What follows belongs to an exercise in optimizing a design on an open flow for small area, a short achievable clock period and few clock cycles; a production flow would make more cautious choices. RTL that was checked went through simulation tests only; none was proved equivalent to the original. Not every run is shown, and edits may drop behaviour that the tests do not exercise. For runs 8 to 14, only the layout was checked, not whether the RTL still works.

==> design.v <==
`timescale 1ns / 1ps
module cpu8080_ctl(st, ir, cond,
                   rd, wr, ia, fin, asel, dsel,
                   asrc, bsrc, aop, bk, isel, idec,
                   wsel, wdin, wrot,
                   fl_alu, fl_szpa, fl_cy8, fl_ac8, fl_pop, fl_rot, fl_stc,
                   fl_cmc, pairw, xchg, wload, wzinc);
   input  [2:0] st;
   input  [7:0] ir;
   input        cond;
   output reg   rd, wr, ia, fin;
   output reg [6:0] asel;    
   output reg [10:0] dsel;   
   output reg [7:0] asrc;    
   output reg [10:0] bsrc;   
   output reg [2:0] aop;
   output reg [1:0] bk;      
   output reg [4:0] isel;    
   output reg   idec;
   output reg [7:0] wsel;    
   output reg   wdin, wrot;
   output reg   fl_alu, fl_szpa, fl_cy8, fl_ac8, fl_pop, fl_rot, fl_stc,
                fl_cmc;
   output reg   pairw, xchg, wload, wzinc;
   localparam S_EX = 3'd0, S_1 = 3'd1, S_2 = 3'd2, S_3 = 3'd3, S_4 = 3'd4,
              S_HALT = 3'd5, S_IA = 3'd6, S_F0 = 3'd7;
   wire [2:0] dd = ir[5:3];
   wire [2:0] ss = ir[2:0];
   wire [1:0] rp = ir[5:4];
   wire g0 = ir[7:6] == 2'b00;
   wire g1 = ir[7:6] == 2'b01;
   wire g2 = ir[7:6] == 2'b10;
   wire g3 = ir[7:6] == 2'b11;
   wire i_hlt   = ir == 8'h76;
   wire i_movrm = g1 && ss == 3'd6 && dd != 3'd6;
   wire i_movmr = g1 && dd == 3'd6 && ss != 3'd6;
   wire i_movrr = g1 && dd != 3'd6 && ss != 3'd6;
   wire i_alum  = g2 && ss == 3'd6;
   wire i_lxi   = g0 && ir[3:0] == 4'h1;
   wire i_dad   = g0 && ir[3:0] == 4'h9;
   wire i_stax  = g0 && !ir[5] && ir[3:0] == 4'h2;
   wire i_ldax  = g0 && !ir[5] && ir[3:0] == 4'hA;
   wire i_shld  = ir == 8'h22;
   wire i_lhld  = ir == 8'h2A;
   wire i_sta   = ir == 8'h32;
   wire i_lda   = ir == 8'h3A;
   wire i_incx  = g0 && ir[2:0] == 3'd3;
   wire i_incdec= g0 && ir[2:1] == 2'b10;
   wire i_indm  = i_incdec && dd == 3'd6;
   wire i_mvi   = g0 && ss == 3'd6;
   wire i_mvim  = i_mvi && dd == 3'd6;
   wire i_rot   = g0 && ss == 3'd7 && !ir[5];
   wire i_daa   = ir == 8'h27;
   wire i_cma   = ir == 8'h2F;
   wire i_stc   = ir == 8'h37;
   wire i_cmc   = ir == 8'h3F;
   wire i_rcc   = g3 && ss == 3'd0;
   wire i_pop   = g3 && ir[3:0] == 4'h1;
   wire i_ret   = ir == 8'hC9;
   wire i_pchl  = ir == 8'hE9;
   wire i_jcc   = g3 && ss == 3'd2;
   wire i_jmp   = ir == 8'hC3;
   wire i_xthl  = ir == 8'hE3;
   wire i_xchg  = ir == 8'hEB;
   wire i_ccc   = g3 && ss == 3'd4;
   wire i_push  = g3 && ir[3:0] == 4'h5;
   wire i_call  = ir == 8'hCD;
   wire i_alui  = g3 && ss == 3'd6;
   wire i_rst   = g3 && ss == 3'd7;
   wire i_retx  = i_ret || (i_rcc && cond);
   wire i_callx = i_call || (i_ccc && cond);
   wire i_imm2  = i_shld || i_lhld || i_sta || i_lda || i_jmp || i_jcc ||
                  i_call || i_ccc;
   localparam P_PC = 0, P_HL = 1, P_BC = 2, P_DE = 3, P_SP = 4, P_SM2 = 5,
              P_WZ = 6;
   localparam Q_L = 5, Q_H = 4, Q_Z = 6, Q_A = 7, Q_PCL = 9, Q_PCH = 10;
   wire [3:0] q_pl = rp == 2'd3 ? 4'd8 : {1'b0, rp, 1'b1};
   wire [3:0] q_ph = rp == 2'd3 ? 4'd7 : {1'b0, rp, 1'b0};
   always @* begin
      rd = 1'b0; wr = 1'b0; ia = 1'b0; fin = 1'b0;
      asel = 7'd0; dsel = 11'd0;
      case (st)
         S_F0: fin = 1'b1;
         S_IA: ia = 1'b1;
         S_HALT: ;
         S_EX: begin
            if (i_hlt || i_dad || i_daa || i_pchl) ;
            else if (i_movrm || i_alum || i_indm) begin rd = 1'b1; asel[P_HL] = 1'b1; end
            else if (i_movmr) begin wr = 1'b1; asel[P_HL] = 1'b1; dsel[ss] = 1'b1; end
            else if (i_alui || i_mvi || i_lxi || i_imm2) begin rd = 1'b1; asel[P_PC] = 1'b1; end
            else if (i_stax) begin wr = 1'b1; asel[P_DE] = ir[4]; asel[P_BC] = !ir[4]; dsel[Q_A] = 1'b1; end
            else if (i_ldax) begin rd = 1'b1; asel[P_DE] = ir[4]; asel[P_BC] = !ir[4]; end
            else if (i_ret || i_rcc || i_pop || i_xthl) begin rd = 1'b1; asel[P_SP] = 1'b1; end
            else if (i_push) begin wr = 1'b1; asel[P_SM2] = 1'b1; dsel[q_pl] = 1'b1; end
            else if (i_rst) begin wr = 1'b1; asel[P_SM2] = 1'b1; dsel[Q_PCL] = 1'b1; end
            else fin = 1'b1;
         end
         S_1: begin
            if (i_mvim) begin wr = 1'b1; asel[P_HL] = 1'b1; dsel[Q_Z] = 1'b1; end
            else if (i_indm) ;
            else if (i_lxi || i_imm2) begin rd = 1'b1; asel[P_PC] = 1'b1; end
            else if (i_retx || i_pop) begin rd = 1'b1; asel[P_SP] = 1'b1; end
            else if (i_xthl) begin wr = 1'b1; asel[P_SP] = 1'b1; dsel[Q_L] = 1'b1; end
            else if (i_push) begin wr = 1'b1; asel[P_SP] = 1'b1; dsel[q_ph] = 1'b1; end
            else if (i_rst) begin wr = 1'b1; asel[P_SP] = 1'b1; dsel[Q_PCH] = 1'b1; end
            else fin = 1'b1;
         end
         S_2: begin
            if (i_indm) begin wr = 1'b1; asel[P_HL] = 1'b1; dsel[Q_Z] = 1'b1; end
            else if (i_shld) begin wr = 1'b1; asel[P_WZ] = 1'b1; dsel[Q_L] = 1'b1; end
            else if (i_sta) begin wr = 1'b1; asel[P_WZ] = 1'b1; dsel[Q_A] = 1'b1; end
            else if (i_lhld || i_lda) begin rd = 1'b1; asel[P_WZ] = 1'b1; end
            else if (i_callx) begin wr = 1'b1; asel[P_SM2] = 1'b1; dsel[Q_PCL] = 1'b1; end
            else if (i_xthl) begin rd = 1'b1; asel[P_SP] = 1'b1; end
            else fin = 1'b1;
         end
         S_3: begin
            if (i_shld) begin wr = 1'b1; asel[P_WZ] = 1'b1; dsel[Q_H] = 1'b1; end
            else if (i_lhld) begin rd = 1'b1; asel[P_WZ] = 1'b1; end
            else if (i_callx) begin wr = 1'b1; asel[P_SP] = 1'b1; dsel[Q_PCH] = 1'b1; end
            else if (i_xthl) begin wr = 1'b1; asel[P_SP] = 1'b1; dsel[Q_H] = 1'b1; end
            else fin = 1'b1;
         end
         default: fin = 1'b1;  
      endcase
      if (fin) begin rd = 1'b1; asel = 7'd1; end
   end
   always @* begin
      isel = 5'b00001; idec = 1'b0;
      if (i_incx) begin
         isel = 5'b00000; isel[rp == 2'd3 ? 0 : rp + 1] = 1'b1;
         idec = ir[3];
      end else if (i_shld || i_lhld) isel = 5'b10000;
      else if (i_push || i_rst || i_callx) idec = 1'b1;
      else if (i_xthl) idec = st[1];
   end
   reg [2:0] aidx, bidx;
   reg       azero, bconst, bsp;
   always @* begin
      aidx = 3'd7; bidx = ss; aop = dd; azero = 1'b0; bconst = 1'b0;
      bsp = 1'b0; bk = 2'd0;
      if (i_movrr || i_xthl) begin           
         azero = 1'b1; aop = 3'd6;
         if (i_xthl) bidx = 3'd6;
      end else if (i_incdec) begin
         aidx = dd; bconst = 1'b1; aop = ir[0] ? 3'd2 : 3'd0;
      end else if (i_dad) begin
         aidx = st[0] ? 3'd4 : 3'd5; bidx = {rp, ~st[0]};
         bsp = rp == 2'd3; aop = {2'b00, st[0]};
      end else if (i_daa) begin
         bconst = 1'b1; bk = st[0] ? 2'd2 : 2'd1; aop = 3'd0;
      end else if (i_cma) begin
         bconst = 1'b1; bk = 2'd3; aop = 3'd5;
      end
      asrc = azero ? 8'd0 : (8'd1 << aidx);
      bsrc = bconst ? 11'h100 : bsp ? (st[0] ? 11'h400 : 11'h200)
                    : (11'd1 << bidx);
   end
   reg       we;
   reg [2:0] wi;
   always @* begin
      we = 1'b0; wdin = 1'b0; wrot = 1'b0; wi = dd;
      fl_alu = 1'b0; fl_szpa = 1'b0; fl_cy8 = 1'b0; fl_ac8 = 1'b0;
      fl_pop = 1'b0; fl_rot = 1'b0; fl_stc = 1'b0; fl_cmc = 1'b0;
      pairw = 1'b0; xchg = 1'b0; wload = 1'b0; wzinc = 1'b0;
      case (st)
         S_EX: begin
            if (i_movrr) we = 1'b1;
            if (i_movrm || i_mvi) begin we = 1'b1; wdin = 1'b1; end
            if (i_alum || i_indm || i_alui || i_imm2 || i_ret || i_rcc ||
                i_xthl) begin
               we = 1'b1; wdin = 1'b1; wi = 3'd6;
            end
            if (i_ldax) begin we = 1'b1; wdin = 1'b1; wi = 3'd7; end
            if (g2 && !i_alum) begin
               we = dd != 3'd7; wi = 3'd7; fl_alu = 1'b1;
            end
            if (i_incdec && !i_indm) begin we = 1'b1; fl_szpa = 1'b1; end
            if ((i_lxi || i_pop) && rp != 2'd3) begin
               we = 1'b1; wdin = 1'b1; wi = {rp, 1'b1};
            end
            if (i_pop && rp == 2'd3) fl_pop = 1'b1;
            if (i_dad) begin we = 1'b1; wi = 3'd5; fl_cy8 = 1'b1; end
            if (i_daa) begin we = 1'b1; wi = 3'd7; fl_ac8 = 1'b1; end
            if (i_cma) begin we = 1'b1; wi = 3'd7; end
            if (i_rot) begin we = 1'b1; wi = 3'd7; wrot = 1'b1; fl_rot = 1'b1; end
            fl_stc = i_stc;
            fl_cmc = i_cmc;
            pairw = i_incx && rp != 2'd3;
            xchg = i_xchg;
         end
         S_1: begin
            if (i_alum || i_alui) begin
               we = dd != 3'd7; wi = 3'd7; fl_alu = 1'b1;
            end
            if (i_dad) begin we = 1'b1; wi = 3'd4; fl_cy8 = 1'b1; end
            if (i_daa) begin we = 1'b1; wi = 3'd7; fl_cy8 = 1'b1; end
            if (i_indm) begin we = 1'b1; wi = 3'd6; fl_szpa = 1'b1; end
            if ((i_lxi && rp != 2'd3) || i_pop) begin
               we = 1'b1; wdin = 1'b1; wi = rp == 2'd3 ? 3'd7 : {rp, 1'b0};
            end
            if (i_xthl) begin we = 1'b1; wi = 3'd5; end
            wload = i_imm2;
         end
         S_2: begin
            if (i_lhld) begin we = 1'b1; wdin = 1'b1; wi = 3'd5; end
            if (i_lda) begin we = 1'b1; wdin = 1'b1; wi = 3'd7; end
            if (i_xthl) begin we = 1'b1; wdin = 1'b1; wi = 3'd6; end
            wzinc = i_shld || i_lhld;
         end
         S_3: begin
            if (i_lhld) begin we = 1'b1; wdin = 1'b1; wi = 3'd4; end
            if (i_xthl) begin we = 1'b1; wi = 3'd4; end
         end
         default: ;
      endcase
      wsel = we ? (8'd1 << wi) : 8'd0;
   end
endmodule
module cpu8080(addr,      
               data_in,   
               data_out,  
               readmem,   
               writemem,  
               intr,      
               inta,      
               reset,     
               clock);    
   output [15:0] addr;
   input  [7:0]  data_in;
   output [7:0]  data_out;
   output        readmem;
   output        writemem;
   input         intr;
   output        inta;
   input         reset;
   input         clock;
   localparam S_EX   = 3'd0;  
   localparam S_1    = 3'd1;
   localparam S_2    = 3'd2;
   localparam S_3    = 3'd3;
   localparam S_4    = 3'd4;
   localparam S_HALT = 3'd5;  
   localparam S_IA   = 3'd6;  
   localparam S_F0   = 3'd7;  
   reg    [7:0]  A, B, C, D, E, H, L;
   reg    [7:0]  W, Z;            
   reg    [15:0] SP, PC;
   reg    [7:0]  IR;
   reg    [2:0]  st;
   reg           fS, fZ, fAC, fP, fCY;
   reg           ei;
   wire   [2:0]  dd = IR[5:3];
   wire   [1:0]  rp = IR[5:4];
   wire   [15:0] WZ = {W, Z};
   wire g0 = IR[7:6] == 2'b00;
   wire g3 = IR[7:6] == 2'b11;
   wire i_hlt   = IR == 8'h76;
   wire i_lxi   = g0 && IR[3:0] == 4'h1;
   wire i_shld  = IR == 8'h22;
   wire i_lhld  = IR == 8'h2A;
   wire i_sta   = IR == 8'h32;
   wire i_lda   = IR == 8'h3A;
   wire i_incx  = g0 && IR[2:0] == 3'd3;   
   wire i_mvi   = g0 && IR[2:0] == 3'd6;
   wire i_daa   = IR == 8'h27;
   wire i_rcc   = g3 && IR[2:0] == 3'd0;
   wire i_pop   = g3 && IR[3:0] == 4'h1;
   wire i_ret   = IR == 8'hC9;
   wire i_pchl  = IR == 8'hE9;
   wire i_sphl  = IR == 8'hF9;
   wire i_jcc   = g3 && IR[2:0] == 3'd2;
   wire i_jmp   = IR == 8'hC3;
   wire i_xthl  = IR == 8'hE3;
   wire i_di    = IR == 8'hF3;
   wire i_ei    = IR == 8'hFB;
   wire i_ccc   = g3 && IR[2:0] == 3'd4;
   wire i_push  = g3 && IR[3:0] == 4'h5;
   wire i_call  = IR == 8'hCD;
   wire i_alui  = g3 && IR[2:0] == 3'd6;
   wire i_rst   = g3 && IR[2:0] == 3'd7;
   reg fl;
   always @* case (dd[2:1])
      2'd0: fl = fZ;
      2'd1: fl = fCY;
      2'd2: fl = fP;
      default: fl = fS;
   endcase
   wire cond = fl == dd[0];
   wire i_retx  = i_ret || (i_rcc && cond);             
   wire i_callx = i_call || (i_ccc && cond);            
   wire i_imm2  = i_shld || i_lhld || i_sta || i_lda || i_jmp || i_jcc ||
                  i_call || i_ccc;                      
   reg        rd, wr, ia, fin;
   reg  [6:0] asel;
   reg  [10:0] dsel;
   reg  [7:0] asrc;
   reg  [10:0] bsrc;
   reg  [2:0] aop;
   reg        asub, arith, ci_cy, ci_ncy;
   reg  [1:0] bk;
   reg  [4:0] isel;
   reg        idec;
   reg  [7:0] wsel;
   reg        wdin, wrot;
   reg        fl_alu, fl_szpa, fl_cy8, fl_ac8, fl_pop, fl_rot, fl_stc, fl_cmc;
   reg        pairw, xchg, wload, wzinc;
   wire ex     = st == S_EX;
   wire ei_eff = ei & ~(ex & i_di);
   wire take   = intr & ei_eff;
   reg  [2:0] st_n;
   always @* begin
      if (fin) st_n = take ? S_IA : S_EX;
      else case (st)
         S_EX:   st_n = i_hlt ? S_HALT : S_1;
         S_1:    st_n = S_2;
         S_2:    st_n = S_3;
         S_3:    st_n = S_4;
         S_HALT: st_n = (intr && ei) ? S_IA : S_HALT;
         S_IA:   st_n = S_EX;
         default: st_n = S_EX;
      endcase
   end
   wire       go_ia = (fin & take) | (st == S_HALT & intr & ei);
   wire       newi  = fin | (st == S_IA);
   wire [2:0] st_a  = newi ? S_EX : (st == S_EX && i_hlt) ? S_HALT :
                      st == S_HALT ? S_HALT : st + 3'd1;
   wire [7:0] ir_n  = newi ? data_in : IR;
   wire       n_rd, n_wr, n_ia, n_fin;
   wire [6:0] n_asel;
   wire [10:0] n_dsel;
   wire [7:0] n_asrc;
   wire [10:0] n_bsrc;
   wire [2:0] n_aop;
   wire [1:0] n_bk;
   wire [4:0] n_isel;
   wire       n_idec;
   wire [7:0] n_wsel;
   wire       n_wdin, n_wrot;
   wire       n_fl_alu, n_fl_szpa, n_fl_cy8, n_fl_ac8, n_fl_pop, n_fl_rot,
              n_fl_stc, n_fl_cmc;
   wire       n_pairw, n_xchg, n_wload, n_wzinc;
   wire       c_rd, c_wr, c_ia, c_fin;
   wire [6:0] c_asel;
   wire [10:0] c_dsel;
   wire [7:0] c_wsel;
   wire       c_fl_alu, c_fl_szpa, c_fl_cy8, c_fl_ac8, c_fl_pop, c_fl_rot,
              c_fl_stc, c_fl_cmc;
   wire       c_pairw, c_xchg, c_wload, c_wzinc;
   cpu8080_ctl nxt(.st(st_a), .ir(ir_n), .cond(cond),
                   .rd(c_rd), .wr(c_wr), .ia(c_ia), .fin(c_fin),
                   .asel(c_asel), .dsel(c_dsel),
                   .asrc(n_asrc), .bsrc(n_bsrc), .aop(n_aop), .bk(n_bk),
                   .isel(n_isel), .idec(n_idec),
                   .wsel(c_wsel), .wdin(n_wdin), .wrot(n_wrot),
                   .fl_alu(c_fl_alu), .fl_szpa(c_fl_szpa), .fl_cy8(c_fl_cy8),
                   .fl_ac8(c_fl_ac8), .fl_pop(c_fl_pop), .fl_rot(c_fl_rot),
                   .fl_stc(c_fl_stc), .fl_cmc(c_fl_cmc),
                   .pairw(c_pairw), .xchg(c_xchg), .wload(c_wload),
                   .wzinc(c_wzinc));
   assign n_rd = c_rd & ~go_ia;
   assign n_wr = c_wr & ~go_ia;
   assign n_ia = c_ia | go_ia;
   assign n_fin = c_fin & ~go_ia;
   assign n_asel = go_ia ? 7'd0 : c_asel;
   assign n_dsel = go_ia ? 11'd0 : c_dsel;
   assign n_wsel = go_ia ? 8'd0 : c_wsel;
   assign n_fl_alu = c_fl_alu & ~go_ia;
   assign n_fl_szpa = c_fl_szpa & ~go_ia;
   assign n_fl_cy8 = c_fl_cy8 & ~go_ia;
   assign n_fl_ac8 = c_fl_ac8 & ~go_ia;
   assign n_fl_pop = c_fl_pop & ~go_ia;
   assign n_fl_rot = c_fl_rot & ~go_ia;
   assign n_fl_stc = c_fl_stc & ~go_ia;
   assign n_fl_cmc = c_fl_cmc & ~go_ia;
   assign n_pairw = c_pairw & ~go_ia;
   assign n_xchg = c_xchg & ~go_ia;
   assign n_wload = c_wload & ~go_ia;
   assign n_wzinc = c_wzinc & ~go_ia;
   always @(posedge clock) begin
      if (reset) begin
         rd <= 1'b1; wr <= 1'b0; ia <= 1'b0; fin <= 1'b1; asel <= 7'd1;
         dsel <= 11'd0;
         wsel <= 8'd0; fl_alu <= 1'b0; fl_szpa <= 1'b0; fl_cy8 <= 1'b0;
         fl_ac8 <= 1'b0; fl_pop <= 1'b0; fl_rot <= 1'b0; fl_stc <= 1'b0;
         fl_cmc <= 1'b0; pairw <= 1'b0; xchg <= 1'b0; wload <= 1'b0;
         wzinc <= 1'b0;
      end else begin
         rd <= n_rd; wr <= n_wr; ia <= n_ia; fin <= n_fin; asel <= n_asel;
         dsel <= n_dsel;
         wsel <= n_wsel; fl_alu <= n_fl_alu; fl_szpa <= n_fl_szpa;
         fl_cy8 <= n_fl_cy8; fl_ac8 <= n_fl_ac8; fl_pop <= n_fl_pop;
         fl_rot <= n_fl_rot; fl_stc <= n_fl_stc; fl_cmc <= n_fl_cmc;
         pairw <= n_pairw; xchg <= n_xchg; wload <= n_wload;
         wzinc <= n_wzinc;
      end
      asrc <= n_asrc; bsrc <= n_bsrc; aop <= n_aop; bk <= n_bk;
      asub <= n_aop == 3'd2 || n_aop == 3'd3 || n_aop == 3'd7;
      arith <= !n_aop[2] || n_aop == 3'd7;
      ci_cy <= n_aop == 3'd1;
      ci_ncy <= n_aop == 3'd3;
      isel <= n_isel; idec <= n_idec; wdin <= n_wdin; wrot <= n_wrot;
   end
   wire daa1 = (A[3:0] > 4'd9) || fAC;
   wire daa2 = (A[7:4] > 4'd9) || fCY;
   reg  [7:0] kv;
   always @* case (bk)
      2'd0: kv = 8'h01;
      2'd1: kv = daa1 ? 8'h06 : 8'h00;
      2'd2: kv = daa2 ? 8'h60 : 8'h00;
      default: kv = 8'hFF;
   endcase
   wire [7:0] aa = ({8{asrc[0]}} & B) | ({8{asrc[1]}} & C) |
                   ({8{asrc[2]}} & D) | ({8{asrc[3]}} & E) |
                   ({8{asrc[4]}} & H) | ({8{asrc[5]}} & L) |
                   ({8{asrc[6]}} & Z) | ({8{asrc[7]}} & A);
   wire [7:0] rb = ({8{bsrc[0]}} & B) | ({8{bsrc[1]}} & C) |
                   ({8{bsrc[2]}} & D) | ({8{bsrc[3]}} & E) |
                   ({8{bsrc[4]}} & H) | ({8{bsrc[5]}} & L) |
                   ({8{bsrc[6]}} & Z) | ({8{bsrc[7]}} & A);
   wire [7:0] bb = rb | ({8{bsrc[8]}} & kv) | ({8{bsrc[9]}} & SP[7:0]) |
                   ({8{bsrc[10]}} & SP[15:8]);
   function [8:0] carries;
      input [7:0] g;
      input [7:0] p;
      input       cin;
      reg   [7:0] gg, pp;
      integer     lv, i, j;
      begin
         gg = g; pp = p;
         for (lv = 0; lv < 3; lv = lv + 1)
            for (i = 0; i < 8; i = i + 1)
               if (i & (1 << lv)) begin
                  j = (i & ~((2 << lv) - 1)) + (1 << lv) - 1;
                  gg[i] = gg[i] | (pp[i] & gg[j]);
                  pp[i] = pp[i] & pp[j];
               end
         carries[0] = cin;
         for (i = 0; i < 8; i = i + 1)
            carries[i + 1] = gg[i] | (pp[i] & cin);
      end
   endfunction
   wire       acin = (ci_cy & fCY) | (ci_ncy & ~fCY) | (asub & ~ci_ncy);
   wire [7:0] bx   = bb ^ {8{asub}};
   wire [7:0] ap   = aa ^ bx;
   wire [7:0] ag   = aa & bx;
   wire [8:0] cy   = carries(ag, ap, acin);
   wire [7:0] sum  = ap ^ cy[7:0];
   reg  [7:0] lres;
   always @* case (aop[1:0])
      2'd0: lres = aa & bb;
      2'd1: lres = aa ^ bb;
      default: lres = aa | bb;
   endcase
   wire [7:0] ares = arith ? sum : lres;
   wire a_cy = arith & (cy[8] ^ asub);
   wire a_ac = arith & (cy[4] ^ asub);
   wire a_z  = ares == 8'd0;
   wire a_p  = arith ? ~(^ap ^ ^cy[7:0]) : ~^lres;
   wire c8   = cy[8];         
   reg [7:0] rres;
   reg       rcy;
   always @* case (IR[4:3])
      2'd0: begin rres = {A[6:0], A[7]}; rcy = A[7]; end
      2'd1: begin rres = {A[0], A[7:1]}; rcy = A[0]; end
      2'd2: begin rres = {A[6:0], fCY};  rcy = A[7]; end
      default: begin rres = {fCY, A[7:1]}; rcy = A[0]; end
   endcase
   function [15:0] incdec16;
      input [15:0] x;
      input        dec;
      integer      i;
      reg   [15:0] y;
      begin
         y = x ^ {16{dec}};
         for (i = 0; i < 16; i = i + 1)
            incdec16[i] = x[i] ^ ((y & ((16'd1 << i) - 16'd1)) == ((16'd1 << i) - 16'd1));
      end
   endfunction
   wire [15:0] idu_in = ({16{isel[0]}} & SP) | ({16{isel[1]}} & {B, C}) |
                        ({16{isel[2]}} & {D, E}) | ({16{isel[3]}} & {H, L}) |
                        ({16{isel[4]}} & WZ);
   wire [15:0] idu = incdec16(idu_in, idec);
   wire [15:0] pcinc = incdec16(PC, 1'b0);
   wire [15:0] spm2 = SP - 16'd2;
   assign addr = ({16{asel[0]}} & PC) | ({16{asel[1]}} & {H, L}) |
                 ({16{asel[2]}} & {B, C}) | ({16{asel[3]}} & {D, E}) |
                 ({16{asel[4]}} & SP) | ({16{asel[5]}} & spm2) |
                 ({16{asel[6]}} & WZ);
   wire [7:0] flagbyte = { fS, fZ, 1'b0, fAC, 1'b0, fP, 1'b1, fCY };
   assign data_out = ({8{dsel[0]}} & B) | ({8{dsel[1]}} & C) |
                     ({8{dsel[2]}} & D) | ({8{dsel[3]}} & E) |
                     ({8{dsel[4]}} & H) | ({8{dsel[5]}} & L) |
                     ({8{dsel[6]}} & Z) | ({8{dsel[7]}} & A) |
                     ({8{dsel[8]}} & flagbyte) | ({8{dsel[9]}} & PC[7:0]) |
                     ({8{dsel[10]}} & PC[15:8]);
   assign readmem  = rd;
   assign writemem = wr;
   assign inta     = ia;
   wire [7:0] wv = wdin ? data_in : wrot ? rres : ares;
   wire fl_szp = fl_alu | fl_szpa;
   wire fl_cya = fl_alu | fl_cy8;        
   wire fS_o  = fl_pop ? data_in[7] : fS;
   wire fZ_o  = fl_pop ? data_in[6] : fZ;
   wire fP_o  = fl_pop ? data_in[2] : fP;
   wire fAC_o = fl_pop ? data_in[4] : fAC;
   wire fCY_o = fl_pop ? data_in[0] : fl_rot ? rcy : fl_stc ? 1'b1 :
                fl_cmc ? ~fCY : fCY;
   always @(posedge clock) begin
      if (wsel[0]) B <= wv;
      if (wsel[1]) C <= wv;
      if (wsel[2]) D <= wv;
      if (wsel[3]) E <= wv;
      if (wsel[4]) H <= wv;
      if (wsel[5]) L <= wv;
      if (wsel[6]) Z <= wv;
      if (wsel[7]) A <= wv;
      if (pairw) begin
         case (rp)
            2'd0: {B, C} <= idu;
            2'd1: {D, E} <= idu;
            default: {H, L} <= idu;
         endcase
      end
      if (xchg) begin D <= H; E <= L; H <= D; L <= E; end
      if (wload) W <= data_in;
      if (wzinc) {W, Z} <= idu;
      fS  <= fl_szp ? ares[7] : fS_o;
      fZ  <= fl_szp ? a_z : fZ_o;
      fP  <= fl_szp ? a_p : fP_o;
      fAC <= fl_szp ? a_ac : fl_ac8 ? c8 : fAC_o;
      fCY <= fl_cya ? a_cy : fCY_o;
      if (reset) begin
         st <= S_F0;
         PC <= 16'd0;
         ei <= 1'b1;
      end else begin
         st <= st_n;
         if (fin) begin
            if (!take) begin
               IR <= data_in;
               PC <= pcinc;
            end
            ei <= (ex & i_ei) | (ei_eff & ~take);
         end else case (st)
         S_EX: begin
            if (i_alui || i_mvi || i_lxi || i_imm2) PC <= pcinc;
            if (i_lxi && rp == 2'd3) SP[7:0] <= data_in;
            if (i_retx || i_pop || i_push || i_rst) SP <= idu;
            if (i_pchl) PC <= {H, L};
         end
         S_1: begin
            if (i_lxi && rp == 2'd3) SP[15:8] <= data_in;
            if (i_lxi || i_shld || i_lhld || i_sta || i_lda || i_call || i_ccc ||
                (i_jcc && !cond)) PC <= pcinc;
            if (i_jmp || (i_jcc && cond) || i_retx) PC <= {data_in, Z};
            if (i_retx || i_pop || i_xthl || i_push || i_rst) SP <= idu;
            if (i_rst) PC <= {10'd0, dd, 3'd0};
         end
         S_2: begin
            if (i_callx) SP <= idu;
         end
         S_3: begin
            if (i_callx || i_xthl) SP <= idu;
            if (i_callx) PC <= WZ;
         end
         S_HALT: begin
            if (intr && ei) ei <= 1'b0;
         end
         S_IA: begin
            IR <= data_in;
            PC <= pcinc;
         end
         default: ;
         endcase
         if (fin && ex) begin
            if (i_incx && rp == 2'd3) SP <= idu;
            if (i_sphl) SP <= {H, L};
         end
      end
   end
endmodule
==> run.sh <==
#!/bin/bash
# synth_recipe.tcl (not shown) runs the flow's synth.tcl, then flattens the netlist and writes it again
# the make line also repeats each setting of config.mk as NAME=value (left out here)
make -C /OpenROAD-flow-scripts/flow DESIGN_CONFIG=/design/flow/config.mk WORK_HOME=/design/flow/orfs CLKGATE_MAP_FILE= SYNTH_SCRIPT=/design/flow/synth_recipe.tcl finish
==> config.mk <==
export PLATFORM = sky130hd
export DESIGN_NAME = cpu8080
export DESIGN_NICKNAME = cpu8080
export VERILOG_FILES = /design/flow/design.v
export SDC_FILE = /design/flow/constraint.sdc
export NUM_CORES = 4
export LEC_CHECK = 0
export CAP_MARGIN = 20
export CORE_MARGIN = 2
export CORE_UTILIZATION = 40
export PLACE_DENSITY = 0.6
export SETUP_SLACK_MARGIN = 3.0
export SLEW_MARGIN = 20
==> constraint.sdc <==
create_clock -name core_clock -period 7.0 [get_ports {clock}]
set_input_delay 1.4000 -clock core_clock [delete_from_list [all_inputs] [get_ports {clock}]]
set_output_delay 1.4000 -clock core_clock [all_outputs]
set_load 0.01 [all_outputs]
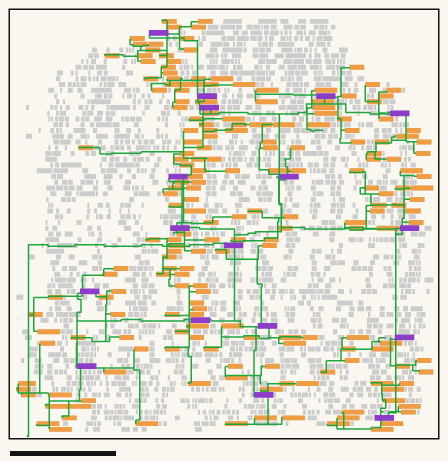
Fig. 1. Clock wires, drivers and flops (run 1).
The bar under the picture is 50 µm long.
[clock drivers] purple | count: 17
[flip-flops] orange | count: 198
[clock wires] green | length: 2,900 µm
routed clock nets: 18
clock latency on the worst-skew pair: 510 ps
Worst Skew: 15.6 ps

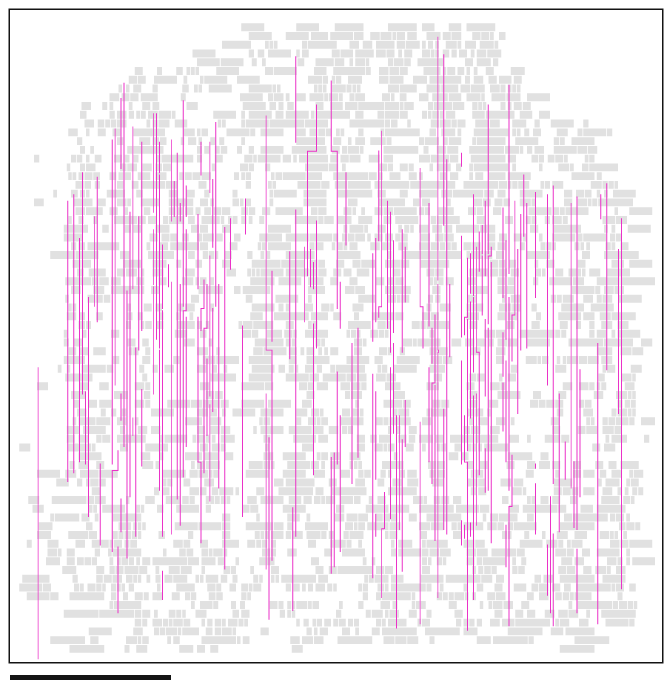
Fig. 2. The metal 4 layer (run 1).
The bar under the picture is 50 µm long.
main direction: vertical
share of all routed wire: 9.2%
longest straight run: 116 µm
nets with wire on the layer: 143

==> run notes, run 1 <==
post-synthesis cell type count=94; hold depth=2; first-pass GRT wire length=about 120 mm; global route overflow=0; commonest cells after routing, fill and taps aside=nand2_1, nor2_1, buf_4, a22oi_1, dfxtp_1; Multi-In Gates=around 1,600; final setup margin=3020 ps; IO buf count=37; main combinational cell family by area after synthesis=compound AO/OA/AOI/OAI gates; crit path kind=in2reg; DRC=0; CP max-delay cell=clkdlybuf4s50_1; FFs & Latches=198; mux share of post-synthesis cell area=around 3.0%; min cycle time layout=around 4000 ps; multi-input combinational area share=59.5%; setup slack at placement=1400 ps; synth warn=2; status=timing/DRC/antenna clean; Die Footprint=approximately 40,000 µm²; Async SR Flop Fraction=0%; GR Layer Usage met3=a little under a tenth; WP data arrival=approximately 4400 ps; wl on met1=30.1 mm; Post-DP Area=~17,000 µm²; Antenna Nets Post-Route=0; H-tree levels=4; min-delay worst type=reg2reg; area of the core=between 30,000 and 40,000 µm²; Final Setup Violations=0; CP Max Fanout=21; CTS tree=done; max_cap viols=0; RSZ-0062 raised after global routing=true; Post-DP HPWL=between 50 and 60 mm; Tightest Pin Transition=1160 ps; Slew Limit Fails=0; vias=about 18,000; FF-to-FF End=Z[7]$_DFFE_PP_; Ports=38; CP delay by family, top=simple AND/OR/NAND/NOR gates; Post-Syn Area=around 16,000 µm²; Finished Layout Cells=roughly 2,600; count leader, synth=nand2_1; aggregate routed wire length=about 80 mm; Yosys top cell area share=18.4%; busiest grt layer=met2; setup TNS=0 ps; fraction of area in registers=24.1%; Vias/cell=about 7; sequential area share after synthesis=roughly 28%; Die H=203 µm; worst-path cell chain=clkdlybuf4s50_1 -> nor2_1 -> o21ai_1 -> nor2_1 -> nand2_1 -> a21oi_1; CTS Buffer Depth=2; worst setup path endpoint=asel[1]$_SDFF_PP0_; Inverters=between 60 and 70; WL/cell=31.4 µm; CTS buffer count=17; vias in the first global route=about 17,000; biggest regs=PC: 16 flops, SP: 16 flops; Post-CTS Hold Buffers=0; Top Metal Used=met4; Slew Limit Headroom=between 20 and 25%; cells on worst reg2reg path=15; fmax=between 0.2 and 0.3 GHz; commonest non-fill, non-tap cell in the layout=nand2_1; number of fill cells in the layout=around 3,800
Testbench counts for the RTL of run 1, summed over its fixed seeds: cycles 103,935.
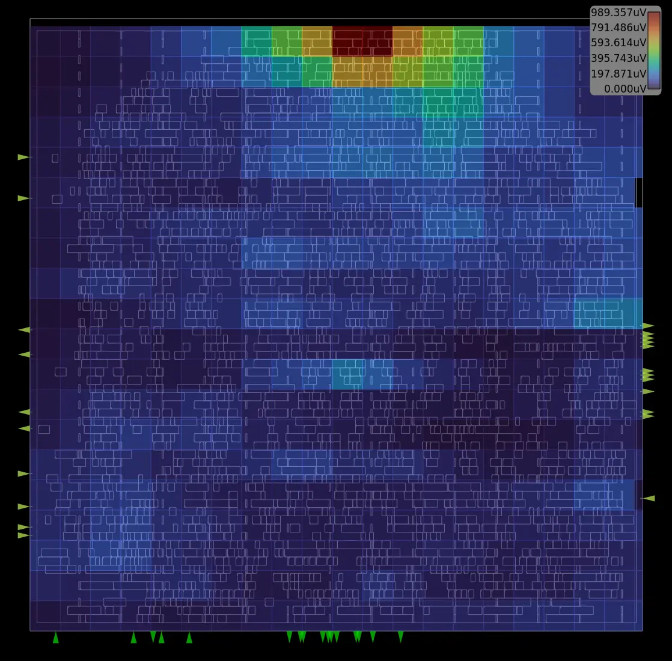
Fig. 3. Supply voltage drop heat map (run 1).

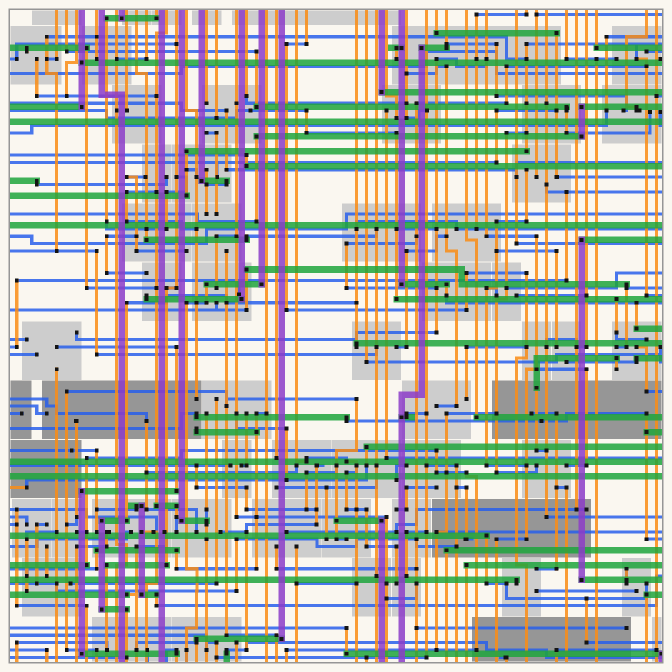
Fig. 4. A small window of the routed layout (run 1).
Region (137, 36) to (167, 66) µm. Cells in grey, sequential cells in the stronger grey; small squares are vias.
| layer | colour |
|---|---|
| metal 3 | green |
| metal 1 | blue |
| metal 4 | purple |
| metal 2 | orange |
netlist names of flops here include: PC (3), W (1)
cells with their middle in the window: 50
most frequent: a22oi_1 (11), nand2_1 (6), xor2_1 (4)
sequential cells in the window: 4

==> run 2: changes to the inputs <==
--- a/config.mk
+++ b/config.mk
@@ -10,2 +10,3 @@
 export CORE_UTILIZATION = 40
+export GPL_ROUTABILITY_DRIVEN = 0
 export PLACE_DENSITY = 0.6
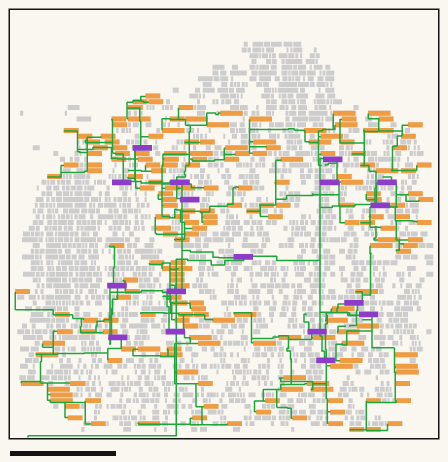
Fig. 5. Clock wires, drivers and flops (run 2).
The bar under the picture is 50 µm long.
[clock drivers] purple | count: 17
[flip-flops] orange | count: 198
[clock wires] green | length: 2,800 µm
flops lie: all over the die

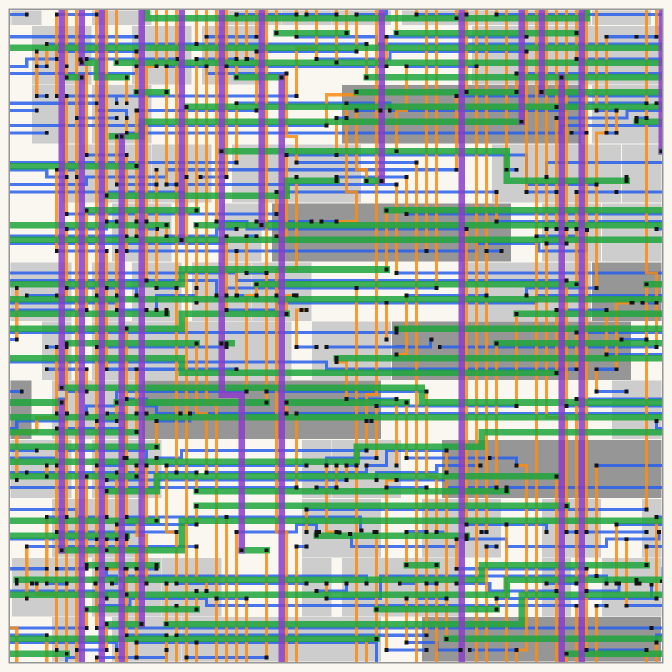
Fig. 6. A small window of the routed layout (run 2).
Region (137, 36) to (167, 66) µm. Cells in grey, sequential cells in the stronger grey; small squares are vias.

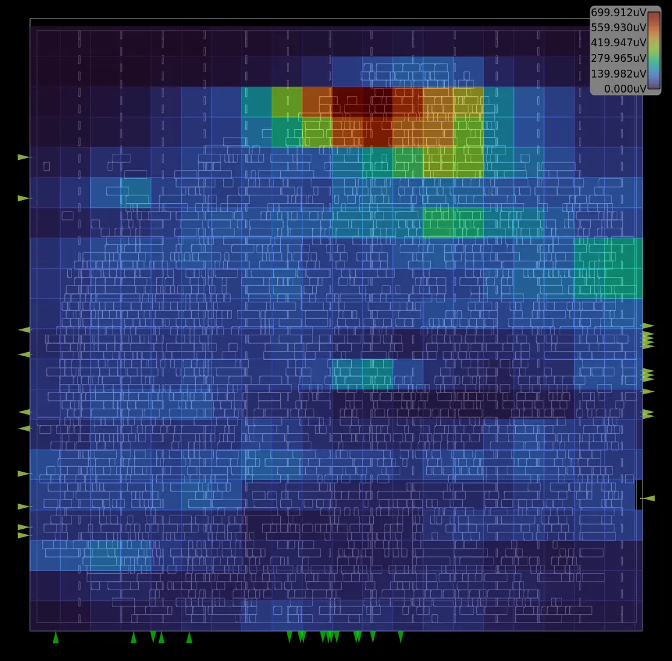
Fig. 7. Supply voltage drop heat map (run 2).

==> run notes, run 2 <==
max_cap viols=0; commonest non-fill, non-tap cell in the layout=nand2_1; post-synthesis adder-cell area fraction=between 4 and 5%; FF-to-FF End=Z[7]$_DFFE_PP_; DIE WIDTH=around 200 µm; final design utilization=48.1%; RSZ-0062 raised after global routing=true; main combinational cell family by area after synthesis=compound AO/OA/AOI/OAI gates; ANT cells=1; min cycle time layout=4100 ps; Finished Layout Cells=about 2,600; Final Setup Violations=0; Mapped Cells=2,026; commonest cells after routing, fill and taps aside=nand2_1, nor2_1, dfxtp_1, a22oi_1, buf_4; WL/cell=a little under 30 µm; wl on met1=about 28 mm; CTS tree=done; global route overflow=0; min-delay worst type=reg2reg; layout cells sized above 1=17.2%; Multi-In Gates=1,580; area of the core=about 39,000 µm²; routing usage on met2=between 40% and 50%; worst path bufs/invs=2; Tightest Pin Transition=about 1300 ps; post-synthesis cell type count=94; count leader, synth=nand2_1; Top Metal Used=met5; GR Layer Usage met3=between 10 and 15%; vias in the first global route=16,781; synth warn=2; Ports=38; multi-input combinational area share=approximately 60%; clk tree area frac=about 3.0%; Die Footprint=41,000 µm²; CP Max Fanout=3; WP data arrival=~2700 ps; CTS Buffer Depth=2; status=timing/DRC/antenna clean; synth cell count leaders=nand2_1, nor2_1, clkbuf_1, dfxtp_1, a22oi_1; fraction of area in registers=approximately a quarter; WL met3=around 11 mm; biggest regs=PC: 16 flops, SP: 16 flops; Post-CTS Hold Buffers=0; Inverters=68; CP delay by family, top=simple AND/OR/NAND/NOR gates; aggregate routed wire length=75.2 mm; first-pass GRT wire length=109 mm; WL met2=29.7 mm; Worst Skew=19.6 ps; Reg2Reg Setup Slack=2990 ps; setup TNS=0 ps; Async SR Flop Fraction=0%; Antenna Nets Post-Route=0; Top class by area=multi-input gates; sequential area share after synthesis=28.5%; CTS buffer count=17; fmax=about 0.24 GHz; Reg clk slew, reported paths=80 ps; Slew Limit Fails=0; CP max-delay cell=edfxtp_1; cells on worst reg2reg path=14; crit path kind=reg2out; hold depth=2; Vias/cell=7.23; Post-DP HPWL=roughly 52 mm; FFs & Latches=just under 200; Die H=approximately 200 µm; Post-DP Area=around 16,000 µm²; Post-Synth XOR/XNOR Area=around 4.1%; clock latency on the worst-skew pair=between 400 and 500 ps; DRC=0; final setup margin=~2900 ps; busiest grt layer=met2; worst-path cell chain=nor4_2 -> nand2b_1 -> nor2_2 -> nand2_2 -> buf_6 -> nor4_4 -> xor2_1 -> nand2_1 -> nand4_1 -> buf_2; vias=~19,000; Yosys top cell area share=18.4%; Slew Limit Headroom=roughly 15%; Iteration-0 DRC Markers=between 3,000 and 4,000; Post-Syn Area=~16,000 µm²; setup slack at placement=roughly 1100 ps; H-tree levels=4; number of fill cells in the layout=3,693; IO buf count=37; mux share of post-synthesis cell area=2.99%; Post-Synth Simple-Gate Area=a little over a fifth; worst setup path endpoint=addr[15]
==> run 3: changes to the inputs <==
--- a/config.mk
+++ b/config.mk
@@ -10,4 +10,3 @@
 export CORE_UTILIZATION = 40
-export GPL_ROUTABILITY_DRIVEN = 0
-export PLACE_DENSITY = 0.6
+export PLACE_DENSITY = 0.7
 export SETUP_SLACK_MARGIN = 3.0
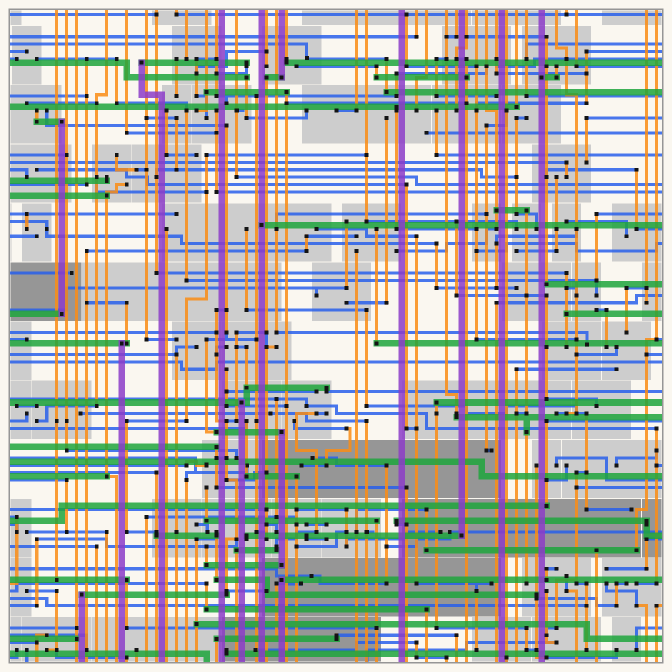
Fig. 8. A small window of the routed layout (run 3).
Region (137, 36) to (167, 66) µm. Cells in grey, sequential cells in the stronger grey; small squares are vias.

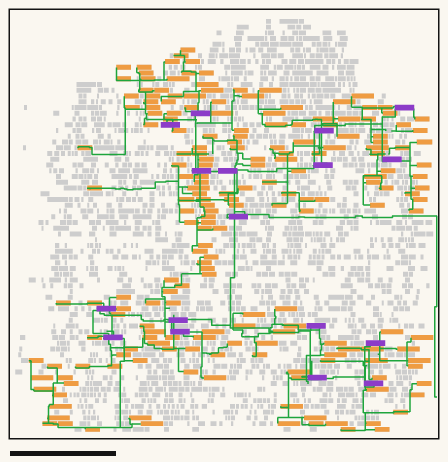
Fig. 9. Clock wires, drivers and flops (run 3).
The bar under the picture is 50 µm long.
[flip-flops] orange | count: 198
[clock drivers] purple | count: 17
[clock wires] green | length: 2,720 µm
routed clock nets: 18
flops lie: all over the die
clock latency on the worst-skew pair: 480 ps

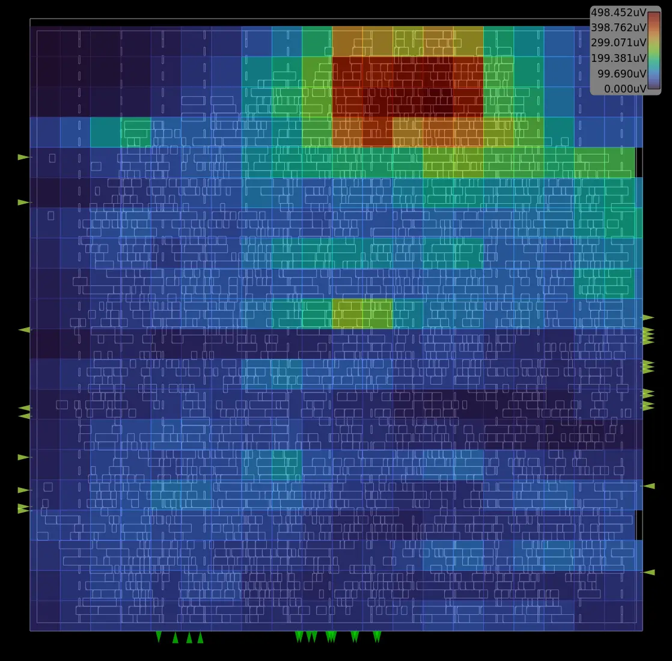
Fig. 10. Supply voltage drop heat map (run 3).

==> run notes, run 3 <==
FF/Latch Area=~4500 µm²; worst setup path endpoint=addr[15]; main combinational cell family by area after synthesis=compound AO/OA/AOI/OAI gates; CP Max Fanout=4; H-tree levels=4; Worst Skew=about 15 ps; synth cell count leaders=nand2_1, nor2_1, clkbuf_1, dfxtp_1, a22oi_1; setup slack at placement=between 1000 and 1500 ps; fraction of area in registers=about a quarter; routing usage on met2=55.7%; biggest regs=PC: 16 flops, SP: 16 flops; Iteration-0 DRC Markers=~3,300; hold depth=2; Die H=roughly 200 µm; Slew Limit Headroom=roughly 19%; RR Startpoint=A[1]$_DFFE_PP_; area of the core=38,800 µm²; WL met3=roughly 9.9 mm; synth warn=2; Post-Synth Simple-Gate Area=21.8%; multi-input combinational area share=around three fifths; WL/cell=just over 30 µm; clk tree area frac=3.19%; commonest non-fill, non-tap cell in the layout=nand2_1; fmax=0.245 GHz; Ports=38; FFs & Latches=around 200; count leader, synth=nand2_1; Async SR Flop Fraction=0%; aggregate routed wire length=78.9 mm; final design utilization=48.6%; CTS tree=done; worst-path cell chain=nor4_4 -> nand2b_1 -> nor2_2 -> nand2_2 -> buf_6 -> nor4_4 -> xor2_1 -> nand2_1 -> nand4_1 -> buf_2; Post-DP Area=16,500 µm²; Post-CTS Hold Buffers=0; Tightest Pin Transition=roughly 1200 ps; ANT cells=0; Multi-In Gates=1,580; DIE WIDTH=between 200 and 250 µm; Post-Synth XOR/XNOR Area=under 10%; status=timing/DRC/antenna clean; number of fill cells in the layout=3,738; sequential area share after synthesis=roughly 28%; post-synthesis adder-cell area fraction=under 10%; vias in the first global route=17,186; Inverters=68; final setup margin=between 2000 and 3000 ps; Yosys top cell area share=between 10% and 20%; GR Layer Usage met3=roughly 8.7%; WP data arrival=about 2700 ps; Vias/cell=slightly above 7; Mapped Cells=about 2,000; mux share of post-synthesis cell area=under 10%; Finished Layout Cells=2,588; post-synthesis cell type count=between 90 and 100; Reg2Reg Setup Slack=about 3000 ps; Antenna Nets Post-Route=0; cells on worst reg2reg path=17; min cycle time layout=around 4100 ps; CTS Buffer Depth=2; FF-to-FF End=H[4]$_DFF_P_; WL met2=33.4 mm; CP delay by family, top=simple AND/OR/NAND/NOR gates; Top Metal Used=met4; DRC=0; Post-Syn Area=~16,000 µm²; wl on met1=a little under 30 mm; RSZ-0062 raised after global routing=true; CP max-delay cell=edfxtp_1; setup TNS=0 ps; worst path bufs/invs=2; CTS buffer count=17; Top class by area=multi-input gates; first-pass GRT wire length=114 mm; crit path kind=reg2out; global route overflow=0; Die Footprint=around 40,000 µm²; Slew Limit Fails=0; commonest cells after routing, fill and taps aside=nand2_1, nor2_1, dfxtp_1, a22oi_1, buf_4; vias=18,615; IO buf count=37; Final Setup Violations=0; layout cells sized above 1=about 18%; Post-DP HPWL=about 57 mm; Reg clk slew, reported paths=about 90 ps
==> run 4: changes to the inputs <==
--- a/config.mk
+++ b/config.mk
@@ -7,2 +7,3 @@
 export LEC_CHECK = 0
+export ABC_AREA = 1
 export CAP_MARGIN = 20
@@ -10,4 +11,4 @@
 export CORE_UTILIZATION = 40
-export PLACE_DENSITY = 0.7
-export SETUP_SLACK_MARGIN = 3.0
+export PLACE_DENSITY = 0.6
+export SETUP_SLACK_MARGIN = 3.5
 export SLEW_MARGIN = 20
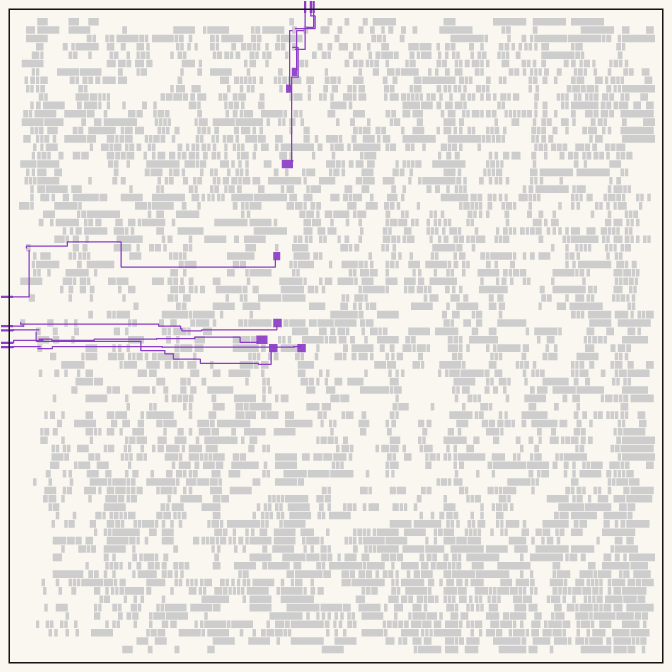
Fig. 11. I/O nets highlighted (run 4).
| port | colour | bits | direction | end cells | wire |
|---|---|---|---|---|---|
| data_out | purple | 8 | output | 8 | 604 µm |
Ports: 38
IO buf count: 37

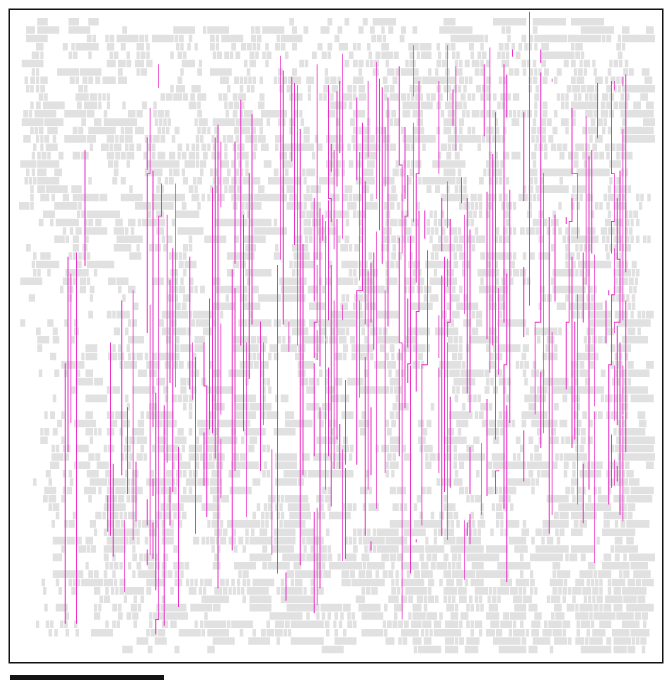
Fig. 12. The metal 4 layer (run 4).
The bar under the picture is 50 µm long.
main direction: vertical
share of all routed wire: 9.1%
longest straight run: 150 µm
nets with wire on the layer: 159
wire length on this layer: 9,330 µm
vias: 21,878
aggregate routed wire length: 103 mm

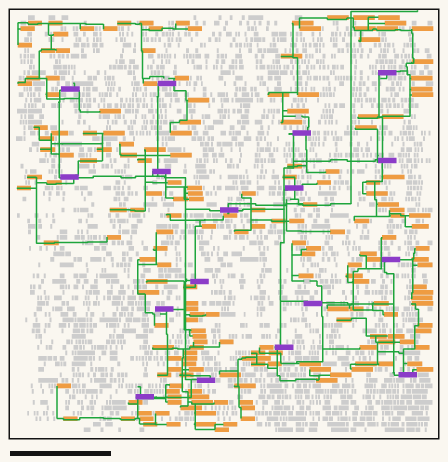
Fig. 13. Clock wires, drivers and flops (run 4).
The bar under the picture is 50 µm long.
[flip-flops] orange | count: 198
[clock drivers] purple | count: 17
[clock wires] green | length: 3,260 µm
flops lie: all over the die
clock latency on the worst-skew pair: 510 ps

==> run notes, run 4 <==
worst setup path endpoint=fP$_DFFE_PP_; WL met2=roughly 43 mm; FF/Latch Area=~4600 µm²; WL met3=approximately 13 mm; Final Setup Violations=0; synth warn=2; Vias/cell=around 6.3; mux share of post-synthesis cell area=0%; layout cells sized above 1=21.8%; crit path kind=reg2reg; min-delay worst type=reg2reg; Die Footprint=between 40,000 and 50,000 µm²; final design utilization=between 40 and 50%; final setup margin=between 3000 and 4000 ps; Slew Limit Fails=0; Top Metal Used=met5; wl on met1=between 30 and 40 mm; first-pass GRT wire length=142 mm; Reg clk slew, reported paths=80 ps; Post-DP Area=about 18,000 µm²; Inverters=about 390; Reg2Reg Setup Slack=roughly 3000 ps; Post-Syn Area=about 17,000 µm²; max_cap viols=0; worst-path cell chain=inv_1 -> o22ai_1 -> nor4_4 -> inv_1 -> ha_1 -> ha_1 -> xnor2_2 -> xnor2_2 -> xnor2_2 -> xnor2_2 -> xor2_2 -> or2_4 -> nand2_1 -> a21oi_2; status=timing/DRC/antenna clean; CTS tree=done; area of the core=42,900 µm²; Mapped Cells=2,764; Async SR Flop Fraction=0%; Finished Layout Cells=3,484; main combinational cell family by area after synthesis=simple AND/OR/NAND/NOR gates; commonest non-fill, non-tap cell in the layout=nand2_1; DRC=0; Multi-In Gates=2,074; RSZ-0062 raised after global routing=true; number of fill cells in the layout=4,447; biggest regs=PC: 16 flops, SP: 16 flops; Top class by area=multi-input gates; commonest cells after routing, fill and taps aside=nand2_1, inv_1, nor2_1, o21ai_0, nand3_1; CP max-delay cell=edfxtp_1
==> run 5: changes to the inputs <==
--- a/config.mk
+++ b/config.mk
@@ -7,3 +7,2 @@
 export LEC_CHECK = 0
-export ABC_AREA = 1
 export CAP_MARGIN = 20
@@ -12,3 +11,3 @@
 export PLACE_DENSITY = 0.6
-export SETUP_SLACK_MARGIN = 3.5
+export SETUP_SLACK_MARGIN = 2.5
 export SLEW_MARGIN = 20
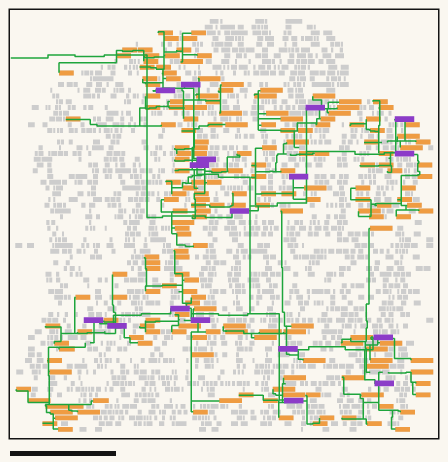
Fig. 14. Clock wires, drivers and flops (run 5).
The bar under the picture is 50 µm long.
[clock wires] green | length: 2,710 µm
[flip-flops] orange | count: 198
[clock drivers] purple | count: 17
routed clock nets: 18

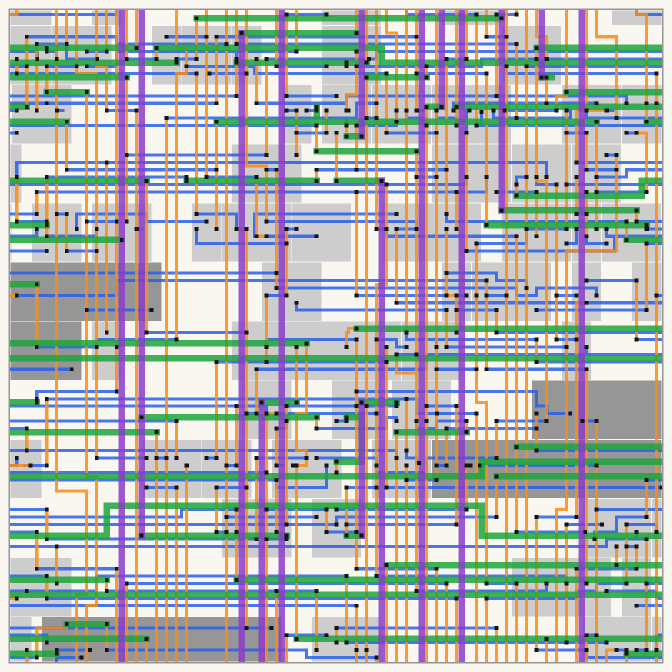
Fig. 15. A small window of the routed layout (run 5).
Region (137, 36) to (167, 66) µm. Cells in grey, sequential cells in the stronger grey; small squares are vias.
| layer | colour |
|---|---|
| metal 4 | purple |
| metal 3 | green |
| metal 2 | orange |
| metal 1 | blue |
sequential cells in the window: 4
netlist names of flops here include: SP (3), W (1)
most frequent: a22oi_1 (14), nand2_1 (7)
cells with their middle in the window: 56

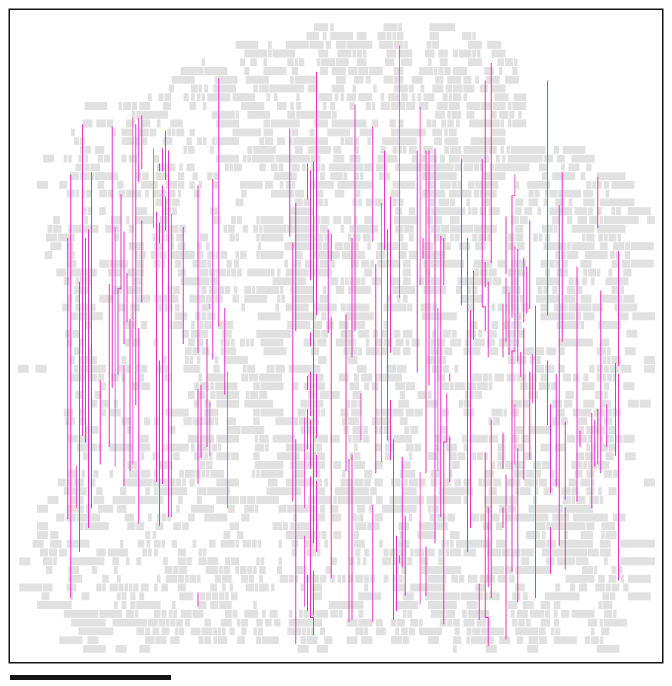
Fig. 16. The metal 4 layer (run 5).
The bar under the picture is 50 µm long.
longest straight run: 131 µm
nets with wire on the layer: 137

==> run notes, run 5 <==
CP delay by family, top=compound AO/OA/AOI/OAI gates; crit path kind=reg2reg; Mapped Cells=about 2,000; setup TNS=0 ps; Post-Synth XOR/XNOR Area=4.15%; setup slack at placement=between 1000 and 1500 ps; WL/cell=approximately 30 µm; Slew Limit Headroom=roughly a fifth; FF/Latch Area=4500 µm²; commonest non-fill, non-tap cell in the layout=nand2_1; mux share of post-synthesis cell area=under 10%; min cycle time layout=4520 ps; Yosys top cell area share=between 10% and 20%; synth cell count leaders=nand2_1, nor2_1, clkbuf_1, dfxtp_1, a22oi_1; cells on worst reg2reg path=7; Reg clk slew, reported paths=around 80 ps; Inverters=68; vias=about 18,000; Reg2Reg Setup Slack=between 2000 and 2500 ps; area of the core=38,800 µm²; final design utilization=45.5%; Finished Layout Cells=2,523; number of fill cells in the layout=between 3,000 and 4,000; CP max-delay cell=a222oi_1; H-tree levels=4; final setup margin=2480 ps; Tightest Pin Transition=~1200 ps; Post-Synth Simple-Gate Area=around 22%; CTS tree=done; Vias/cell=~7.1; ANT cells=0; status=timing/DRC/antenna clean; Iteration-0 DRC Markers=between 3,000 and 4,000; GR Layer Usage met3=under 10%; clk tree area frac=between 3 and 4%; Antenna Nets Post-Route=0; WL met2=between 30 and 40 mm; WL met3=8.60 mm; post-synthesis adder-cell area fraction=under 10%; Post-CTS Hold Buffers=0; DIE WIDTH=about 200 µm; hold depth=2; first-pass GRT wire length=113 mm; RR Startpoint=isel[1]$_SDFF_PP0_; sequential area share after synthesis=between 20 and 30%; Top class by area=multi-input gates; post-synthesis cell type count=94; DRC=0; Post-Syn Area=approximately 16,000 µm²; global route overflow=0; max_cap viols=0; fmax=roughly 0.22 GHz; layout cells sized above 1=10.9%; Die Footprint=a little over 40,000 µm²; aggregate routed wire length=77.2 mm; worst-path cell chain=a222oi_1 -> and3_1 -> or3_1 -> a222oi_1 -> nand2_2 -> xor2_1 -> mux2i_1; routing usage on met2=about 55%; CTS buffer count=17; Die H=between 200 and 250 µm; Post-DP HPWL=between 50 and 60 mm; Post-DP Area=16,500 µm²; CTS Buffer Depth=2; Ports=38; WP data arrival=between 4000 and 5000 ps; clock latency on the worst-skew pair=~480 ps
==> run 6: changes to the inputs <==
--- a/config.mk
+++ b/config.mk
@@ -11,3 +11,3 @@
 export PLACE_DENSITY = 0.6
-export SETUP_SLACK_MARGIN = 2.5
+export SETUP_SLACK_MARGIN = 3.3
 export SLEW_MARGIN = 20
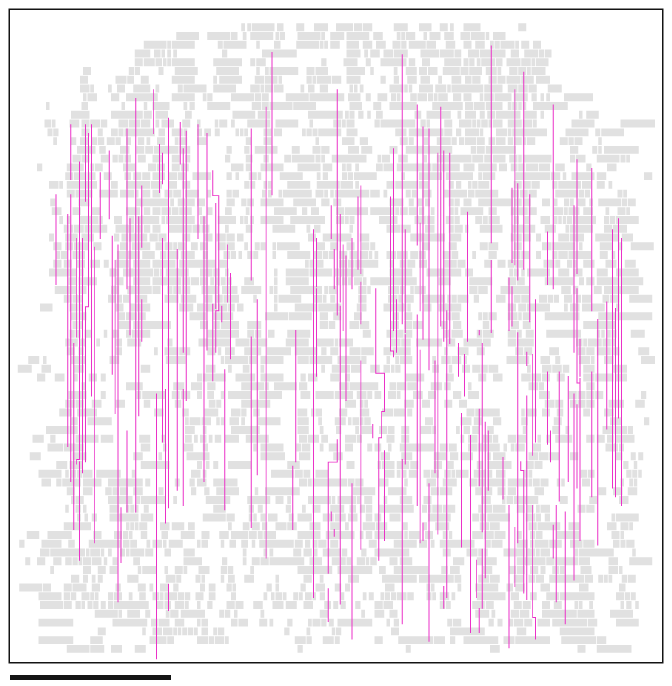
Fig. 17. The metal 4 layer (run 6).
The bar under the picture is 50 µm long.
share of all routed wire: 8.1%
nets with wire on the layer: 132
main direction: vertical
vias: 18,837
aggregate routed wire length: 83.4 mm

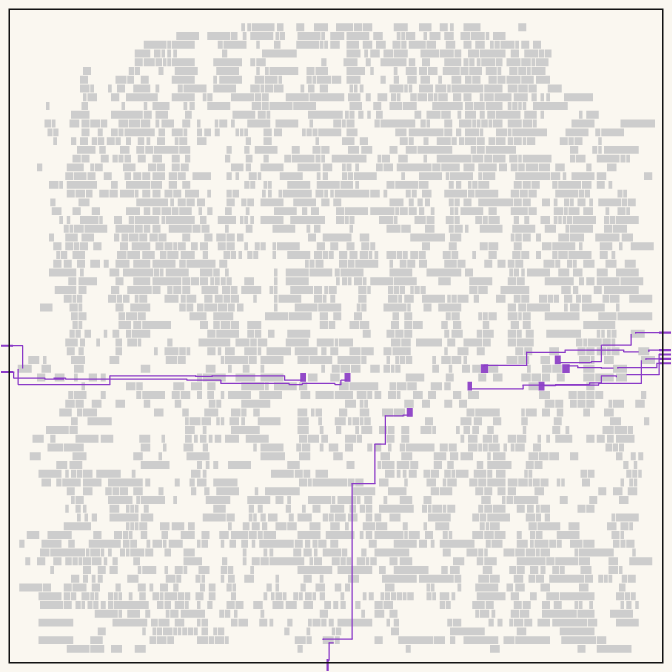
Fig. 18. I/O nets highlighted (run 6).
| port | colour | bits | direction | end cells | wire |
|---|---|---|---|---|---|
| data_out | purple | 8 | output | 8 | 561 µm |

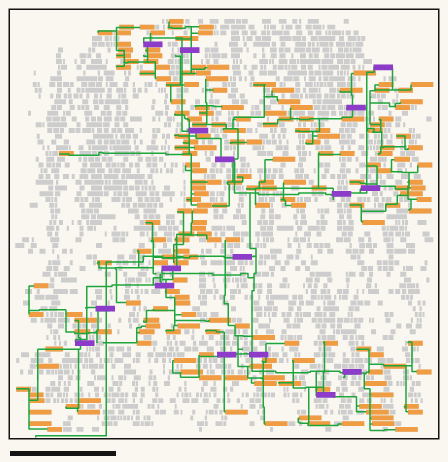
Fig. 19. Clock wires, drivers and flops (run 6).
The bar under the picture is 50 µm long.
[clock drivers] purple | count: 17
[flip-flops] orange | count: 198
[clock wires] green | length: 2,870 µm
routed clock nets: 18
flops lie: all over the die

==> run notes, run 6 <==
RR Startpoint=A[1]$_DFFE_PP_; fraction of area in registers=between 20% and 30%; area of the core=just under 40,000 µm²; hold depth=2; final setup margin=a little under 3000 ps; Die Footprint=between 40,000 and 50,000 µm²; global route overflow=0; first-pass GRT wire length=around 120 mm; WL met2=36.3 mm; Ports=38; Reg clk slew, reported paths=roughly 90 ps; Iteration-0 DRC Markers=roughly 3,200; Final Setup Violations=0; clock latency on the worst-skew pair=490 ps; synth cell count leaders=nand2_1, nor2_1, clkbuf_1, dfxtp_1, a22oi_1; Mapped Cells=between 2,000 and 2,500; WL/cell=31.4 µm; multi-input combinational area share=between 50% and 60%; post-synthesis cell type count=94; Post-DP HPWL=a little under 60 mm; Yosys top cell area share=a little under a fifth; Reg2Reg Setup Slack=roughly 3000 ps; FF-to-FF End=E[6]$_DFF_P_; mux share of post-synthesis cell area=under 10%; clk tree area frac=a little under 3%; Vias/cell=roughly 7.1; setup slack at placement=approximately 1300 ps; Worst Skew=about 14 ps; ANT cells=1; Post-DP Area=roughly 17,000 µm²; status=timing/DRC/antenna clean; worst path bufs/invs=2; Post-Synth Simple-Gate Area=a little over a fifth; Post-CTS Hold Buffers=0; RSZ-0062 raised after global routing=true; H-tree levels=4; worst setup path endpoint=E[6]$_DFF_P_; min cycle time layout=approximately 4000 ps; CTS Buffer Depth=2
==> run 7: changes to the inputs <==
--- a/config.mk
+++ b/config.mk
@@ -7,3 +7,3 @@
 export LEC_CHECK = 0
-export CAP_MARGIN = 20
+export CAP_MARGIN = 10
 export CORE_MARGIN = 2
@@ -11,3 +11,3 @@
 export PLACE_DENSITY = 0.6
-export SETUP_SLACK_MARGIN = 3.3
-export SLEW_MARGIN = 20
+export SETUP_SLACK_MARGIN = 3.0
+export SLEW_MARGIN = 10
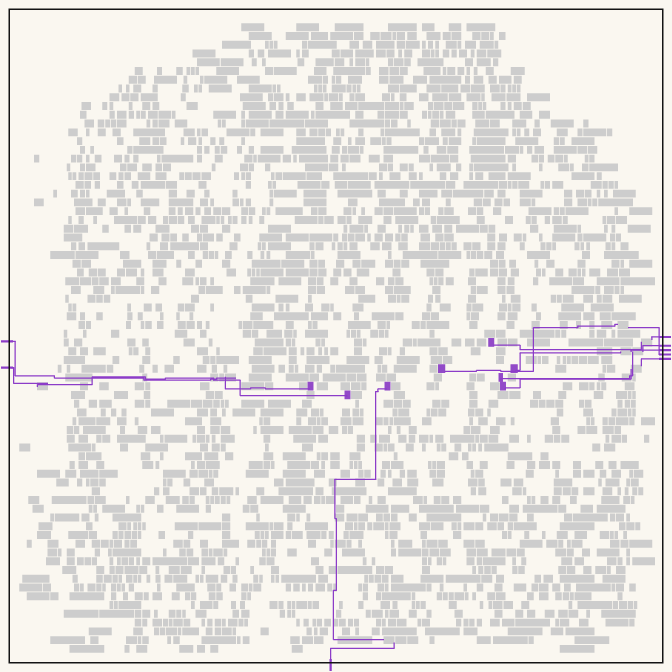
Fig. 20. I/O nets highlighted (run 7).
| port | colour | bits | direction | end cells | wire |
|---|---|---|---|---|---|
| data_out | purple | 8 | output | 8 | 670 µm |

==> run notes, run 7 <==
WL/cell=~31 µm; Iteration-0 DRC Markers=about 3,200; Post-CTS Hold Buffers=0; CTS buffer count=17; Vias/cell=a little over 7; CP delay by family, top=simple AND/OR/NAND/NOR gates; Inverters=68; Mapped Cells=between 2,000 and 2,500; clk tree area frac=between 3 and 4%; worst setup path endpoint=asel[1]$_SDFF_PP0_; status=timing/DRC/antenna clean; Post-Synth XOR/XNOR Area=between 4 and 5%; FF-to-FF End=Z[7]$_DFFE_PP_; FFs & Latches=between 150 and 200; WL met2=between 30 and 40 mm; Multi-In Gates=1,581; aggregate routed wire length=between 80 and 90 mm; wl on met1=approximately 30 mm; fraction of area in registers=approximately 24%; biggest regs=PC: 16 flops, SP: 16 flops; cells on worst reg2reg path=15; layout cells sized above 1=17.6%; Yosys top cell area share=between 10% and 20%; Reg2Reg Setup Slack=between 3000 and 4000 ps; H-tree levels=4; max_cap viols=0; hold depth=2; main combinational cell family by area after synthesis=compound AO/OA/AOI/OAI gates; sequential area share after synthesis=roughly 28%; ANT cells=1; CTS Buffer Depth=2; Final Setup Violations=0; number of fill cells in the layout=between 3,000 and 4,000; post-synthesis adder-cell area fraction=between 4 and 5%; first-pass GRT wire length=roughly 120 mm; synth cell count leaders=nand2_1, nor2_1, clkbuf_1, dfxtp_1, a22oi_1; vias=18,414; Top class by area=multi-input gates; min-delay worst type=reg2reg; busiest grt layer=met2; mux share of post-synthesis cell area=about 3%; DRC=0; Die H=203 µm; CTS tree=done; crit path kind=in2reg; RR Startpoint=bk[0]$_SDFF_PP0_; IO buf count=37; routing usage on met2=between 50% and 60%; WL met3=9.40 mm; Ports=38; Tightest Pin Transition=between 1000 and 1500 ps; FF/Latch Area=4510 µm²; Async SR Flop Fraction=0%; Post-DP Area=16,500 µm²; WP data arrival=about 4400 ps; count leader, synth=nand2_1; post-synthesis cell type count=94; Finished Layout Cells=~2,600; DIE WIDTH=203 µm; final design utilization=between 40% and 50%; Reg clk slew, reported paths=roughly 80 ps; global route overflow=0; RSZ-0062 raised after global routing=true; commonest cells after routing, fill and taps aside=nand2_1, nor2_1, buf_4, a22oi_1, dfxtp_1; final setup margin=about 3000 ps; CP max-delay cell=clkdlybuf4s50_1; setup TNS=0 ps; synth warn=2; min cycle time layout=approximately 4000 ps
==> run 8: changes to the inputs <==
--- a/design.v
+++ b/design.v
@@ -312,3 +312,3 @@
    always @* begin
-      if (fin) st_n = take ? S_IA : S_EX;
+      if (fin) st_n = S_EX;
       else case (st)
@@ -323,3 +323,3 @@
    end
-   wire       go_ia = (fin & take) | (st == S_HALT & intr & ei);
+   wire       go_ia = st == S_HALT & intr & ei;
    wire       newi  = fin | (st == S_IA);
@@ -496,5 +496,5 @@
                      ({8{dsel[10]}} & PC[15:8]);
-   assign readmem  = rd;
+   assign readmem  = rd & ~(fin & take);
    assign writemem = wr;
-   assign inta     = ia;
+   assign inta     = ia | (fin & take);
    wire [7:0] wv = wdin ? data_in : wrot ? rres : ares;
@@ -539,6 +539,4 @@
          if (fin) begin
-            if (!take) begin
-               IR <= data_in;
-               PC <= pcinc;
-            end
+            IR <= data_in;
+            PC <= pcinc;
             ei <= (ex & i_ei) | (ei_eff & ~take);
--- a/config.mk
+++ b/config.mk
@@ -7,3 +7,3 @@
 export LEC_CHECK = 0
-export CAP_MARGIN = 10
+export CAP_MARGIN = 20
 export CORE_MARGIN = 2
@@ -12,2 +12,2 @@
 export SETUP_SLACK_MARGIN = 3.0
-export SLEW_MARGIN = 10
+export SLEW_MARGIN = 20
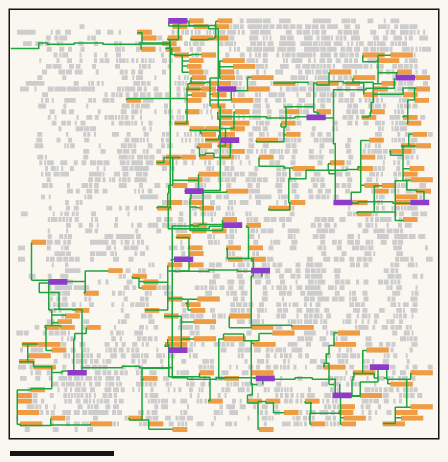
Fig. 21. Clock wires, drivers and flops (run 8).
The bar under the picture is 50 µm long.
[flip-flops] orange | count: 198
[clock drivers] purple | count: 17
[clock wires] green | length: 2,970 µm
flops lie: all over the die
routed clock nets: 18

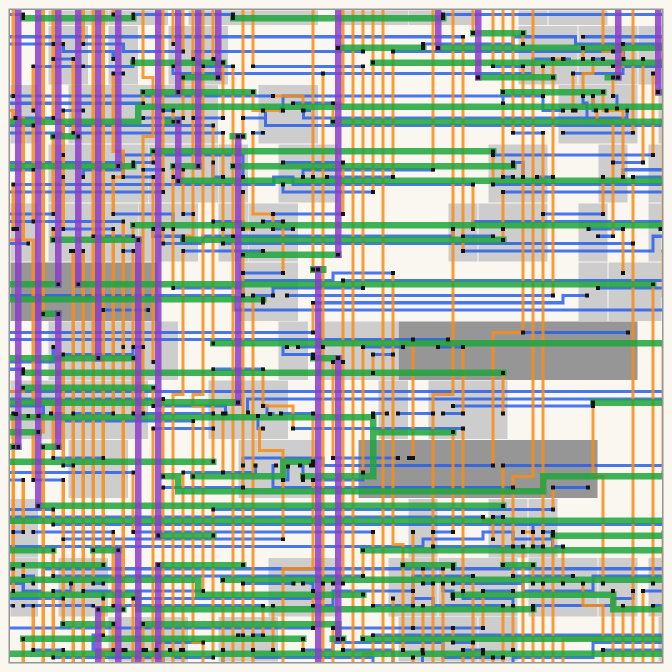
Fig. 22. A small window of the routed layout (run 8).
Region (139, 36) to (169, 66) µm. Cells in grey, sequential cells in the stronger grey; small squares are vias.
| layer | colour |
|---|---|
| metal 2 | orange |
| metal 1 | blue |
| metal 4 | purple |
| metal 3 | green |
sequential cells in the window: 3
cells with their middle in the window: 53
most frequent: a22oi_1 (7)
netlist names of flops here include: W (2), SP (1)

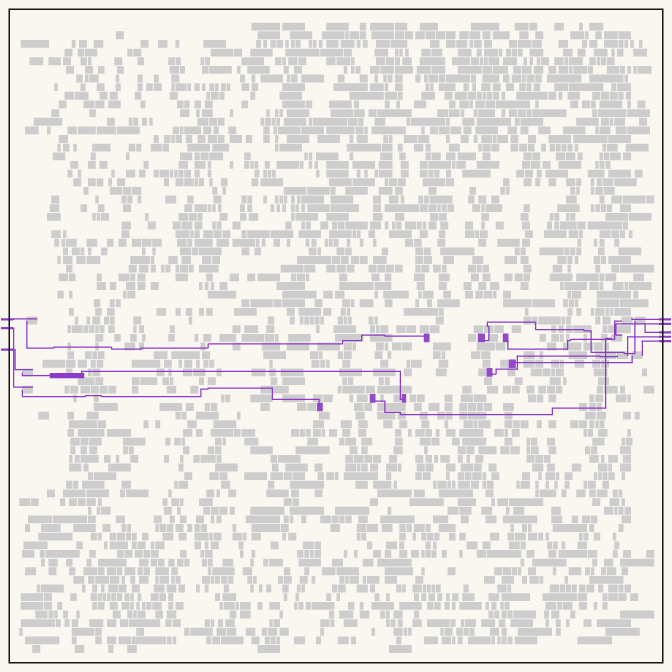
Fig. 23. I/O nets highlighted (run 8).
| port | colour | bits | direction | end cells | wire |
|---|---|---|---|---|---|
| data_out | purple | 8 | output | 8 | 795 µm |

==> run notes, run 8 <==
synth cell count leaders=nand2_1, nor2_1, dfxtp_1, a21oi_1, a22oi_1; Finished Layout Cells=between 2,000 and 3,000; Mapped Cells=2,080; crit path kind=reg2out; CTS buffer count=17; RR Startpoint=A[2]$_DFFE_PP_; H-tree levels=4; min-delay worst type=reg2reg; wl on met1=between 30 and 40 mm; worst setup path endpoint=addr[15]; DRC=0; CP Max Fanout=2; worst-path cell chain=or4_4 -> nor3_4 -> nand2_2 -> buf_6 -> nor4_4 -> xor2_1 -> nand2_1 -> nand4_1 -> buf_2; Yosys top cell area share=about 18%; GR Layer Usage met3=about an eighth; vias=between 15,000 and 20,000; ANT cells=1; Die Footprint=42,100 µm²; CP delay by family, top=simple AND/OR/NAND/NOR gates; routing usage on met2=between 60 and 70%; area of the core=about 40,000 µm²; CTS Buffer Depth=2; Reg clk slew, reported paths=80 ps; post-synthesis cell type count=between 100 and 150; main combinational cell family by area after synthesis=compound AO/OA/AOI/OAI gates; commonest cells after routing, fill and taps aside=nand2_1, nor2_1, buf_4, dfxtp_1, a22oi_1; Slew Limit Fails=0; fraction of area in registers=23.5%; Tightest Pin Transition=between 1000 and 1500 ps; Post-DP HPWL=approximately 67 mm; Vias/cell=between 7 and 8; Slew Limit Headroom=between 20% and 30%; min cycle time layout=approximately 4200 ps; commonest non-fill, non-tap cell in the layout=nand2_1; multi-input combinational area share=between 50 and 60%; status=timing/DRC/antenna clean; max_cap viols=0; Post-Synth XOR/XNOR Area=under 10%; Final Setup Violations=0; Top class by area=multi-input gates; final design utilization=between 40% and 50%; WL/cell=~34 µm; FF-to-FF End=E[7]$_DFF_P_; FFs & Latches=about 200; biggest regs=PC: 16 flops, SP: 16 flops; FF/Latch Area=between 4000 and 5000 µm²; Die H=205 µm; Multi-In Gates=1,632; Top Metal Used=met5; CP max-delay cell=or4_4; setup slack at placement=about 1500 ps; Post-Synth Simple-Gate Area=a little over a fifth; final setup margin=2840 ps; vias in the first global route=between 15,000 and 20,000; Post-CTS Hold Buffers=0; fmax=0.240 GHz; mux share of post-synthesis cell area=under 10%; WL met3=roughly 12 mm; Ports=38; Post-Syn Area=roughly 16,000 µm²; cells on worst reg2reg path=17; sequential area share after synthesis=between 20% and 30%; CTS tree=done; RSZ-0062 raised after global routing=true; clk tree area frac=under 10%; hold depth=2; Post-DP Area=approximately 17,000 µm²; post-synthesis adder-cell area fraction=3.99%
==> run 9: changes to the inputs <==
--- a/design.v
+++ b/design.v
@@ -86,3 +86,3 @@
          S_EX: begin
-            if (i_hlt || i_dad || i_daa || i_pchl) ;
+            if (i_hlt || i_dad || i_daa) ;
             else if (i_movrm || i_alum || i_indm) begin rd = 1'b1; asel[P_HL] = 1'b1; end
@@ -125,3 +125,6 @@
       endcase
-      if (fin) begin rd = 1'b1; asel = 7'd1; end
+      if (fin) begin
+         rd = 1'b1;
+         asel = (st == S_EX && i_pchl) ? 7'd2 : 7'd1;    
+      end
    end
@@ -133,2 +136,3 @@
       end else if (i_shld || i_lhld) isel = 5'b10000;
+      else if (i_pchl) isel = 5'b01000;
       else if (i_push || i_rst || i_callx) idec = 1'b1;
@@ -540,3 +544,3 @@
             IR <= data_in;
-            PC <= pcinc;
+            PC <= (ex & i_pchl) ? idu : pcinc;
             ei <= (ex & i_ei) | (ei_eff & ~take);
@@ -547,3 +551,2 @@
             if (i_retx || i_pop || i_push || i_rst) SP <= idu;
-            if (i_pchl) PC <= {H, L};
          end
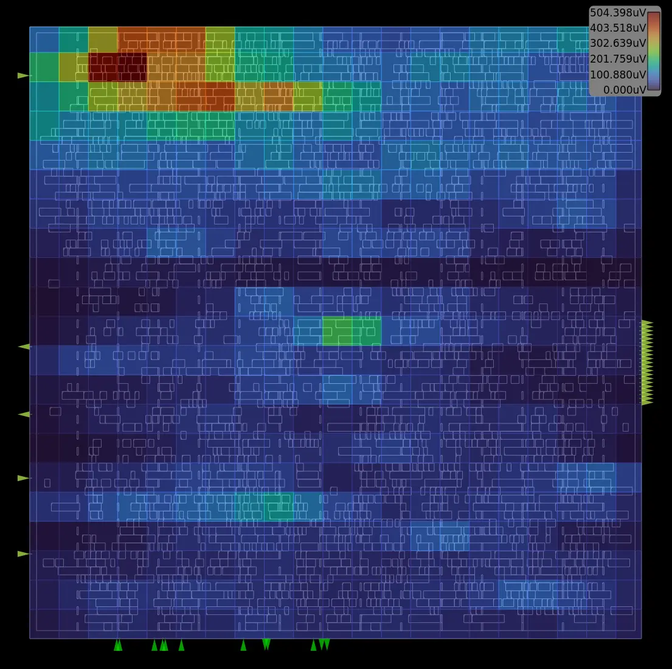
Fig. 24. Supply voltage drop heat map (run 9).

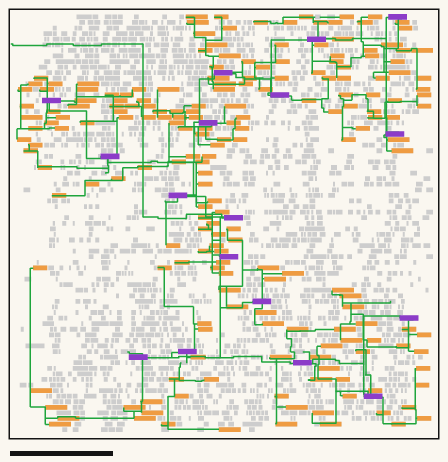
Fig. 25. Clock wires, drivers and flops (run 9).
The bar under the picture is 50 µm long.
[clock drivers] purple | count: 17
[clock wires] green | length: 3,110 µm
[flip-flops] orange | count: 198
routed clock nets: 18
flops lie: all over the die

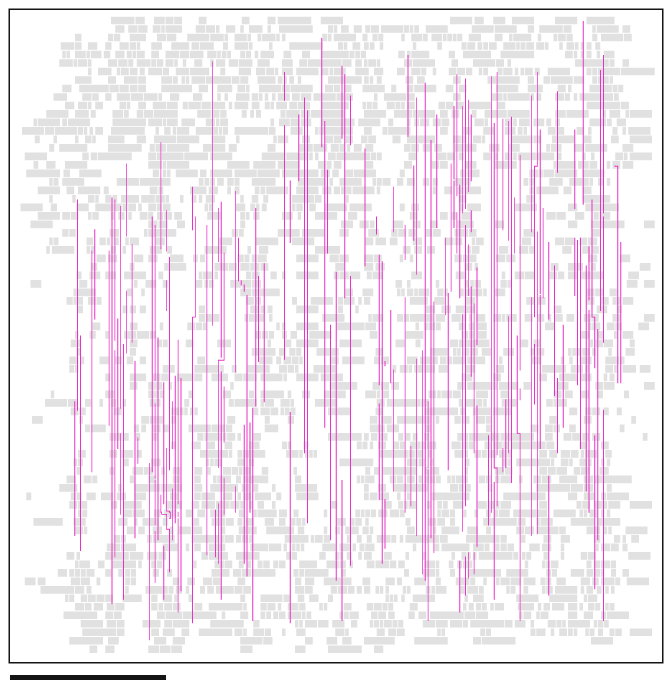
Fig. 26. The metal 4 layer (run 9).
The bar under the picture is 50 µm long.
nets with wire on the layer: 125
share of all routed wire: 8.7%
wire length on this layer: 8,030 µm
aggregate routed wire length: 92.0 mm
vias: 19,352

==> run notes, run 9 <==
CTS Buffer Depth=2; ANT cells=2; commonest non-fill, non-tap cell in the layout=nand2_1; RSZ-0062 raised after global routing=true; WL met3=10.8 mm; Multi-In Gates=1,667; Async SR Flop Fraction=0%; fmax=between 0.2 and 0.25 GHz; commonest cells after routing, fill and taps aside=nand2_1, nor2_1, dfxtp_1, buf_4, a22oi_1; mux share of post-synthesis cell area=roughly 3.6%; Iteration-0 DRC Markers=between 3,000 and 4,000; Inverters=76; WL/cell=roughly 34 µm; global route overflow=0; Mapped Cells=around 2,100; min-delay worst type=reg2reg; CP delay by family, top=compound AO/OA/AOI/OAI gates; worst path bufs/invs=1; fraction of area in registers=between 20% and 30%; Post-DP HPWL=66.5 mm; WL met2=slightly below 40 mm; setup slack at placement=~1300 ps; CTS tree=done; Tightest Pin Transition=1240 ps; Slew Limit Headroom=between 15 and 20%; Post-Syn Area=16,800 µm²; status=timing/DRC/antenna clean; Reg clk slew, reported paths=around 80 ps; count leader, synth=nand2_1; Ports=38; vias in the first global route=17,827; first-pass GRT wire length=130 mm; FFs & Latches=about 200; cells on worst reg2reg path=15; Top Metal Used=met4; synth cell count leaders=nand2_1, nor2_1, clkbuf_1, dfxtp_1, a22oi_1; Vias/cell=7.20; FF/Latch Area=about 4500 µm²; CP max-delay cell=edfxtp_1; Post-Synth XOR/XNOR Area=under 10%; wl on met1=roughly 34 mm; biggest regs=PC: 16 flops, SP: 16 flops; Post-DP Area=around 17,000 µm²; crit path kind=reg2reg; min cycle time layout=4130 ps; main combinational cell family by area after synthesis=compound AO/OA/AOI/OAI gates; Die Footprint=~44,000 µm²; Yosys top cell area share=between 10% and 20%; RR Startpoint=A[1]$_DFFE_PP_; hold depth=2; Top class by area=multi-input gates; worst-path cell chain=o21a_1 -> o21a_1 -> o21ai_2 -> nand4_1 -> buf_6 -> xor2_2 -> ha_1 -> ha_2 -> a221o_1 -> or2_4 -> a211o_1 -> a211oi_2 -> o31a_4 -> a211oi_1 -> a221o_1; DIE WIDTH=approximately 210 µm; setup TNS=0 ps
==> run 10: changes to the inputs <==
--- a/config.mk
+++ b/config.mk
@@ -11,3 +11,3 @@
 export PLACE_DENSITY = 0.6
-export SETUP_SLACK_MARGIN = 3.0
+export SETUP_SLACK_MARGIN = 3.15
 export SLEW_MARGIN = 20
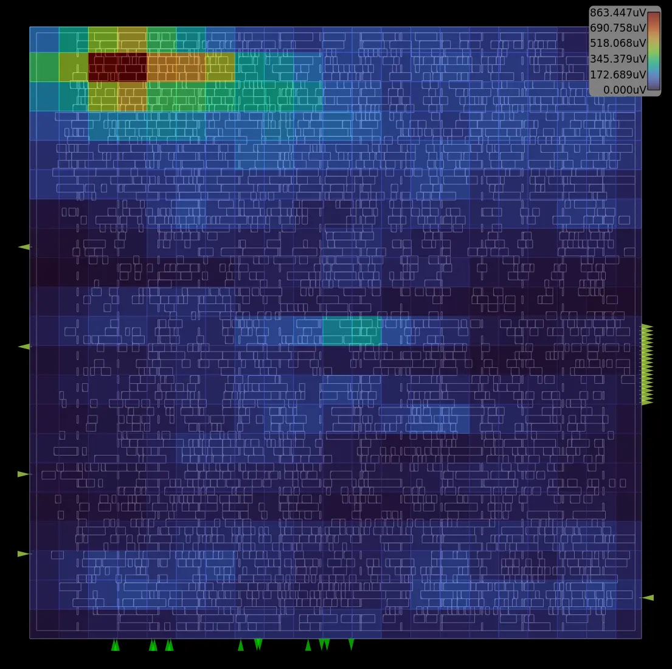
Fig. 27. Supply voltage drop heat map (run 10).

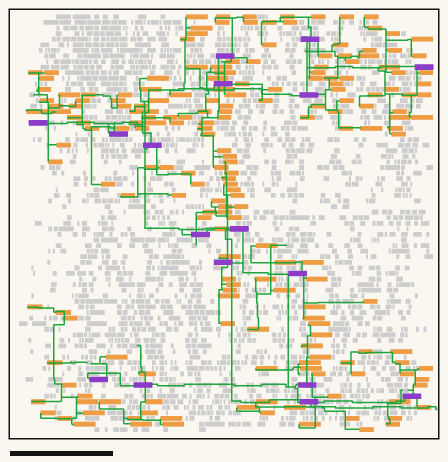
Fig. 28. Clock wires, drivers and flops (run 10).
The bar under the picture is 50 µm long.
[clock wires] green | length: 2,920 µm
[clock drivers] purple | count: 17
[flip-flops] orange | count: 198
routed clock nets: 18
Worst Skew: 20.6 ps

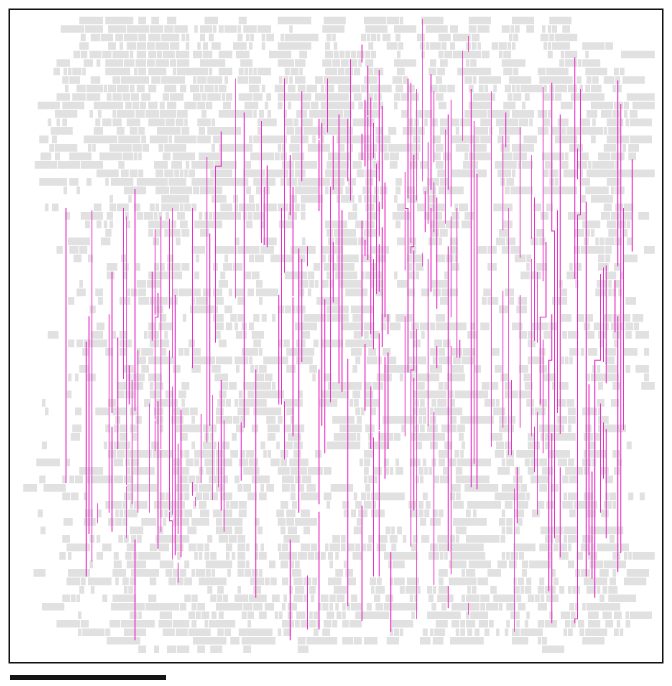
Fig. 29. The metal 4 layer (run 10).
The bar under the picture is 50 µm long.
aggregate routed wire length: 92.9 mm
vias: 19,737

==> run notes, run 10 <==
status=timing/DRC/antenna clean; Die Footprint=about 44,000 µm²; setup TNS=0 ps; worst path bufs/invs=4; CP delay by family, top=compound AO/OA/AOI/OAI gates; WL met2=approximately 40 mm; commonest non-fill, non-tap cell in the layout=nand2_1; Inverters=76; sequential area share after synthesis=~27%; worst setup path endpoint=D[7]$_DFF_P_; Top Metal Used=met5; Post-Synth Simple-Gate Area=roughly 22%; Antenna Nets Post-Route=0; fmax=0.239 GHz; clock latency on the worst-skew pair=approximately 510 ps; IO buf count=37; RR Startpoint=A[1]$_DFFE_PP_; multi-input combinational area share=between 60% and 70%; Final Setup Violations=0; Finished Layout Cells=roughly 2,700; main combinational cell family by area after synthesis=compound AO/OA/AOI/OAI gates; vias in the first global route=18,364; GR Layer Usage met3=around a tenth; Vias/cell=between 7 and 8; CP max-delay cell=edfxtp_1; min-delay worst type=reg2reg; CTS buffer count=17; busiest grt layer=met2; RSZ-0062 raised after global routing=true; min cycle time layout=roughly 4200 ps; CTS tree=done; Top class by area=multi-input gates; setup slack at placement=about 1700 ps; crit path kind=reg2reg; biggest regs=PC: 16 flops, SP: 16 flops; synth cell count leaders=nand2_1, nor2_1, clkbuf_1, dfxtp_1, a22oi_1; worst-path cell chain=buf_6 -> a22oi_2 -> nand2_1 -> a221oi_2 -> nand4_1 -> buf_6 -> xor2_1 -> ha_1 -> ha_4 -> buf_4 -> buf_6 -> nand2_4 -> a31oi_4 -> o211ai_1 -> a2111oi_1 -> a31oi_1 -> a21o_2 -> a311o_1 -> o21ai_1; layout cells sized above 1=around 22%; wl on met1=between 30 and 40 mm; cells on worst reg2reg path=19; Slew Limit Fails=0; WP data arrival=4610 ps; max_cap viols=0; count leader, synth=nand2_1; area of the core=roughly 42,000 µm²; CTS Buffer Depth=2; Tightest Pin Transition=1100 ps; Yosys top cell area share=17.3%; Post-DP Area=17,400 µm²; FFs & Latches=around 200; first-pass GRT wire length=between 100 and 150 mm; number of fill cells in the layout=between 4,000 and 5,000; WL/cell=about 34 µm
==> run 11: changes to the inputs <==
--- a/design.v
+++ b/design.v
@@ -409,9 +409,11 @@
    wire daa2 = (A[7:4] > 4'd9) || fCY;
-   reg  [7:0] kv;
-   always @* case (bk)
-      2'd0: kv = 8'h01;
-      2'd1: kv = daa1 ? 8'h06 : 8'h00;
-      2'd2: kv = daa2 ? 8'h60 : 8'h00;
-      default: kv = 8'hFF;
-   endcase
+   reg  [7:0] kvr;            
+   reg        kdaa1, kdaa2;    
+   always @(posedge clock) begin
+      kvr <= n_bk == 2'd0 ? 8'h01 : n_bk == 2'd1 ? 8'h06 :
+             n_bk == 2'd2 ? 8'h60 : 8'hFF;
+      kdaa1 <= n_bk == 2'd1;
+      kdaa2 <= n_bk == 2'd2;
+   end
+   wire       kon = ~(kdaa1 & ~daa1) & ~(kdaa2 & ~daa2);
    wire [7:0] aa = ({8{asrc[0]}} & B) | ({8{asrc[1]}} & C) |
@@ -424,3 +426,3 @@
                    ({8{bsrc[6]}} & Z) | ({8{bsrc[7]}} & A);
-   wire [7:0] bb = rb | ({8{bsrc[8]}} & kv) | ({8{bsrc[9]}} & SP[7:0]) |
+   wire [7:0] bb = rb | ({8{bsrc[8] & kon}} & kvr) | ({8{bsrc[9]}} & SP[7:0]) |
                    ({8{bsrc[10]}} & SP[15:8]);
@@ -513,10 +515,2 @@
    always @(posedge clock) begin
-      if (wsel[0]) B <= wv;
-      if (wsel[1]) C <= wv;
-      if (wsel[2]) D <= wv;
-      if (wsel[3]) E <= wv;
-      if (wsel[4]) H <= wv;
-      if (wsel[5]) L <= wv;
-      if (wsel[6]) Z <= wv;
-      if (wsel[7]) A <= wv;
       if (pairw) begin
@@ -531,2 +525,10 @@
       if (wzinc) {W, Z} <= idu;
+      if (wsel[0]) B <= wv;
+      if (wsel[1]) C <= wv;
+      if (wsel[2]) D <= wv;
+      if (wsel[3]) E <= wv;
+      if (wsel[4]) H <= wv;
+      if (wsel[5]) L <= wv;
+      if (wsel[6]) Z <= wv;
+      if (wsel[7]) A <= wv;
       fS  <= fl_szp ? ares[7] : fS_o;
--- a/config.mk
+++ b/config.mk
@@ -11,3 +11,3 @@
 export PLACE_DENSITY = 0.6
-export SETUP_SLACK_MARGIN = 3.15
+export SETUP_SLACK_MARGIN = 3.0
 export SLEW_MARGIN = 20
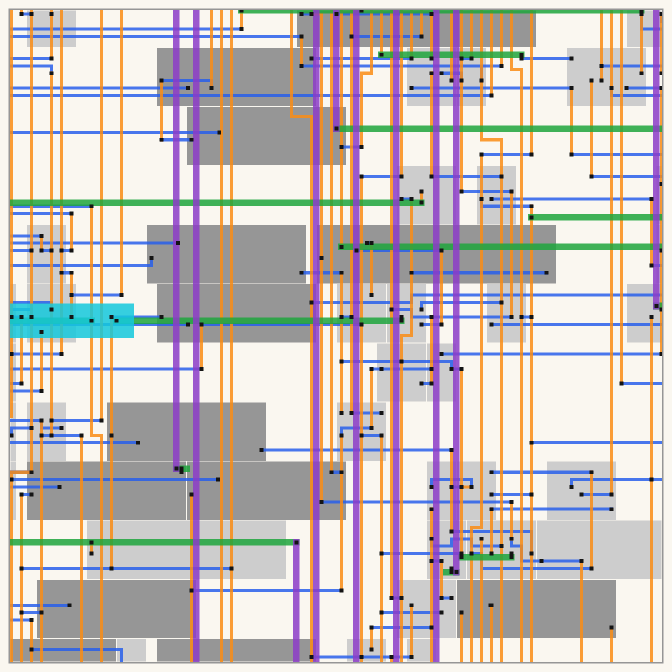
Fig. 30. A small window of the routed layout (run 11).
Region (140, 37) to (170, 67) µm. Cells in grey, sequential cells in the stronger grey; small squares are vias.
| layer | colour |
|---|---|
| metal 4 | purple |
| metal 5 | cyan |
| metal 1 | blue |
| metal 2 | orange |
| metal 3 | green |
sequential cells in the window: 11
most frequent: dfxtp_1 (9), o21ai_0 (4), nor2_1 (3)
netlist names of flops here include: asrc (3)
cells with their middle in the window: 35

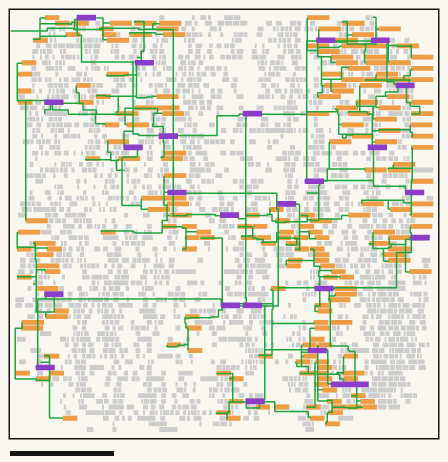
Fig. 31. Clock wires, drivers and flops (run 11).
The bar under the picture is 50 µm long.
[flip-flops] orange | count: 202
[clock wires] green | length: 3,470 µm
[clock drivers] purple | count: 25
routed clock nets: 26
flops lie: all over the die
Worst Skew: 17.0 ps

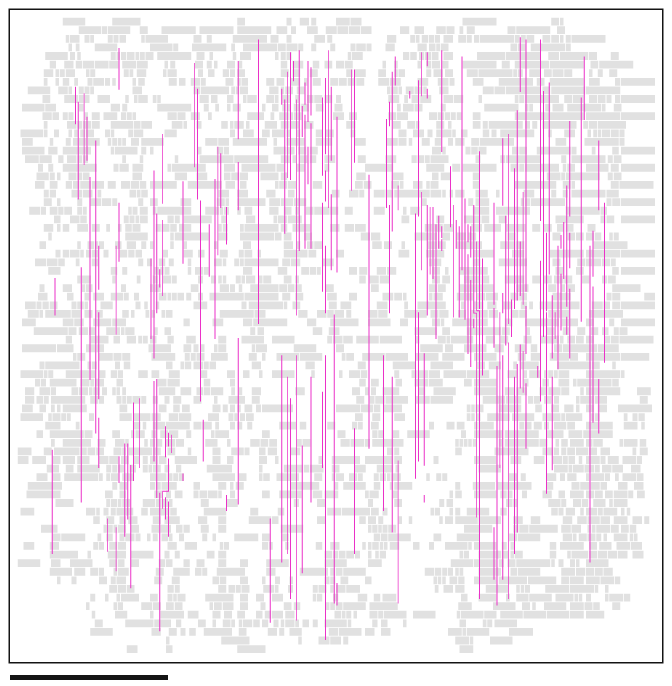
Fig. 32. The metal 4 layer (run 11).
The bar under the picture is 50 µm long.
wire length on this layer: 5,970 µm
nets with wire on the layer: 154
vias: 19,499
aggregate routed wire length: 91.2 mm

==> run notes, run 11 <==
status=timing/DRC/antenna clean; routing usage on met2=between 60% and 70%; DRC=0; Async SR Flop Fraction=0%; clk tree area frac=under 10%; biggest regs=PC: 16 flops, SP: 16 flops; Final Setup Violations=0; FF-to-FF End=fP$_DFFE_PP_; Finished Layout Cells=approximately 2,700; synth cell count leaders=nand2_1, a22oi_1, clkbuf_1, nor2_1, a21oi_1; Reg2Reg Setup Slack=~3000 ps; Ports=38; Die H=~210 µm; FF/Latch Area=5060 µm²; setup TNS=0 ps; global route overflow=0; Vias/cell=~7.2; WL met2=about 38 mm; post-synthesis adder-cell area fraction=~4.1%; final design utilization=between 50% and 60%; H-tree levels=1; Yosys top cell area share=between 10% and 20%; multi-input combinational area share=a little under three fifths; sequential area share after synthesis=approximately 31%; Post-Syn Area=16,400 µm²; Inverters=65; CP max-delay cell=or4_4; crit path kind=reg2out; layout cells sized above 1=a little over a fifth; GR Layer Usage met3=a little over an eighth; cells on worst reg2reg path=15; busiest grt layer=met2; setup slack at placement=approximately 1500 ps; Post-DP HPWL=between 60 and 70 mm; area of the core=between 40,000 and 50,000 µm²; fmax=between 0.2 and 0.25 GHz; WL/cell=approximately 34 µm; ANT cells=0; Top Metal Used=met5; Reg clk slew, reported paths=approximately 70 ps; IO buf count=37; CTS Buffer Depth=3
==> run 12: changes to the inputs <==
--- a/config.mk
+++ b/config.mk
@@ -9,4 +9,4 @@
 export CORE_MARGIN = 2
-export CORE_UTILIZATION = 40
-export PLACE_DENSITY = 0.6
+export CORE_UTILIZATION = 50
+export PLACE_DENSITY = 0.65
 export SETUP_SLACK_MARGIN = 3.0
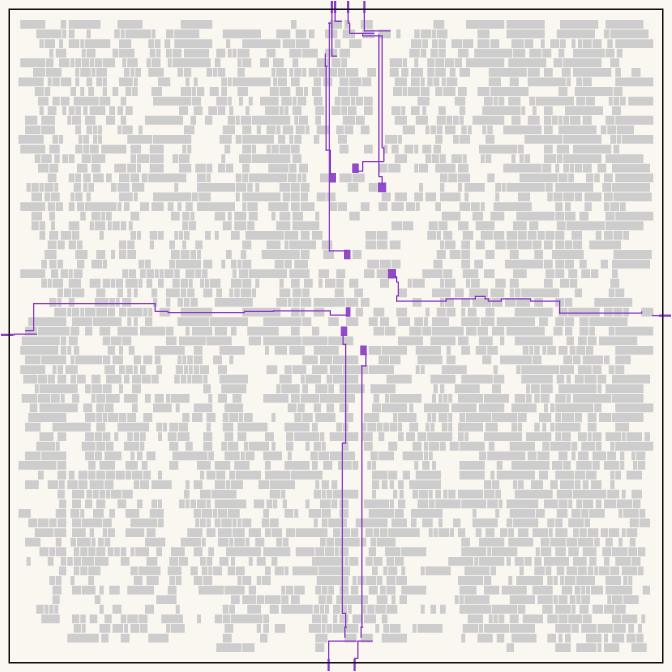
Fig. 33. I/O nets highlighted (run 12).
| port | colour | bits | direction | end cells | wire |
|---|---|---|---|---|---|
| data_out | purple | 8 | output | 8 | 642 µm |

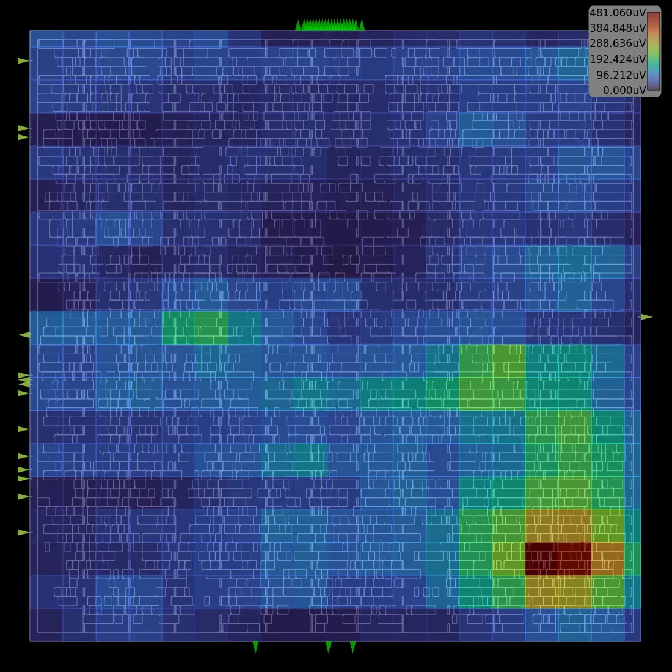
Fig. 34. Supply voltage drop heat map (run 12).

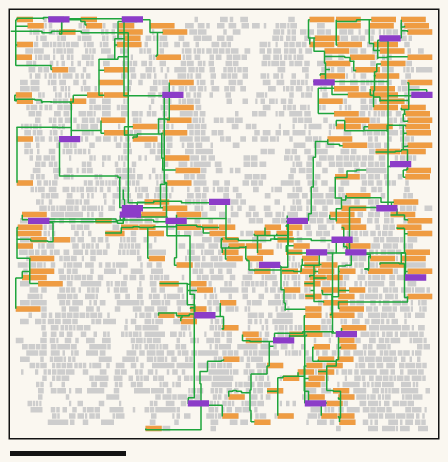
Fig. 35. Clock wires, drivers and flops (run 12).
The bar under the picture is 50 µm long.
[clock wires] green | length: 2,950 µm
[flip-flops] orange | count: 202
[clock drivers] purple | count: 25
flops lie: all over the die
clock latency on the worst-skew pair: 560 ps

==> run notes, run 12 <==
synth warn=2; main combinational cell family by area after synthesis=compound AO/OA/AOI/OAI gates; DIE WIDTH=roughly 180 µm; Final Setup Violations=0; Yosys top cell area share=between 10% and 20%; Root Driver=clkbuf_16; WP data arrival=roughly 2800 ps; Post-CTS Hold Buffers=0; first-pass GRT wire length=117 mm; Tightest Pin Transition=around 1400 ps; status=timing/DRC/antenna clean; count leader, synth=nand2_1; Top Metal Used=met5; busiest grt layer=met2; Die H=around 180 µm; ANT cells=4; post-synthesis cell type count=86; clk tree area frac=under 10%; RSZ-0062 raised after global routing=true; RR Startpoint=SP[1]$_DFFE_PN_; min cycle time layout=between 4000 and 5000 ps; Antenna Nets Post-Route=0; Post-DP HPWL=58.7 mm; Mapped Cells=roughly 2,000; number of fill cells in the layout=2,865; FF/Latch Area=just over 5000 µm²; CP delay by family, top=simple AND/OR/NAND/NOR gates; aggregate routed wire length=roughly 84 mm; Finished Layout Cells=between 2,000 and 3,000; crit path kind=reg2out; Iteration-0 DRC Markers=between 3,000 and 4,000; Reg2Reg Setup Slack=just under 3000 ps; global route overflow=0; Slew Limit Fails=0; Vias/cell=around 7.5; final design utilization=62.9%; mux share of post-synthesis cell area=4.11%; Post-DP Area=approximately 17,000 µm²; vias in the first global route=17,394; wl on met1=about 30 mm; Post-Synth Simple-Gate Area=between 20% and 30%; multi-input combinational area share=between 50% and 60%; initial antenna violation count=5; FFs & Latches=a little over 200; cells on worst reg2reg path=14; fraction of area in registers=around 25%; CP max-delay cell=or4_4; setup TNS=0 ps; commonest cells after routing, fill and taps aside=nand2_1, buf_4, a22oi_1, nor2_1, a21oi_1; Ports=38; Post-synth EDFFs=~100; worst setup path endpoint=addr[11]; synth cell count leaders=nand2_1, a22oi_1, clkbuf_1, nor2_1, a21oi_1; routing usage on met2=between 60% and 70%; worst path bufs/invs=3; min-delay worst type=reg2reg; area of the core=32,400 µm²; layout cells sized above 1=a little over a fifth; GR Layer Usage met3=~16%; vias=around 20,000; Post-Synth XOR/XNOR Area=4.17%; first drt pass iteration count=10; Reg clk slew, reported paths=roughly 60 ps; commonest non-fill, non-tap cell in the layout=nand2_1; CTS tree=done; DRC=0; H-tree levels=1; Inverters=65; Setup Fix Bufs, Post-CTS=just under 80; CTS Buffer Depth=3; setup slack at placement=between 1000 and 1500 ps; FF-to-FF End=H[5]$_DFFE_PP_; WL met2=~33 mm; sequential area share after synthesis=slightly above 30%; Multi-In Gates=around 1,600; Post-Syn Area=approximately 16,000 µm²; WL/cell=32.0 µm; hold depth=2; Die Footprint=about 34,000 µm²; IO buf count=37; max_cap viols=0; final setup margin=~2800 ps
==> run 13: changes to the inputs <==
--- a/design.v
+++ b/design.v
@@ -86,3 +86,3 @@
          S_EX: begin
-            if (i_hlt || i_dad || i_daa) ;
+            if (i_hlt || i_dad || i_daa || i_pchl) ;
             else if (i_movrm || i_alum || i_indm) begin rd = 1'b1; asel[P_HL] = 1'b1; end
@@ -125,6 +125,3 @@
       endcase
-      if (fin) begin
-         rd = 1'b1;
-         asel = (st == S_EX && i_pchl) ? 7'd2 : 7'd1;    
-      end
+      if (fin) begin rd = 1'b1; asel = 7'd1; end
    end
@@ -136,3 +133,2 @@
       end else if (i_shld || i_lhld) isel = 5'b10000;
-      else if (i_pchl) isel = 5'b01000;
       else if (i_push || i_rst || i_callx) idec = 1'b1;
@@ -316,3 +312,3 @@
    always @* begin
-      if (fin) st_n = S_EX;
+      if (fin) st_n = take ? S_IA : S_EX;
       else case (st)
@@ -327,3 +323,3 @@
    end
-   wire       go_ia = st == S_HALT & intr & ei;
+   wire       go_ia = (fin & take) | (st == S_HALT & intr & ei);
    wire       newi  = fin | (st == S_IA);
@@ -502,5 +498,5 @@
                      ({8{dsel[10]}} & PC[15:8]);
-   assign readmem  = rd & ~(fin & take);
+   assign readmem  = rd;
    assign writemem = wr;
-   assign inta     = ia | (fin & take);
+   assign inta     = ia;
    wire [7:0] wv = wdin ? data_in : wrot ? rres : ares;
@@ -545,4 +541,6 @@
          if (fin) begin
-            IR <= data_in;
-            PC <= (ex & i_pchl) ? idu : pcinc;
+            if (!take) begin
+               IR <= data_in;
+               PC <= pcinc;
+            end
             ei <= (ex & i_ei) | (ei_eff & ~take);
@@ -553,2 +551,3 @@
             if (i_retx || i_pop || i_push || i_rst) SP <= idu;
+            if (i_pchl) PC <= {H, L};
          end
--- a/config.mk
+++ b/config.mk
@@ -9,4 +9,4 @@
 export CORE_MARGIN = 2
-export CORE_UTILIZATION = 50
-export PLACE_DENSITY = 0.65
+export CORE_UTILIZATION = 40
+export PLACE_DENSITY = 0.6
 export SETUP_SLACK_MARGIN = 3.0
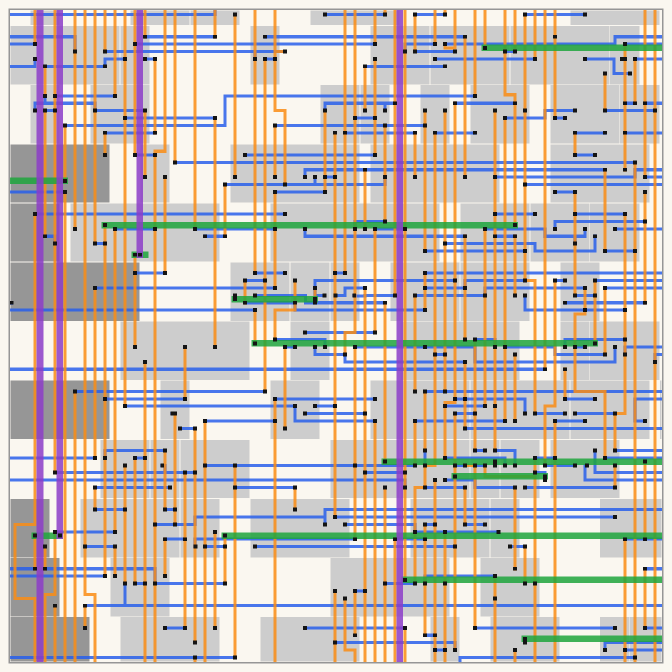
Fig. 36. A small window of the routed layout (run 13).
Region (138, 36) to (168, 66) µm. Cells in grey, sequential cells in the stronger grey; small squares are vias.
| layer | colour |
|---|---|
| metal 1 | blue |
| metal 3 | green |
| metal 2 | orange |
| metal 4 | purple |
most frequent: nand2_1 (7), ha_1 (7), xnor2_1 (5)
netlist names of flops here include: kvr (3), aop (1)
sequential cells in the window: 4
cells with their middle in the window: 66

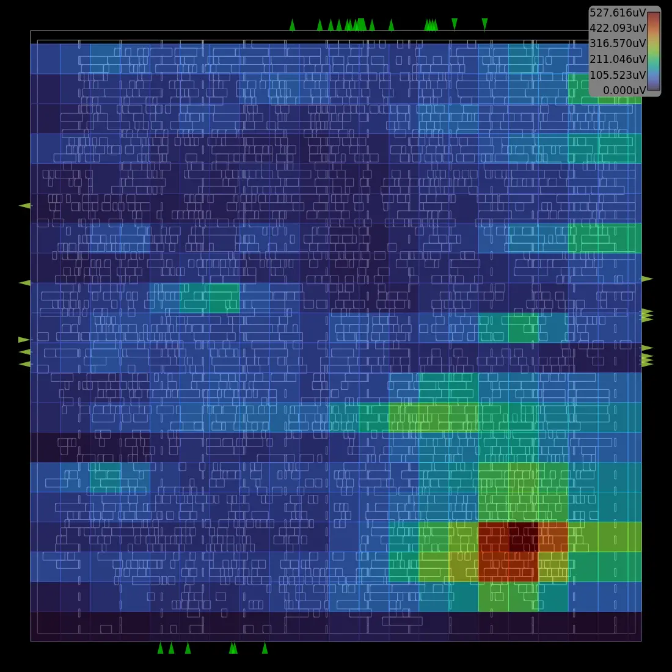
Fig. 37. Supply voltage drop heat map (run 13).

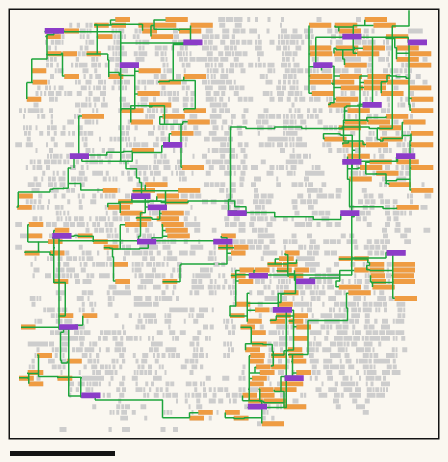
Fig. 38. Clock wires, drivers and flops (run 13).
The bar under the picture is 50 µm long.
[clock drivers] purple | count: 26
[flip-flops] orange | count: 202
[clock wires] green | length: 3,180 µm
routed clock nets: 27
Worst Skew: 11.6 ps

==> run notes, run 13 <==
FFs & Latches=~200; count leader, synth=nand2_1; area of the core=39,700 µm²; final setup margin=~2800 ps; Setup Fix Bufs, Post-CTS=42; WL met2=around 35 mm; clock latency on the worst-skew pair=between 500 and 600 ps; fmax=around 0.24 GHz; worst path bufs/invs=2; GR Layer Usage met3=between 10% and 20%; setup slack at placement=around 1300 ps; clk tree area frac=under 10%; Iteration-0 DRC Markers=between 3,000 and 4,000; DIE WIDTH=~200 µm; Tightest Pin Transition=about 1100 ps; Die Footprint=41,800 µm²; setup TNS=0 ps; Multi-In Gates=1,568; synth cell count leaders=nand2_1, nor2_1, clkbuf_1, a22oi_1, a21oi_1; Post-synth EDFFs=a little over 100; Vias/cell=between 7 and 8; Post-Synth XOR/XNOR Area=under 10%; mux share of post-synthesis cell area=between 2 and 3%; commonest non-fill, non-tap cell in the layout=nand2_1; RR Startpoint=C[1]$_DFFE_PP_; CTS buffer count=26; Slew Limit Fails=0; crit path kind=reg2out; Reg2Reg Setup Slack=2920 ps; status=timing/DRC/antenna clean; vias=between 15,000 and 20,000; biggest regs=PC: 16 flops, SP: 16 flops; first drt pass iteration count=8; Inverters=67; H-tree levels=1; CTS tree=done; CTS Buffer Depth=3; multi-input combinational area share=about 57%; number of fill cells in the layout=between 3,000 and 4,000; Reg clk slew, reported paths=roughly 60 ps; Antenna Nets Post-Route=0; min cycle time layout=4160 ps; worst-path cell chain=or4_4 -> nor3_4 -> buf_6 -> nand2_8 -> nor4_4 -> xor2_1 -> nand2_1 -> nand4_1 -> buf_2; Post-Syn Area=between 15,000 and 20,000 µm²; Top class by area=multi-input gates
## Run 14: large edit since run 13, in outline
design.v: 584 -> 676 lines; modules unchanged: 1
  cpu8080: edited, 365 -> 457 lines
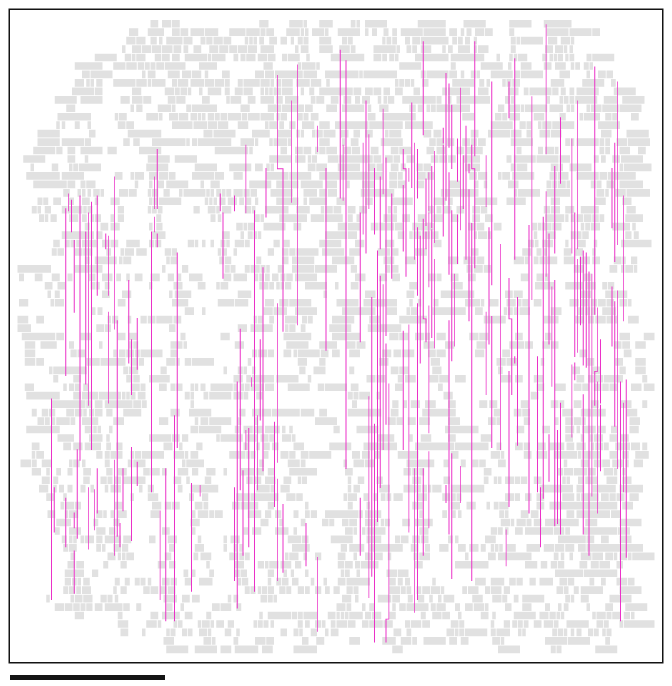
Fig. 39. The metal 4 layer (run 14).
The bar under the picture is 50 µm long.
wire length on this layer: 7,060 µm
share of all routed wire: 7.4%
nets with wire on the layer: 141
longest straight run: 131 µm
main direction: vertical

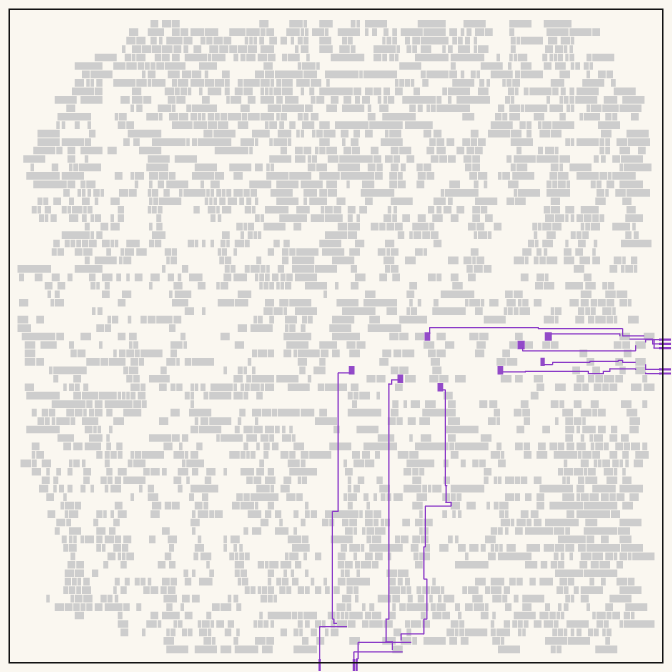
Fig. 40. I/O nets highlighted (run 14).

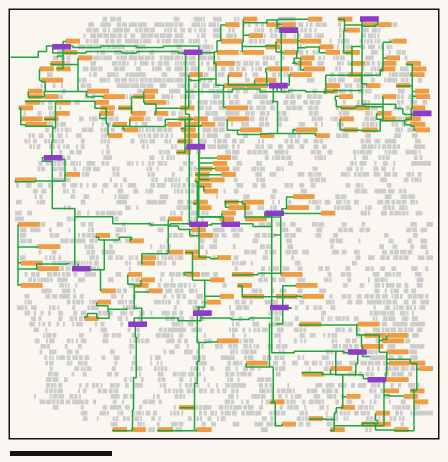
Fig. 41. Clock wires, drivers and flops (run 14).
The bar under the picture is 50 µm long.
[clock wires] green | length: 3,310 µm
[flip-flops] orange | count: 198
[clock drivers] purple | count: 17
flops lie: all over the die
routed clock nets: 18

==> run notes, run 14 <==
GR Layer Usage met3=a little over a tenth; Post-Syn Area=16,900 µm²; Async SR Flop Fraction=0%; main combinational cell family by area after synthesis=compound AO/OA/AOI/OAI gates; Yosys top cell area share=between 10% and 20%; Multi-In Gates=1,750; Top class by area=multi-input gates; WL met3=between 10 and 15 mm; commonest cells after routing, fill and taps aside=nand2_1, nor2_1, a22oi_1, dfxtp_1, o21ai_0; worst path bufs/invs=6; CTS Buffer Depth=2; Post-CTS Hold Buffers=0; Die H=between 200 and 250 µm; CP Max Fanout=12; synth warn=2; cells on worst reg2reg path=14; clk tree area frac=3.14%; Reg clk slew, reported paths=~80 ps; FFs & Latches=198; number of fill cells in the layout=4,163; crit path kind=in2reg; Post-Synth Simple-Gate Area=about 23%; Finished Layout Cells=around 2,800; IO buf count=37; Tightest Pin Transition=1230 ps; min-delay worst type=reg2reg; routing usage on met2=a little over three fifths; busiest grt layer=met2; Vias/cell=about 7.4; post-synthesis cell type count=90; Mapped Cells=around 2,200; Slew Limit Fails=0; CP delay by family, top=buffers and inverters; WL/cell=between 30 and 40 µm; final setup margin=between 3000 and 4000 ps; setup TNS=0 ps; RSZ-0062 raised after global routing=true; vias=between 20,000 and 25,000; CP max-delay cell=clkdlybuf4s50_1; RR Startpoint=IR[5]$_DFFE_PP_; Setup Fix Bufs, Post-CTS=44; Worst Skew=roughly 11 ps; max_cap viols=0; setup slack at placement=roughly 1600 ps; sequential area share after synthesis=26.5%; Post-DP Area=approximately 18,000 µm²; H-tree levels=4; Top Metal Used=met4; CTS buffer count=17; DRC=0; FF-to-FF End=SP[12]$_DFFE_PN_; initial antenna violation count=3; Root Driver=clkbuf_16; synth cell count leaders=nand2_1, nor2_1, clkbuf_1, dfxtp_1, a22oi_1; Iteration-0 DRC Markers=about 3,600; first-pass GRT wire length=approximately 140 mm; aggregate routed wire length=around 96 mm; layout cells sized above 1=approximately 13%; Post-Synth XOR/XNOR Area=~3.5%; Die Footprint=around 44,000 µm²; Antenna Nets Post-Route=0; CTS tree=done; commonest non-fill, non-tap cell in the layout=nand2_1; final design utilization=46.2%; worst-path cell chain=clkdlybuf4s50_1 -> buf_8 -> clkinvlp_4 -> ha_2 -> nand3b_1 -> nor3_2 -> a211oi_2 -> buf_4 -> buf_4 -> nand3_1 -> nor2_1 -> inv_1 -> o32ai_1; fraction of area in registers=23.3%; post-synthesis adder-cell area fraction=between 4 and 5%; worst setup path endpoint=dsel[4]$_SDFF_PP0_; count leader, synth=nand2_1; Inverters=71; global route overflow=0; mux share of post-synthesis cell area=between 3 and 4%; first drt pass iteration count=8; status=timing/DRC/antenna clean; DIE WIDTH=around 210 µm; hold depth=2

==> screenshots <==
I/O nets highlighted.
(a)
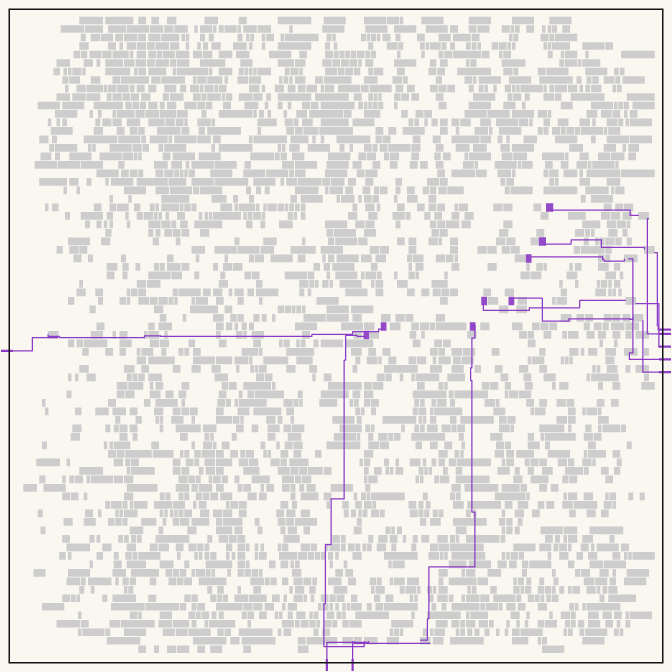
(b)
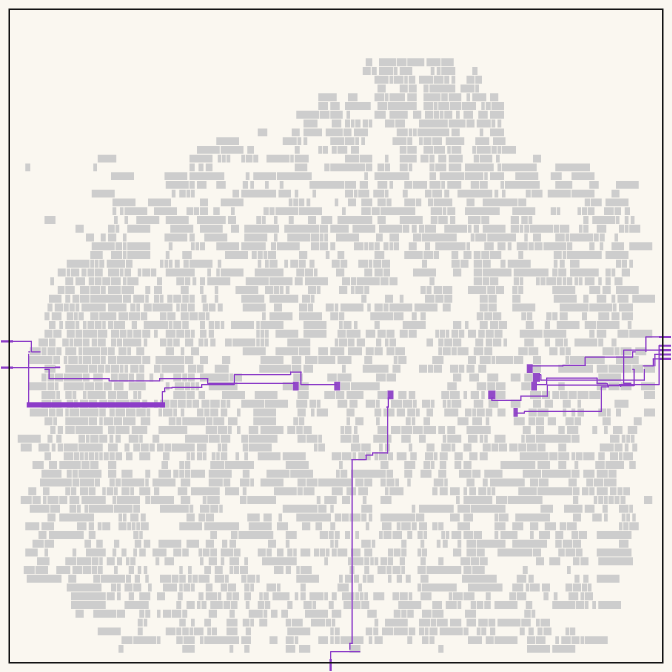
(c)
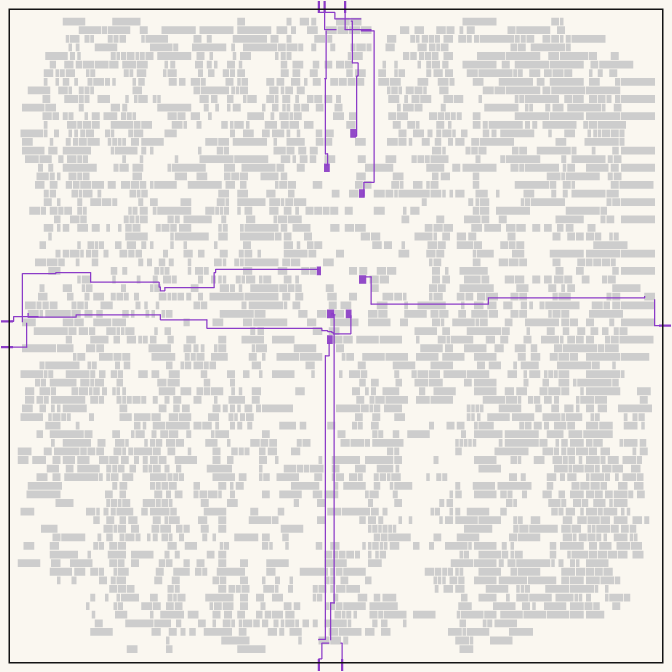
(d)
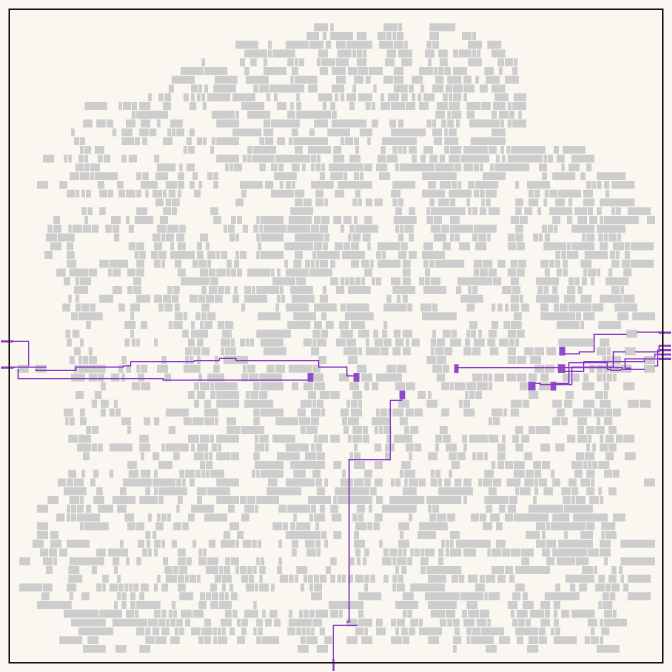
(e)
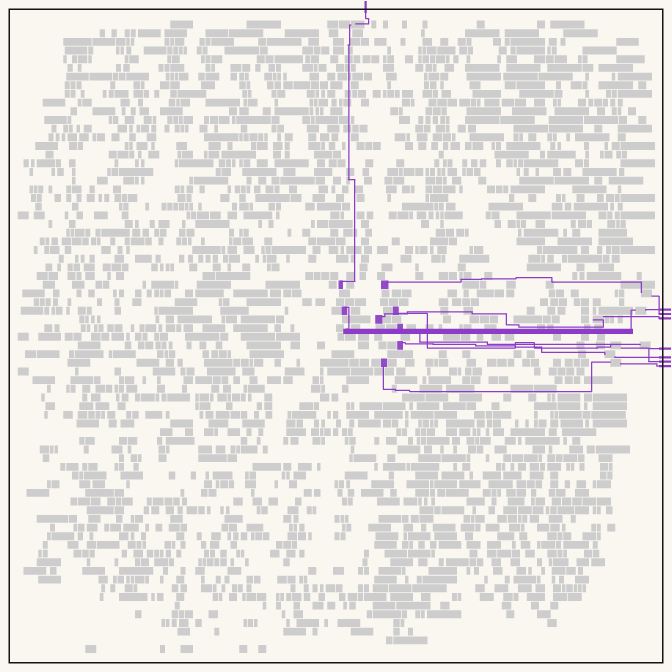
(a) is run 10.
(d) is run 5.
(e) is run 13.
(b) is run 2.
(c) is run 11.

Key to (d):
| port | colour | bits | direction | end cells | wire |
|---|---|---|---|---|---|
| data_out | purple | 8 | output | 8 | 555 µm |


==> notes/layouts.md <==
Pictures saved along the way, in no particular order.

Supply voltage drop heat map.
image #1
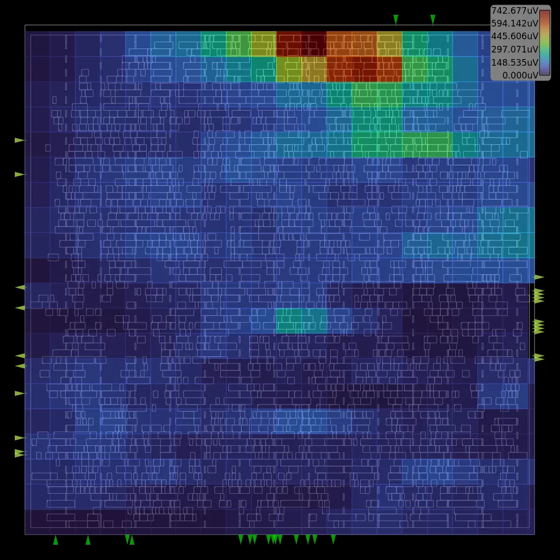
image #2
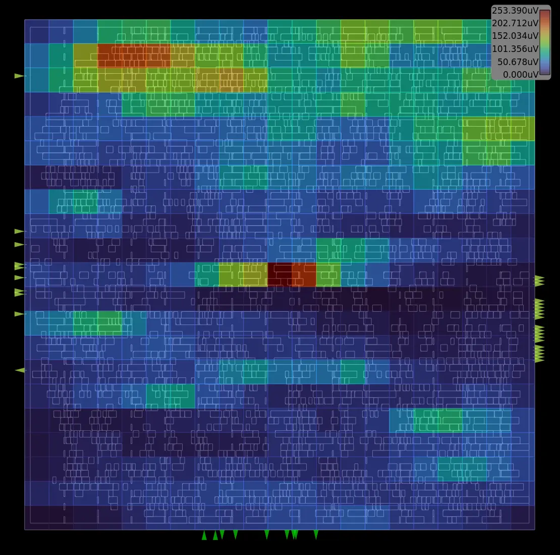
image #3
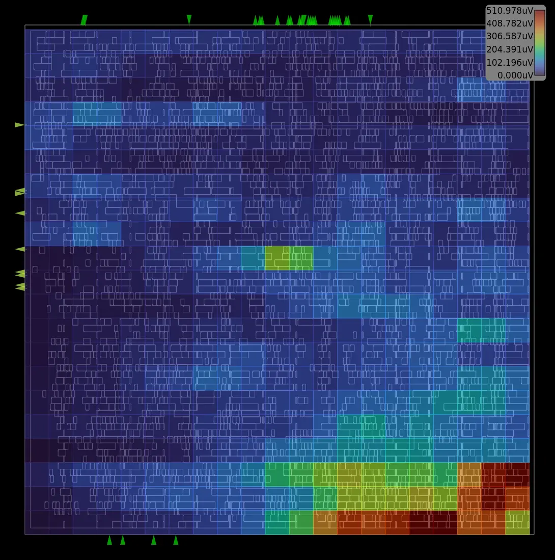
image #4
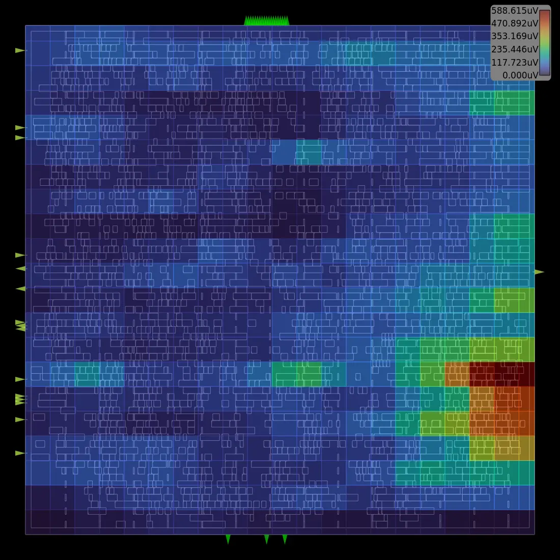
run 4 -> image #3
run 11 -> image #4
run 14 -> image #2
run 6 -> image #1

-- port drivers added, routing unchanged --
The results above use ideal ports. As a check the final layouts listed here were re-extracted and re-timed, cells and wires unchanged.
Step 1 sets driving cells, clkbuf_16 on the clock port and buf_2 on the other inputs (assumed; they add their load-dependent delay and slew).
Step 2, shift: input delay + t, output delay - t, t = (earliest + latest rising clock arrival at the registers) / 2. This alone moves slack from input paths to output paths.
a / b / c = ideal / step 1 / step 2; a / b = the first two.
run | t, ns | setup WS [ns] | worst data-port slew with drivers (ns) | cell pins on the clock port's net
run 1 | 0.557 | 3.020 / 2.965 / 2.494 | 0.03 | 1
run 2 | 0.515 | 2.902 / 2.847 / 2.482 | 0.04 | 1
run 3 | 0.529 | 2.910 / 2.855 / 2.561 | 0.04 | 1
run 4 | 0.566 | 3.007 / 3.007 / 2.977 | 0.06 | 1
run 5 | 0.534 | 2.484 / 2.484 / 2.102 | 0.03 | 1
run 6 | 0.535 | 2.970 / 2.969 / 2.806 | 0.05 | 1
run 7 | 0.557 | 3.020 / 2.965 / 2.494 | 0.03 | 1
run 8 | 0.565 | 2.840 / 2.780 / 2.482 | 0.04 | 1
run 9 | 0.553 | 2.868 / 2.868 / 2.480 | 0.03 | 1
run 10 | 0.560 | 2.824 / 2.821 / 2.648 | 0.04 | 1
run 11 | 0.619 | 2.823 / 2.766 / 2.424 | 0.03 | 1
run 12 | 0.611 | 2.812 / 2.759 / 2.480 | 0.03 | 1
run 13 | 0.618 | 2.835 / 2.776 / 2.425 | 0.05 | 1
run 14 | 0.573 | 3.002 / 2.965 / 2.463 | 0.03 | 1
After both steps setup and hold are still met in every run listed. For run 14, which loses most, drivers alone change the setup slack by -0.037 ns; drivers and shift together by -0.539 ns.
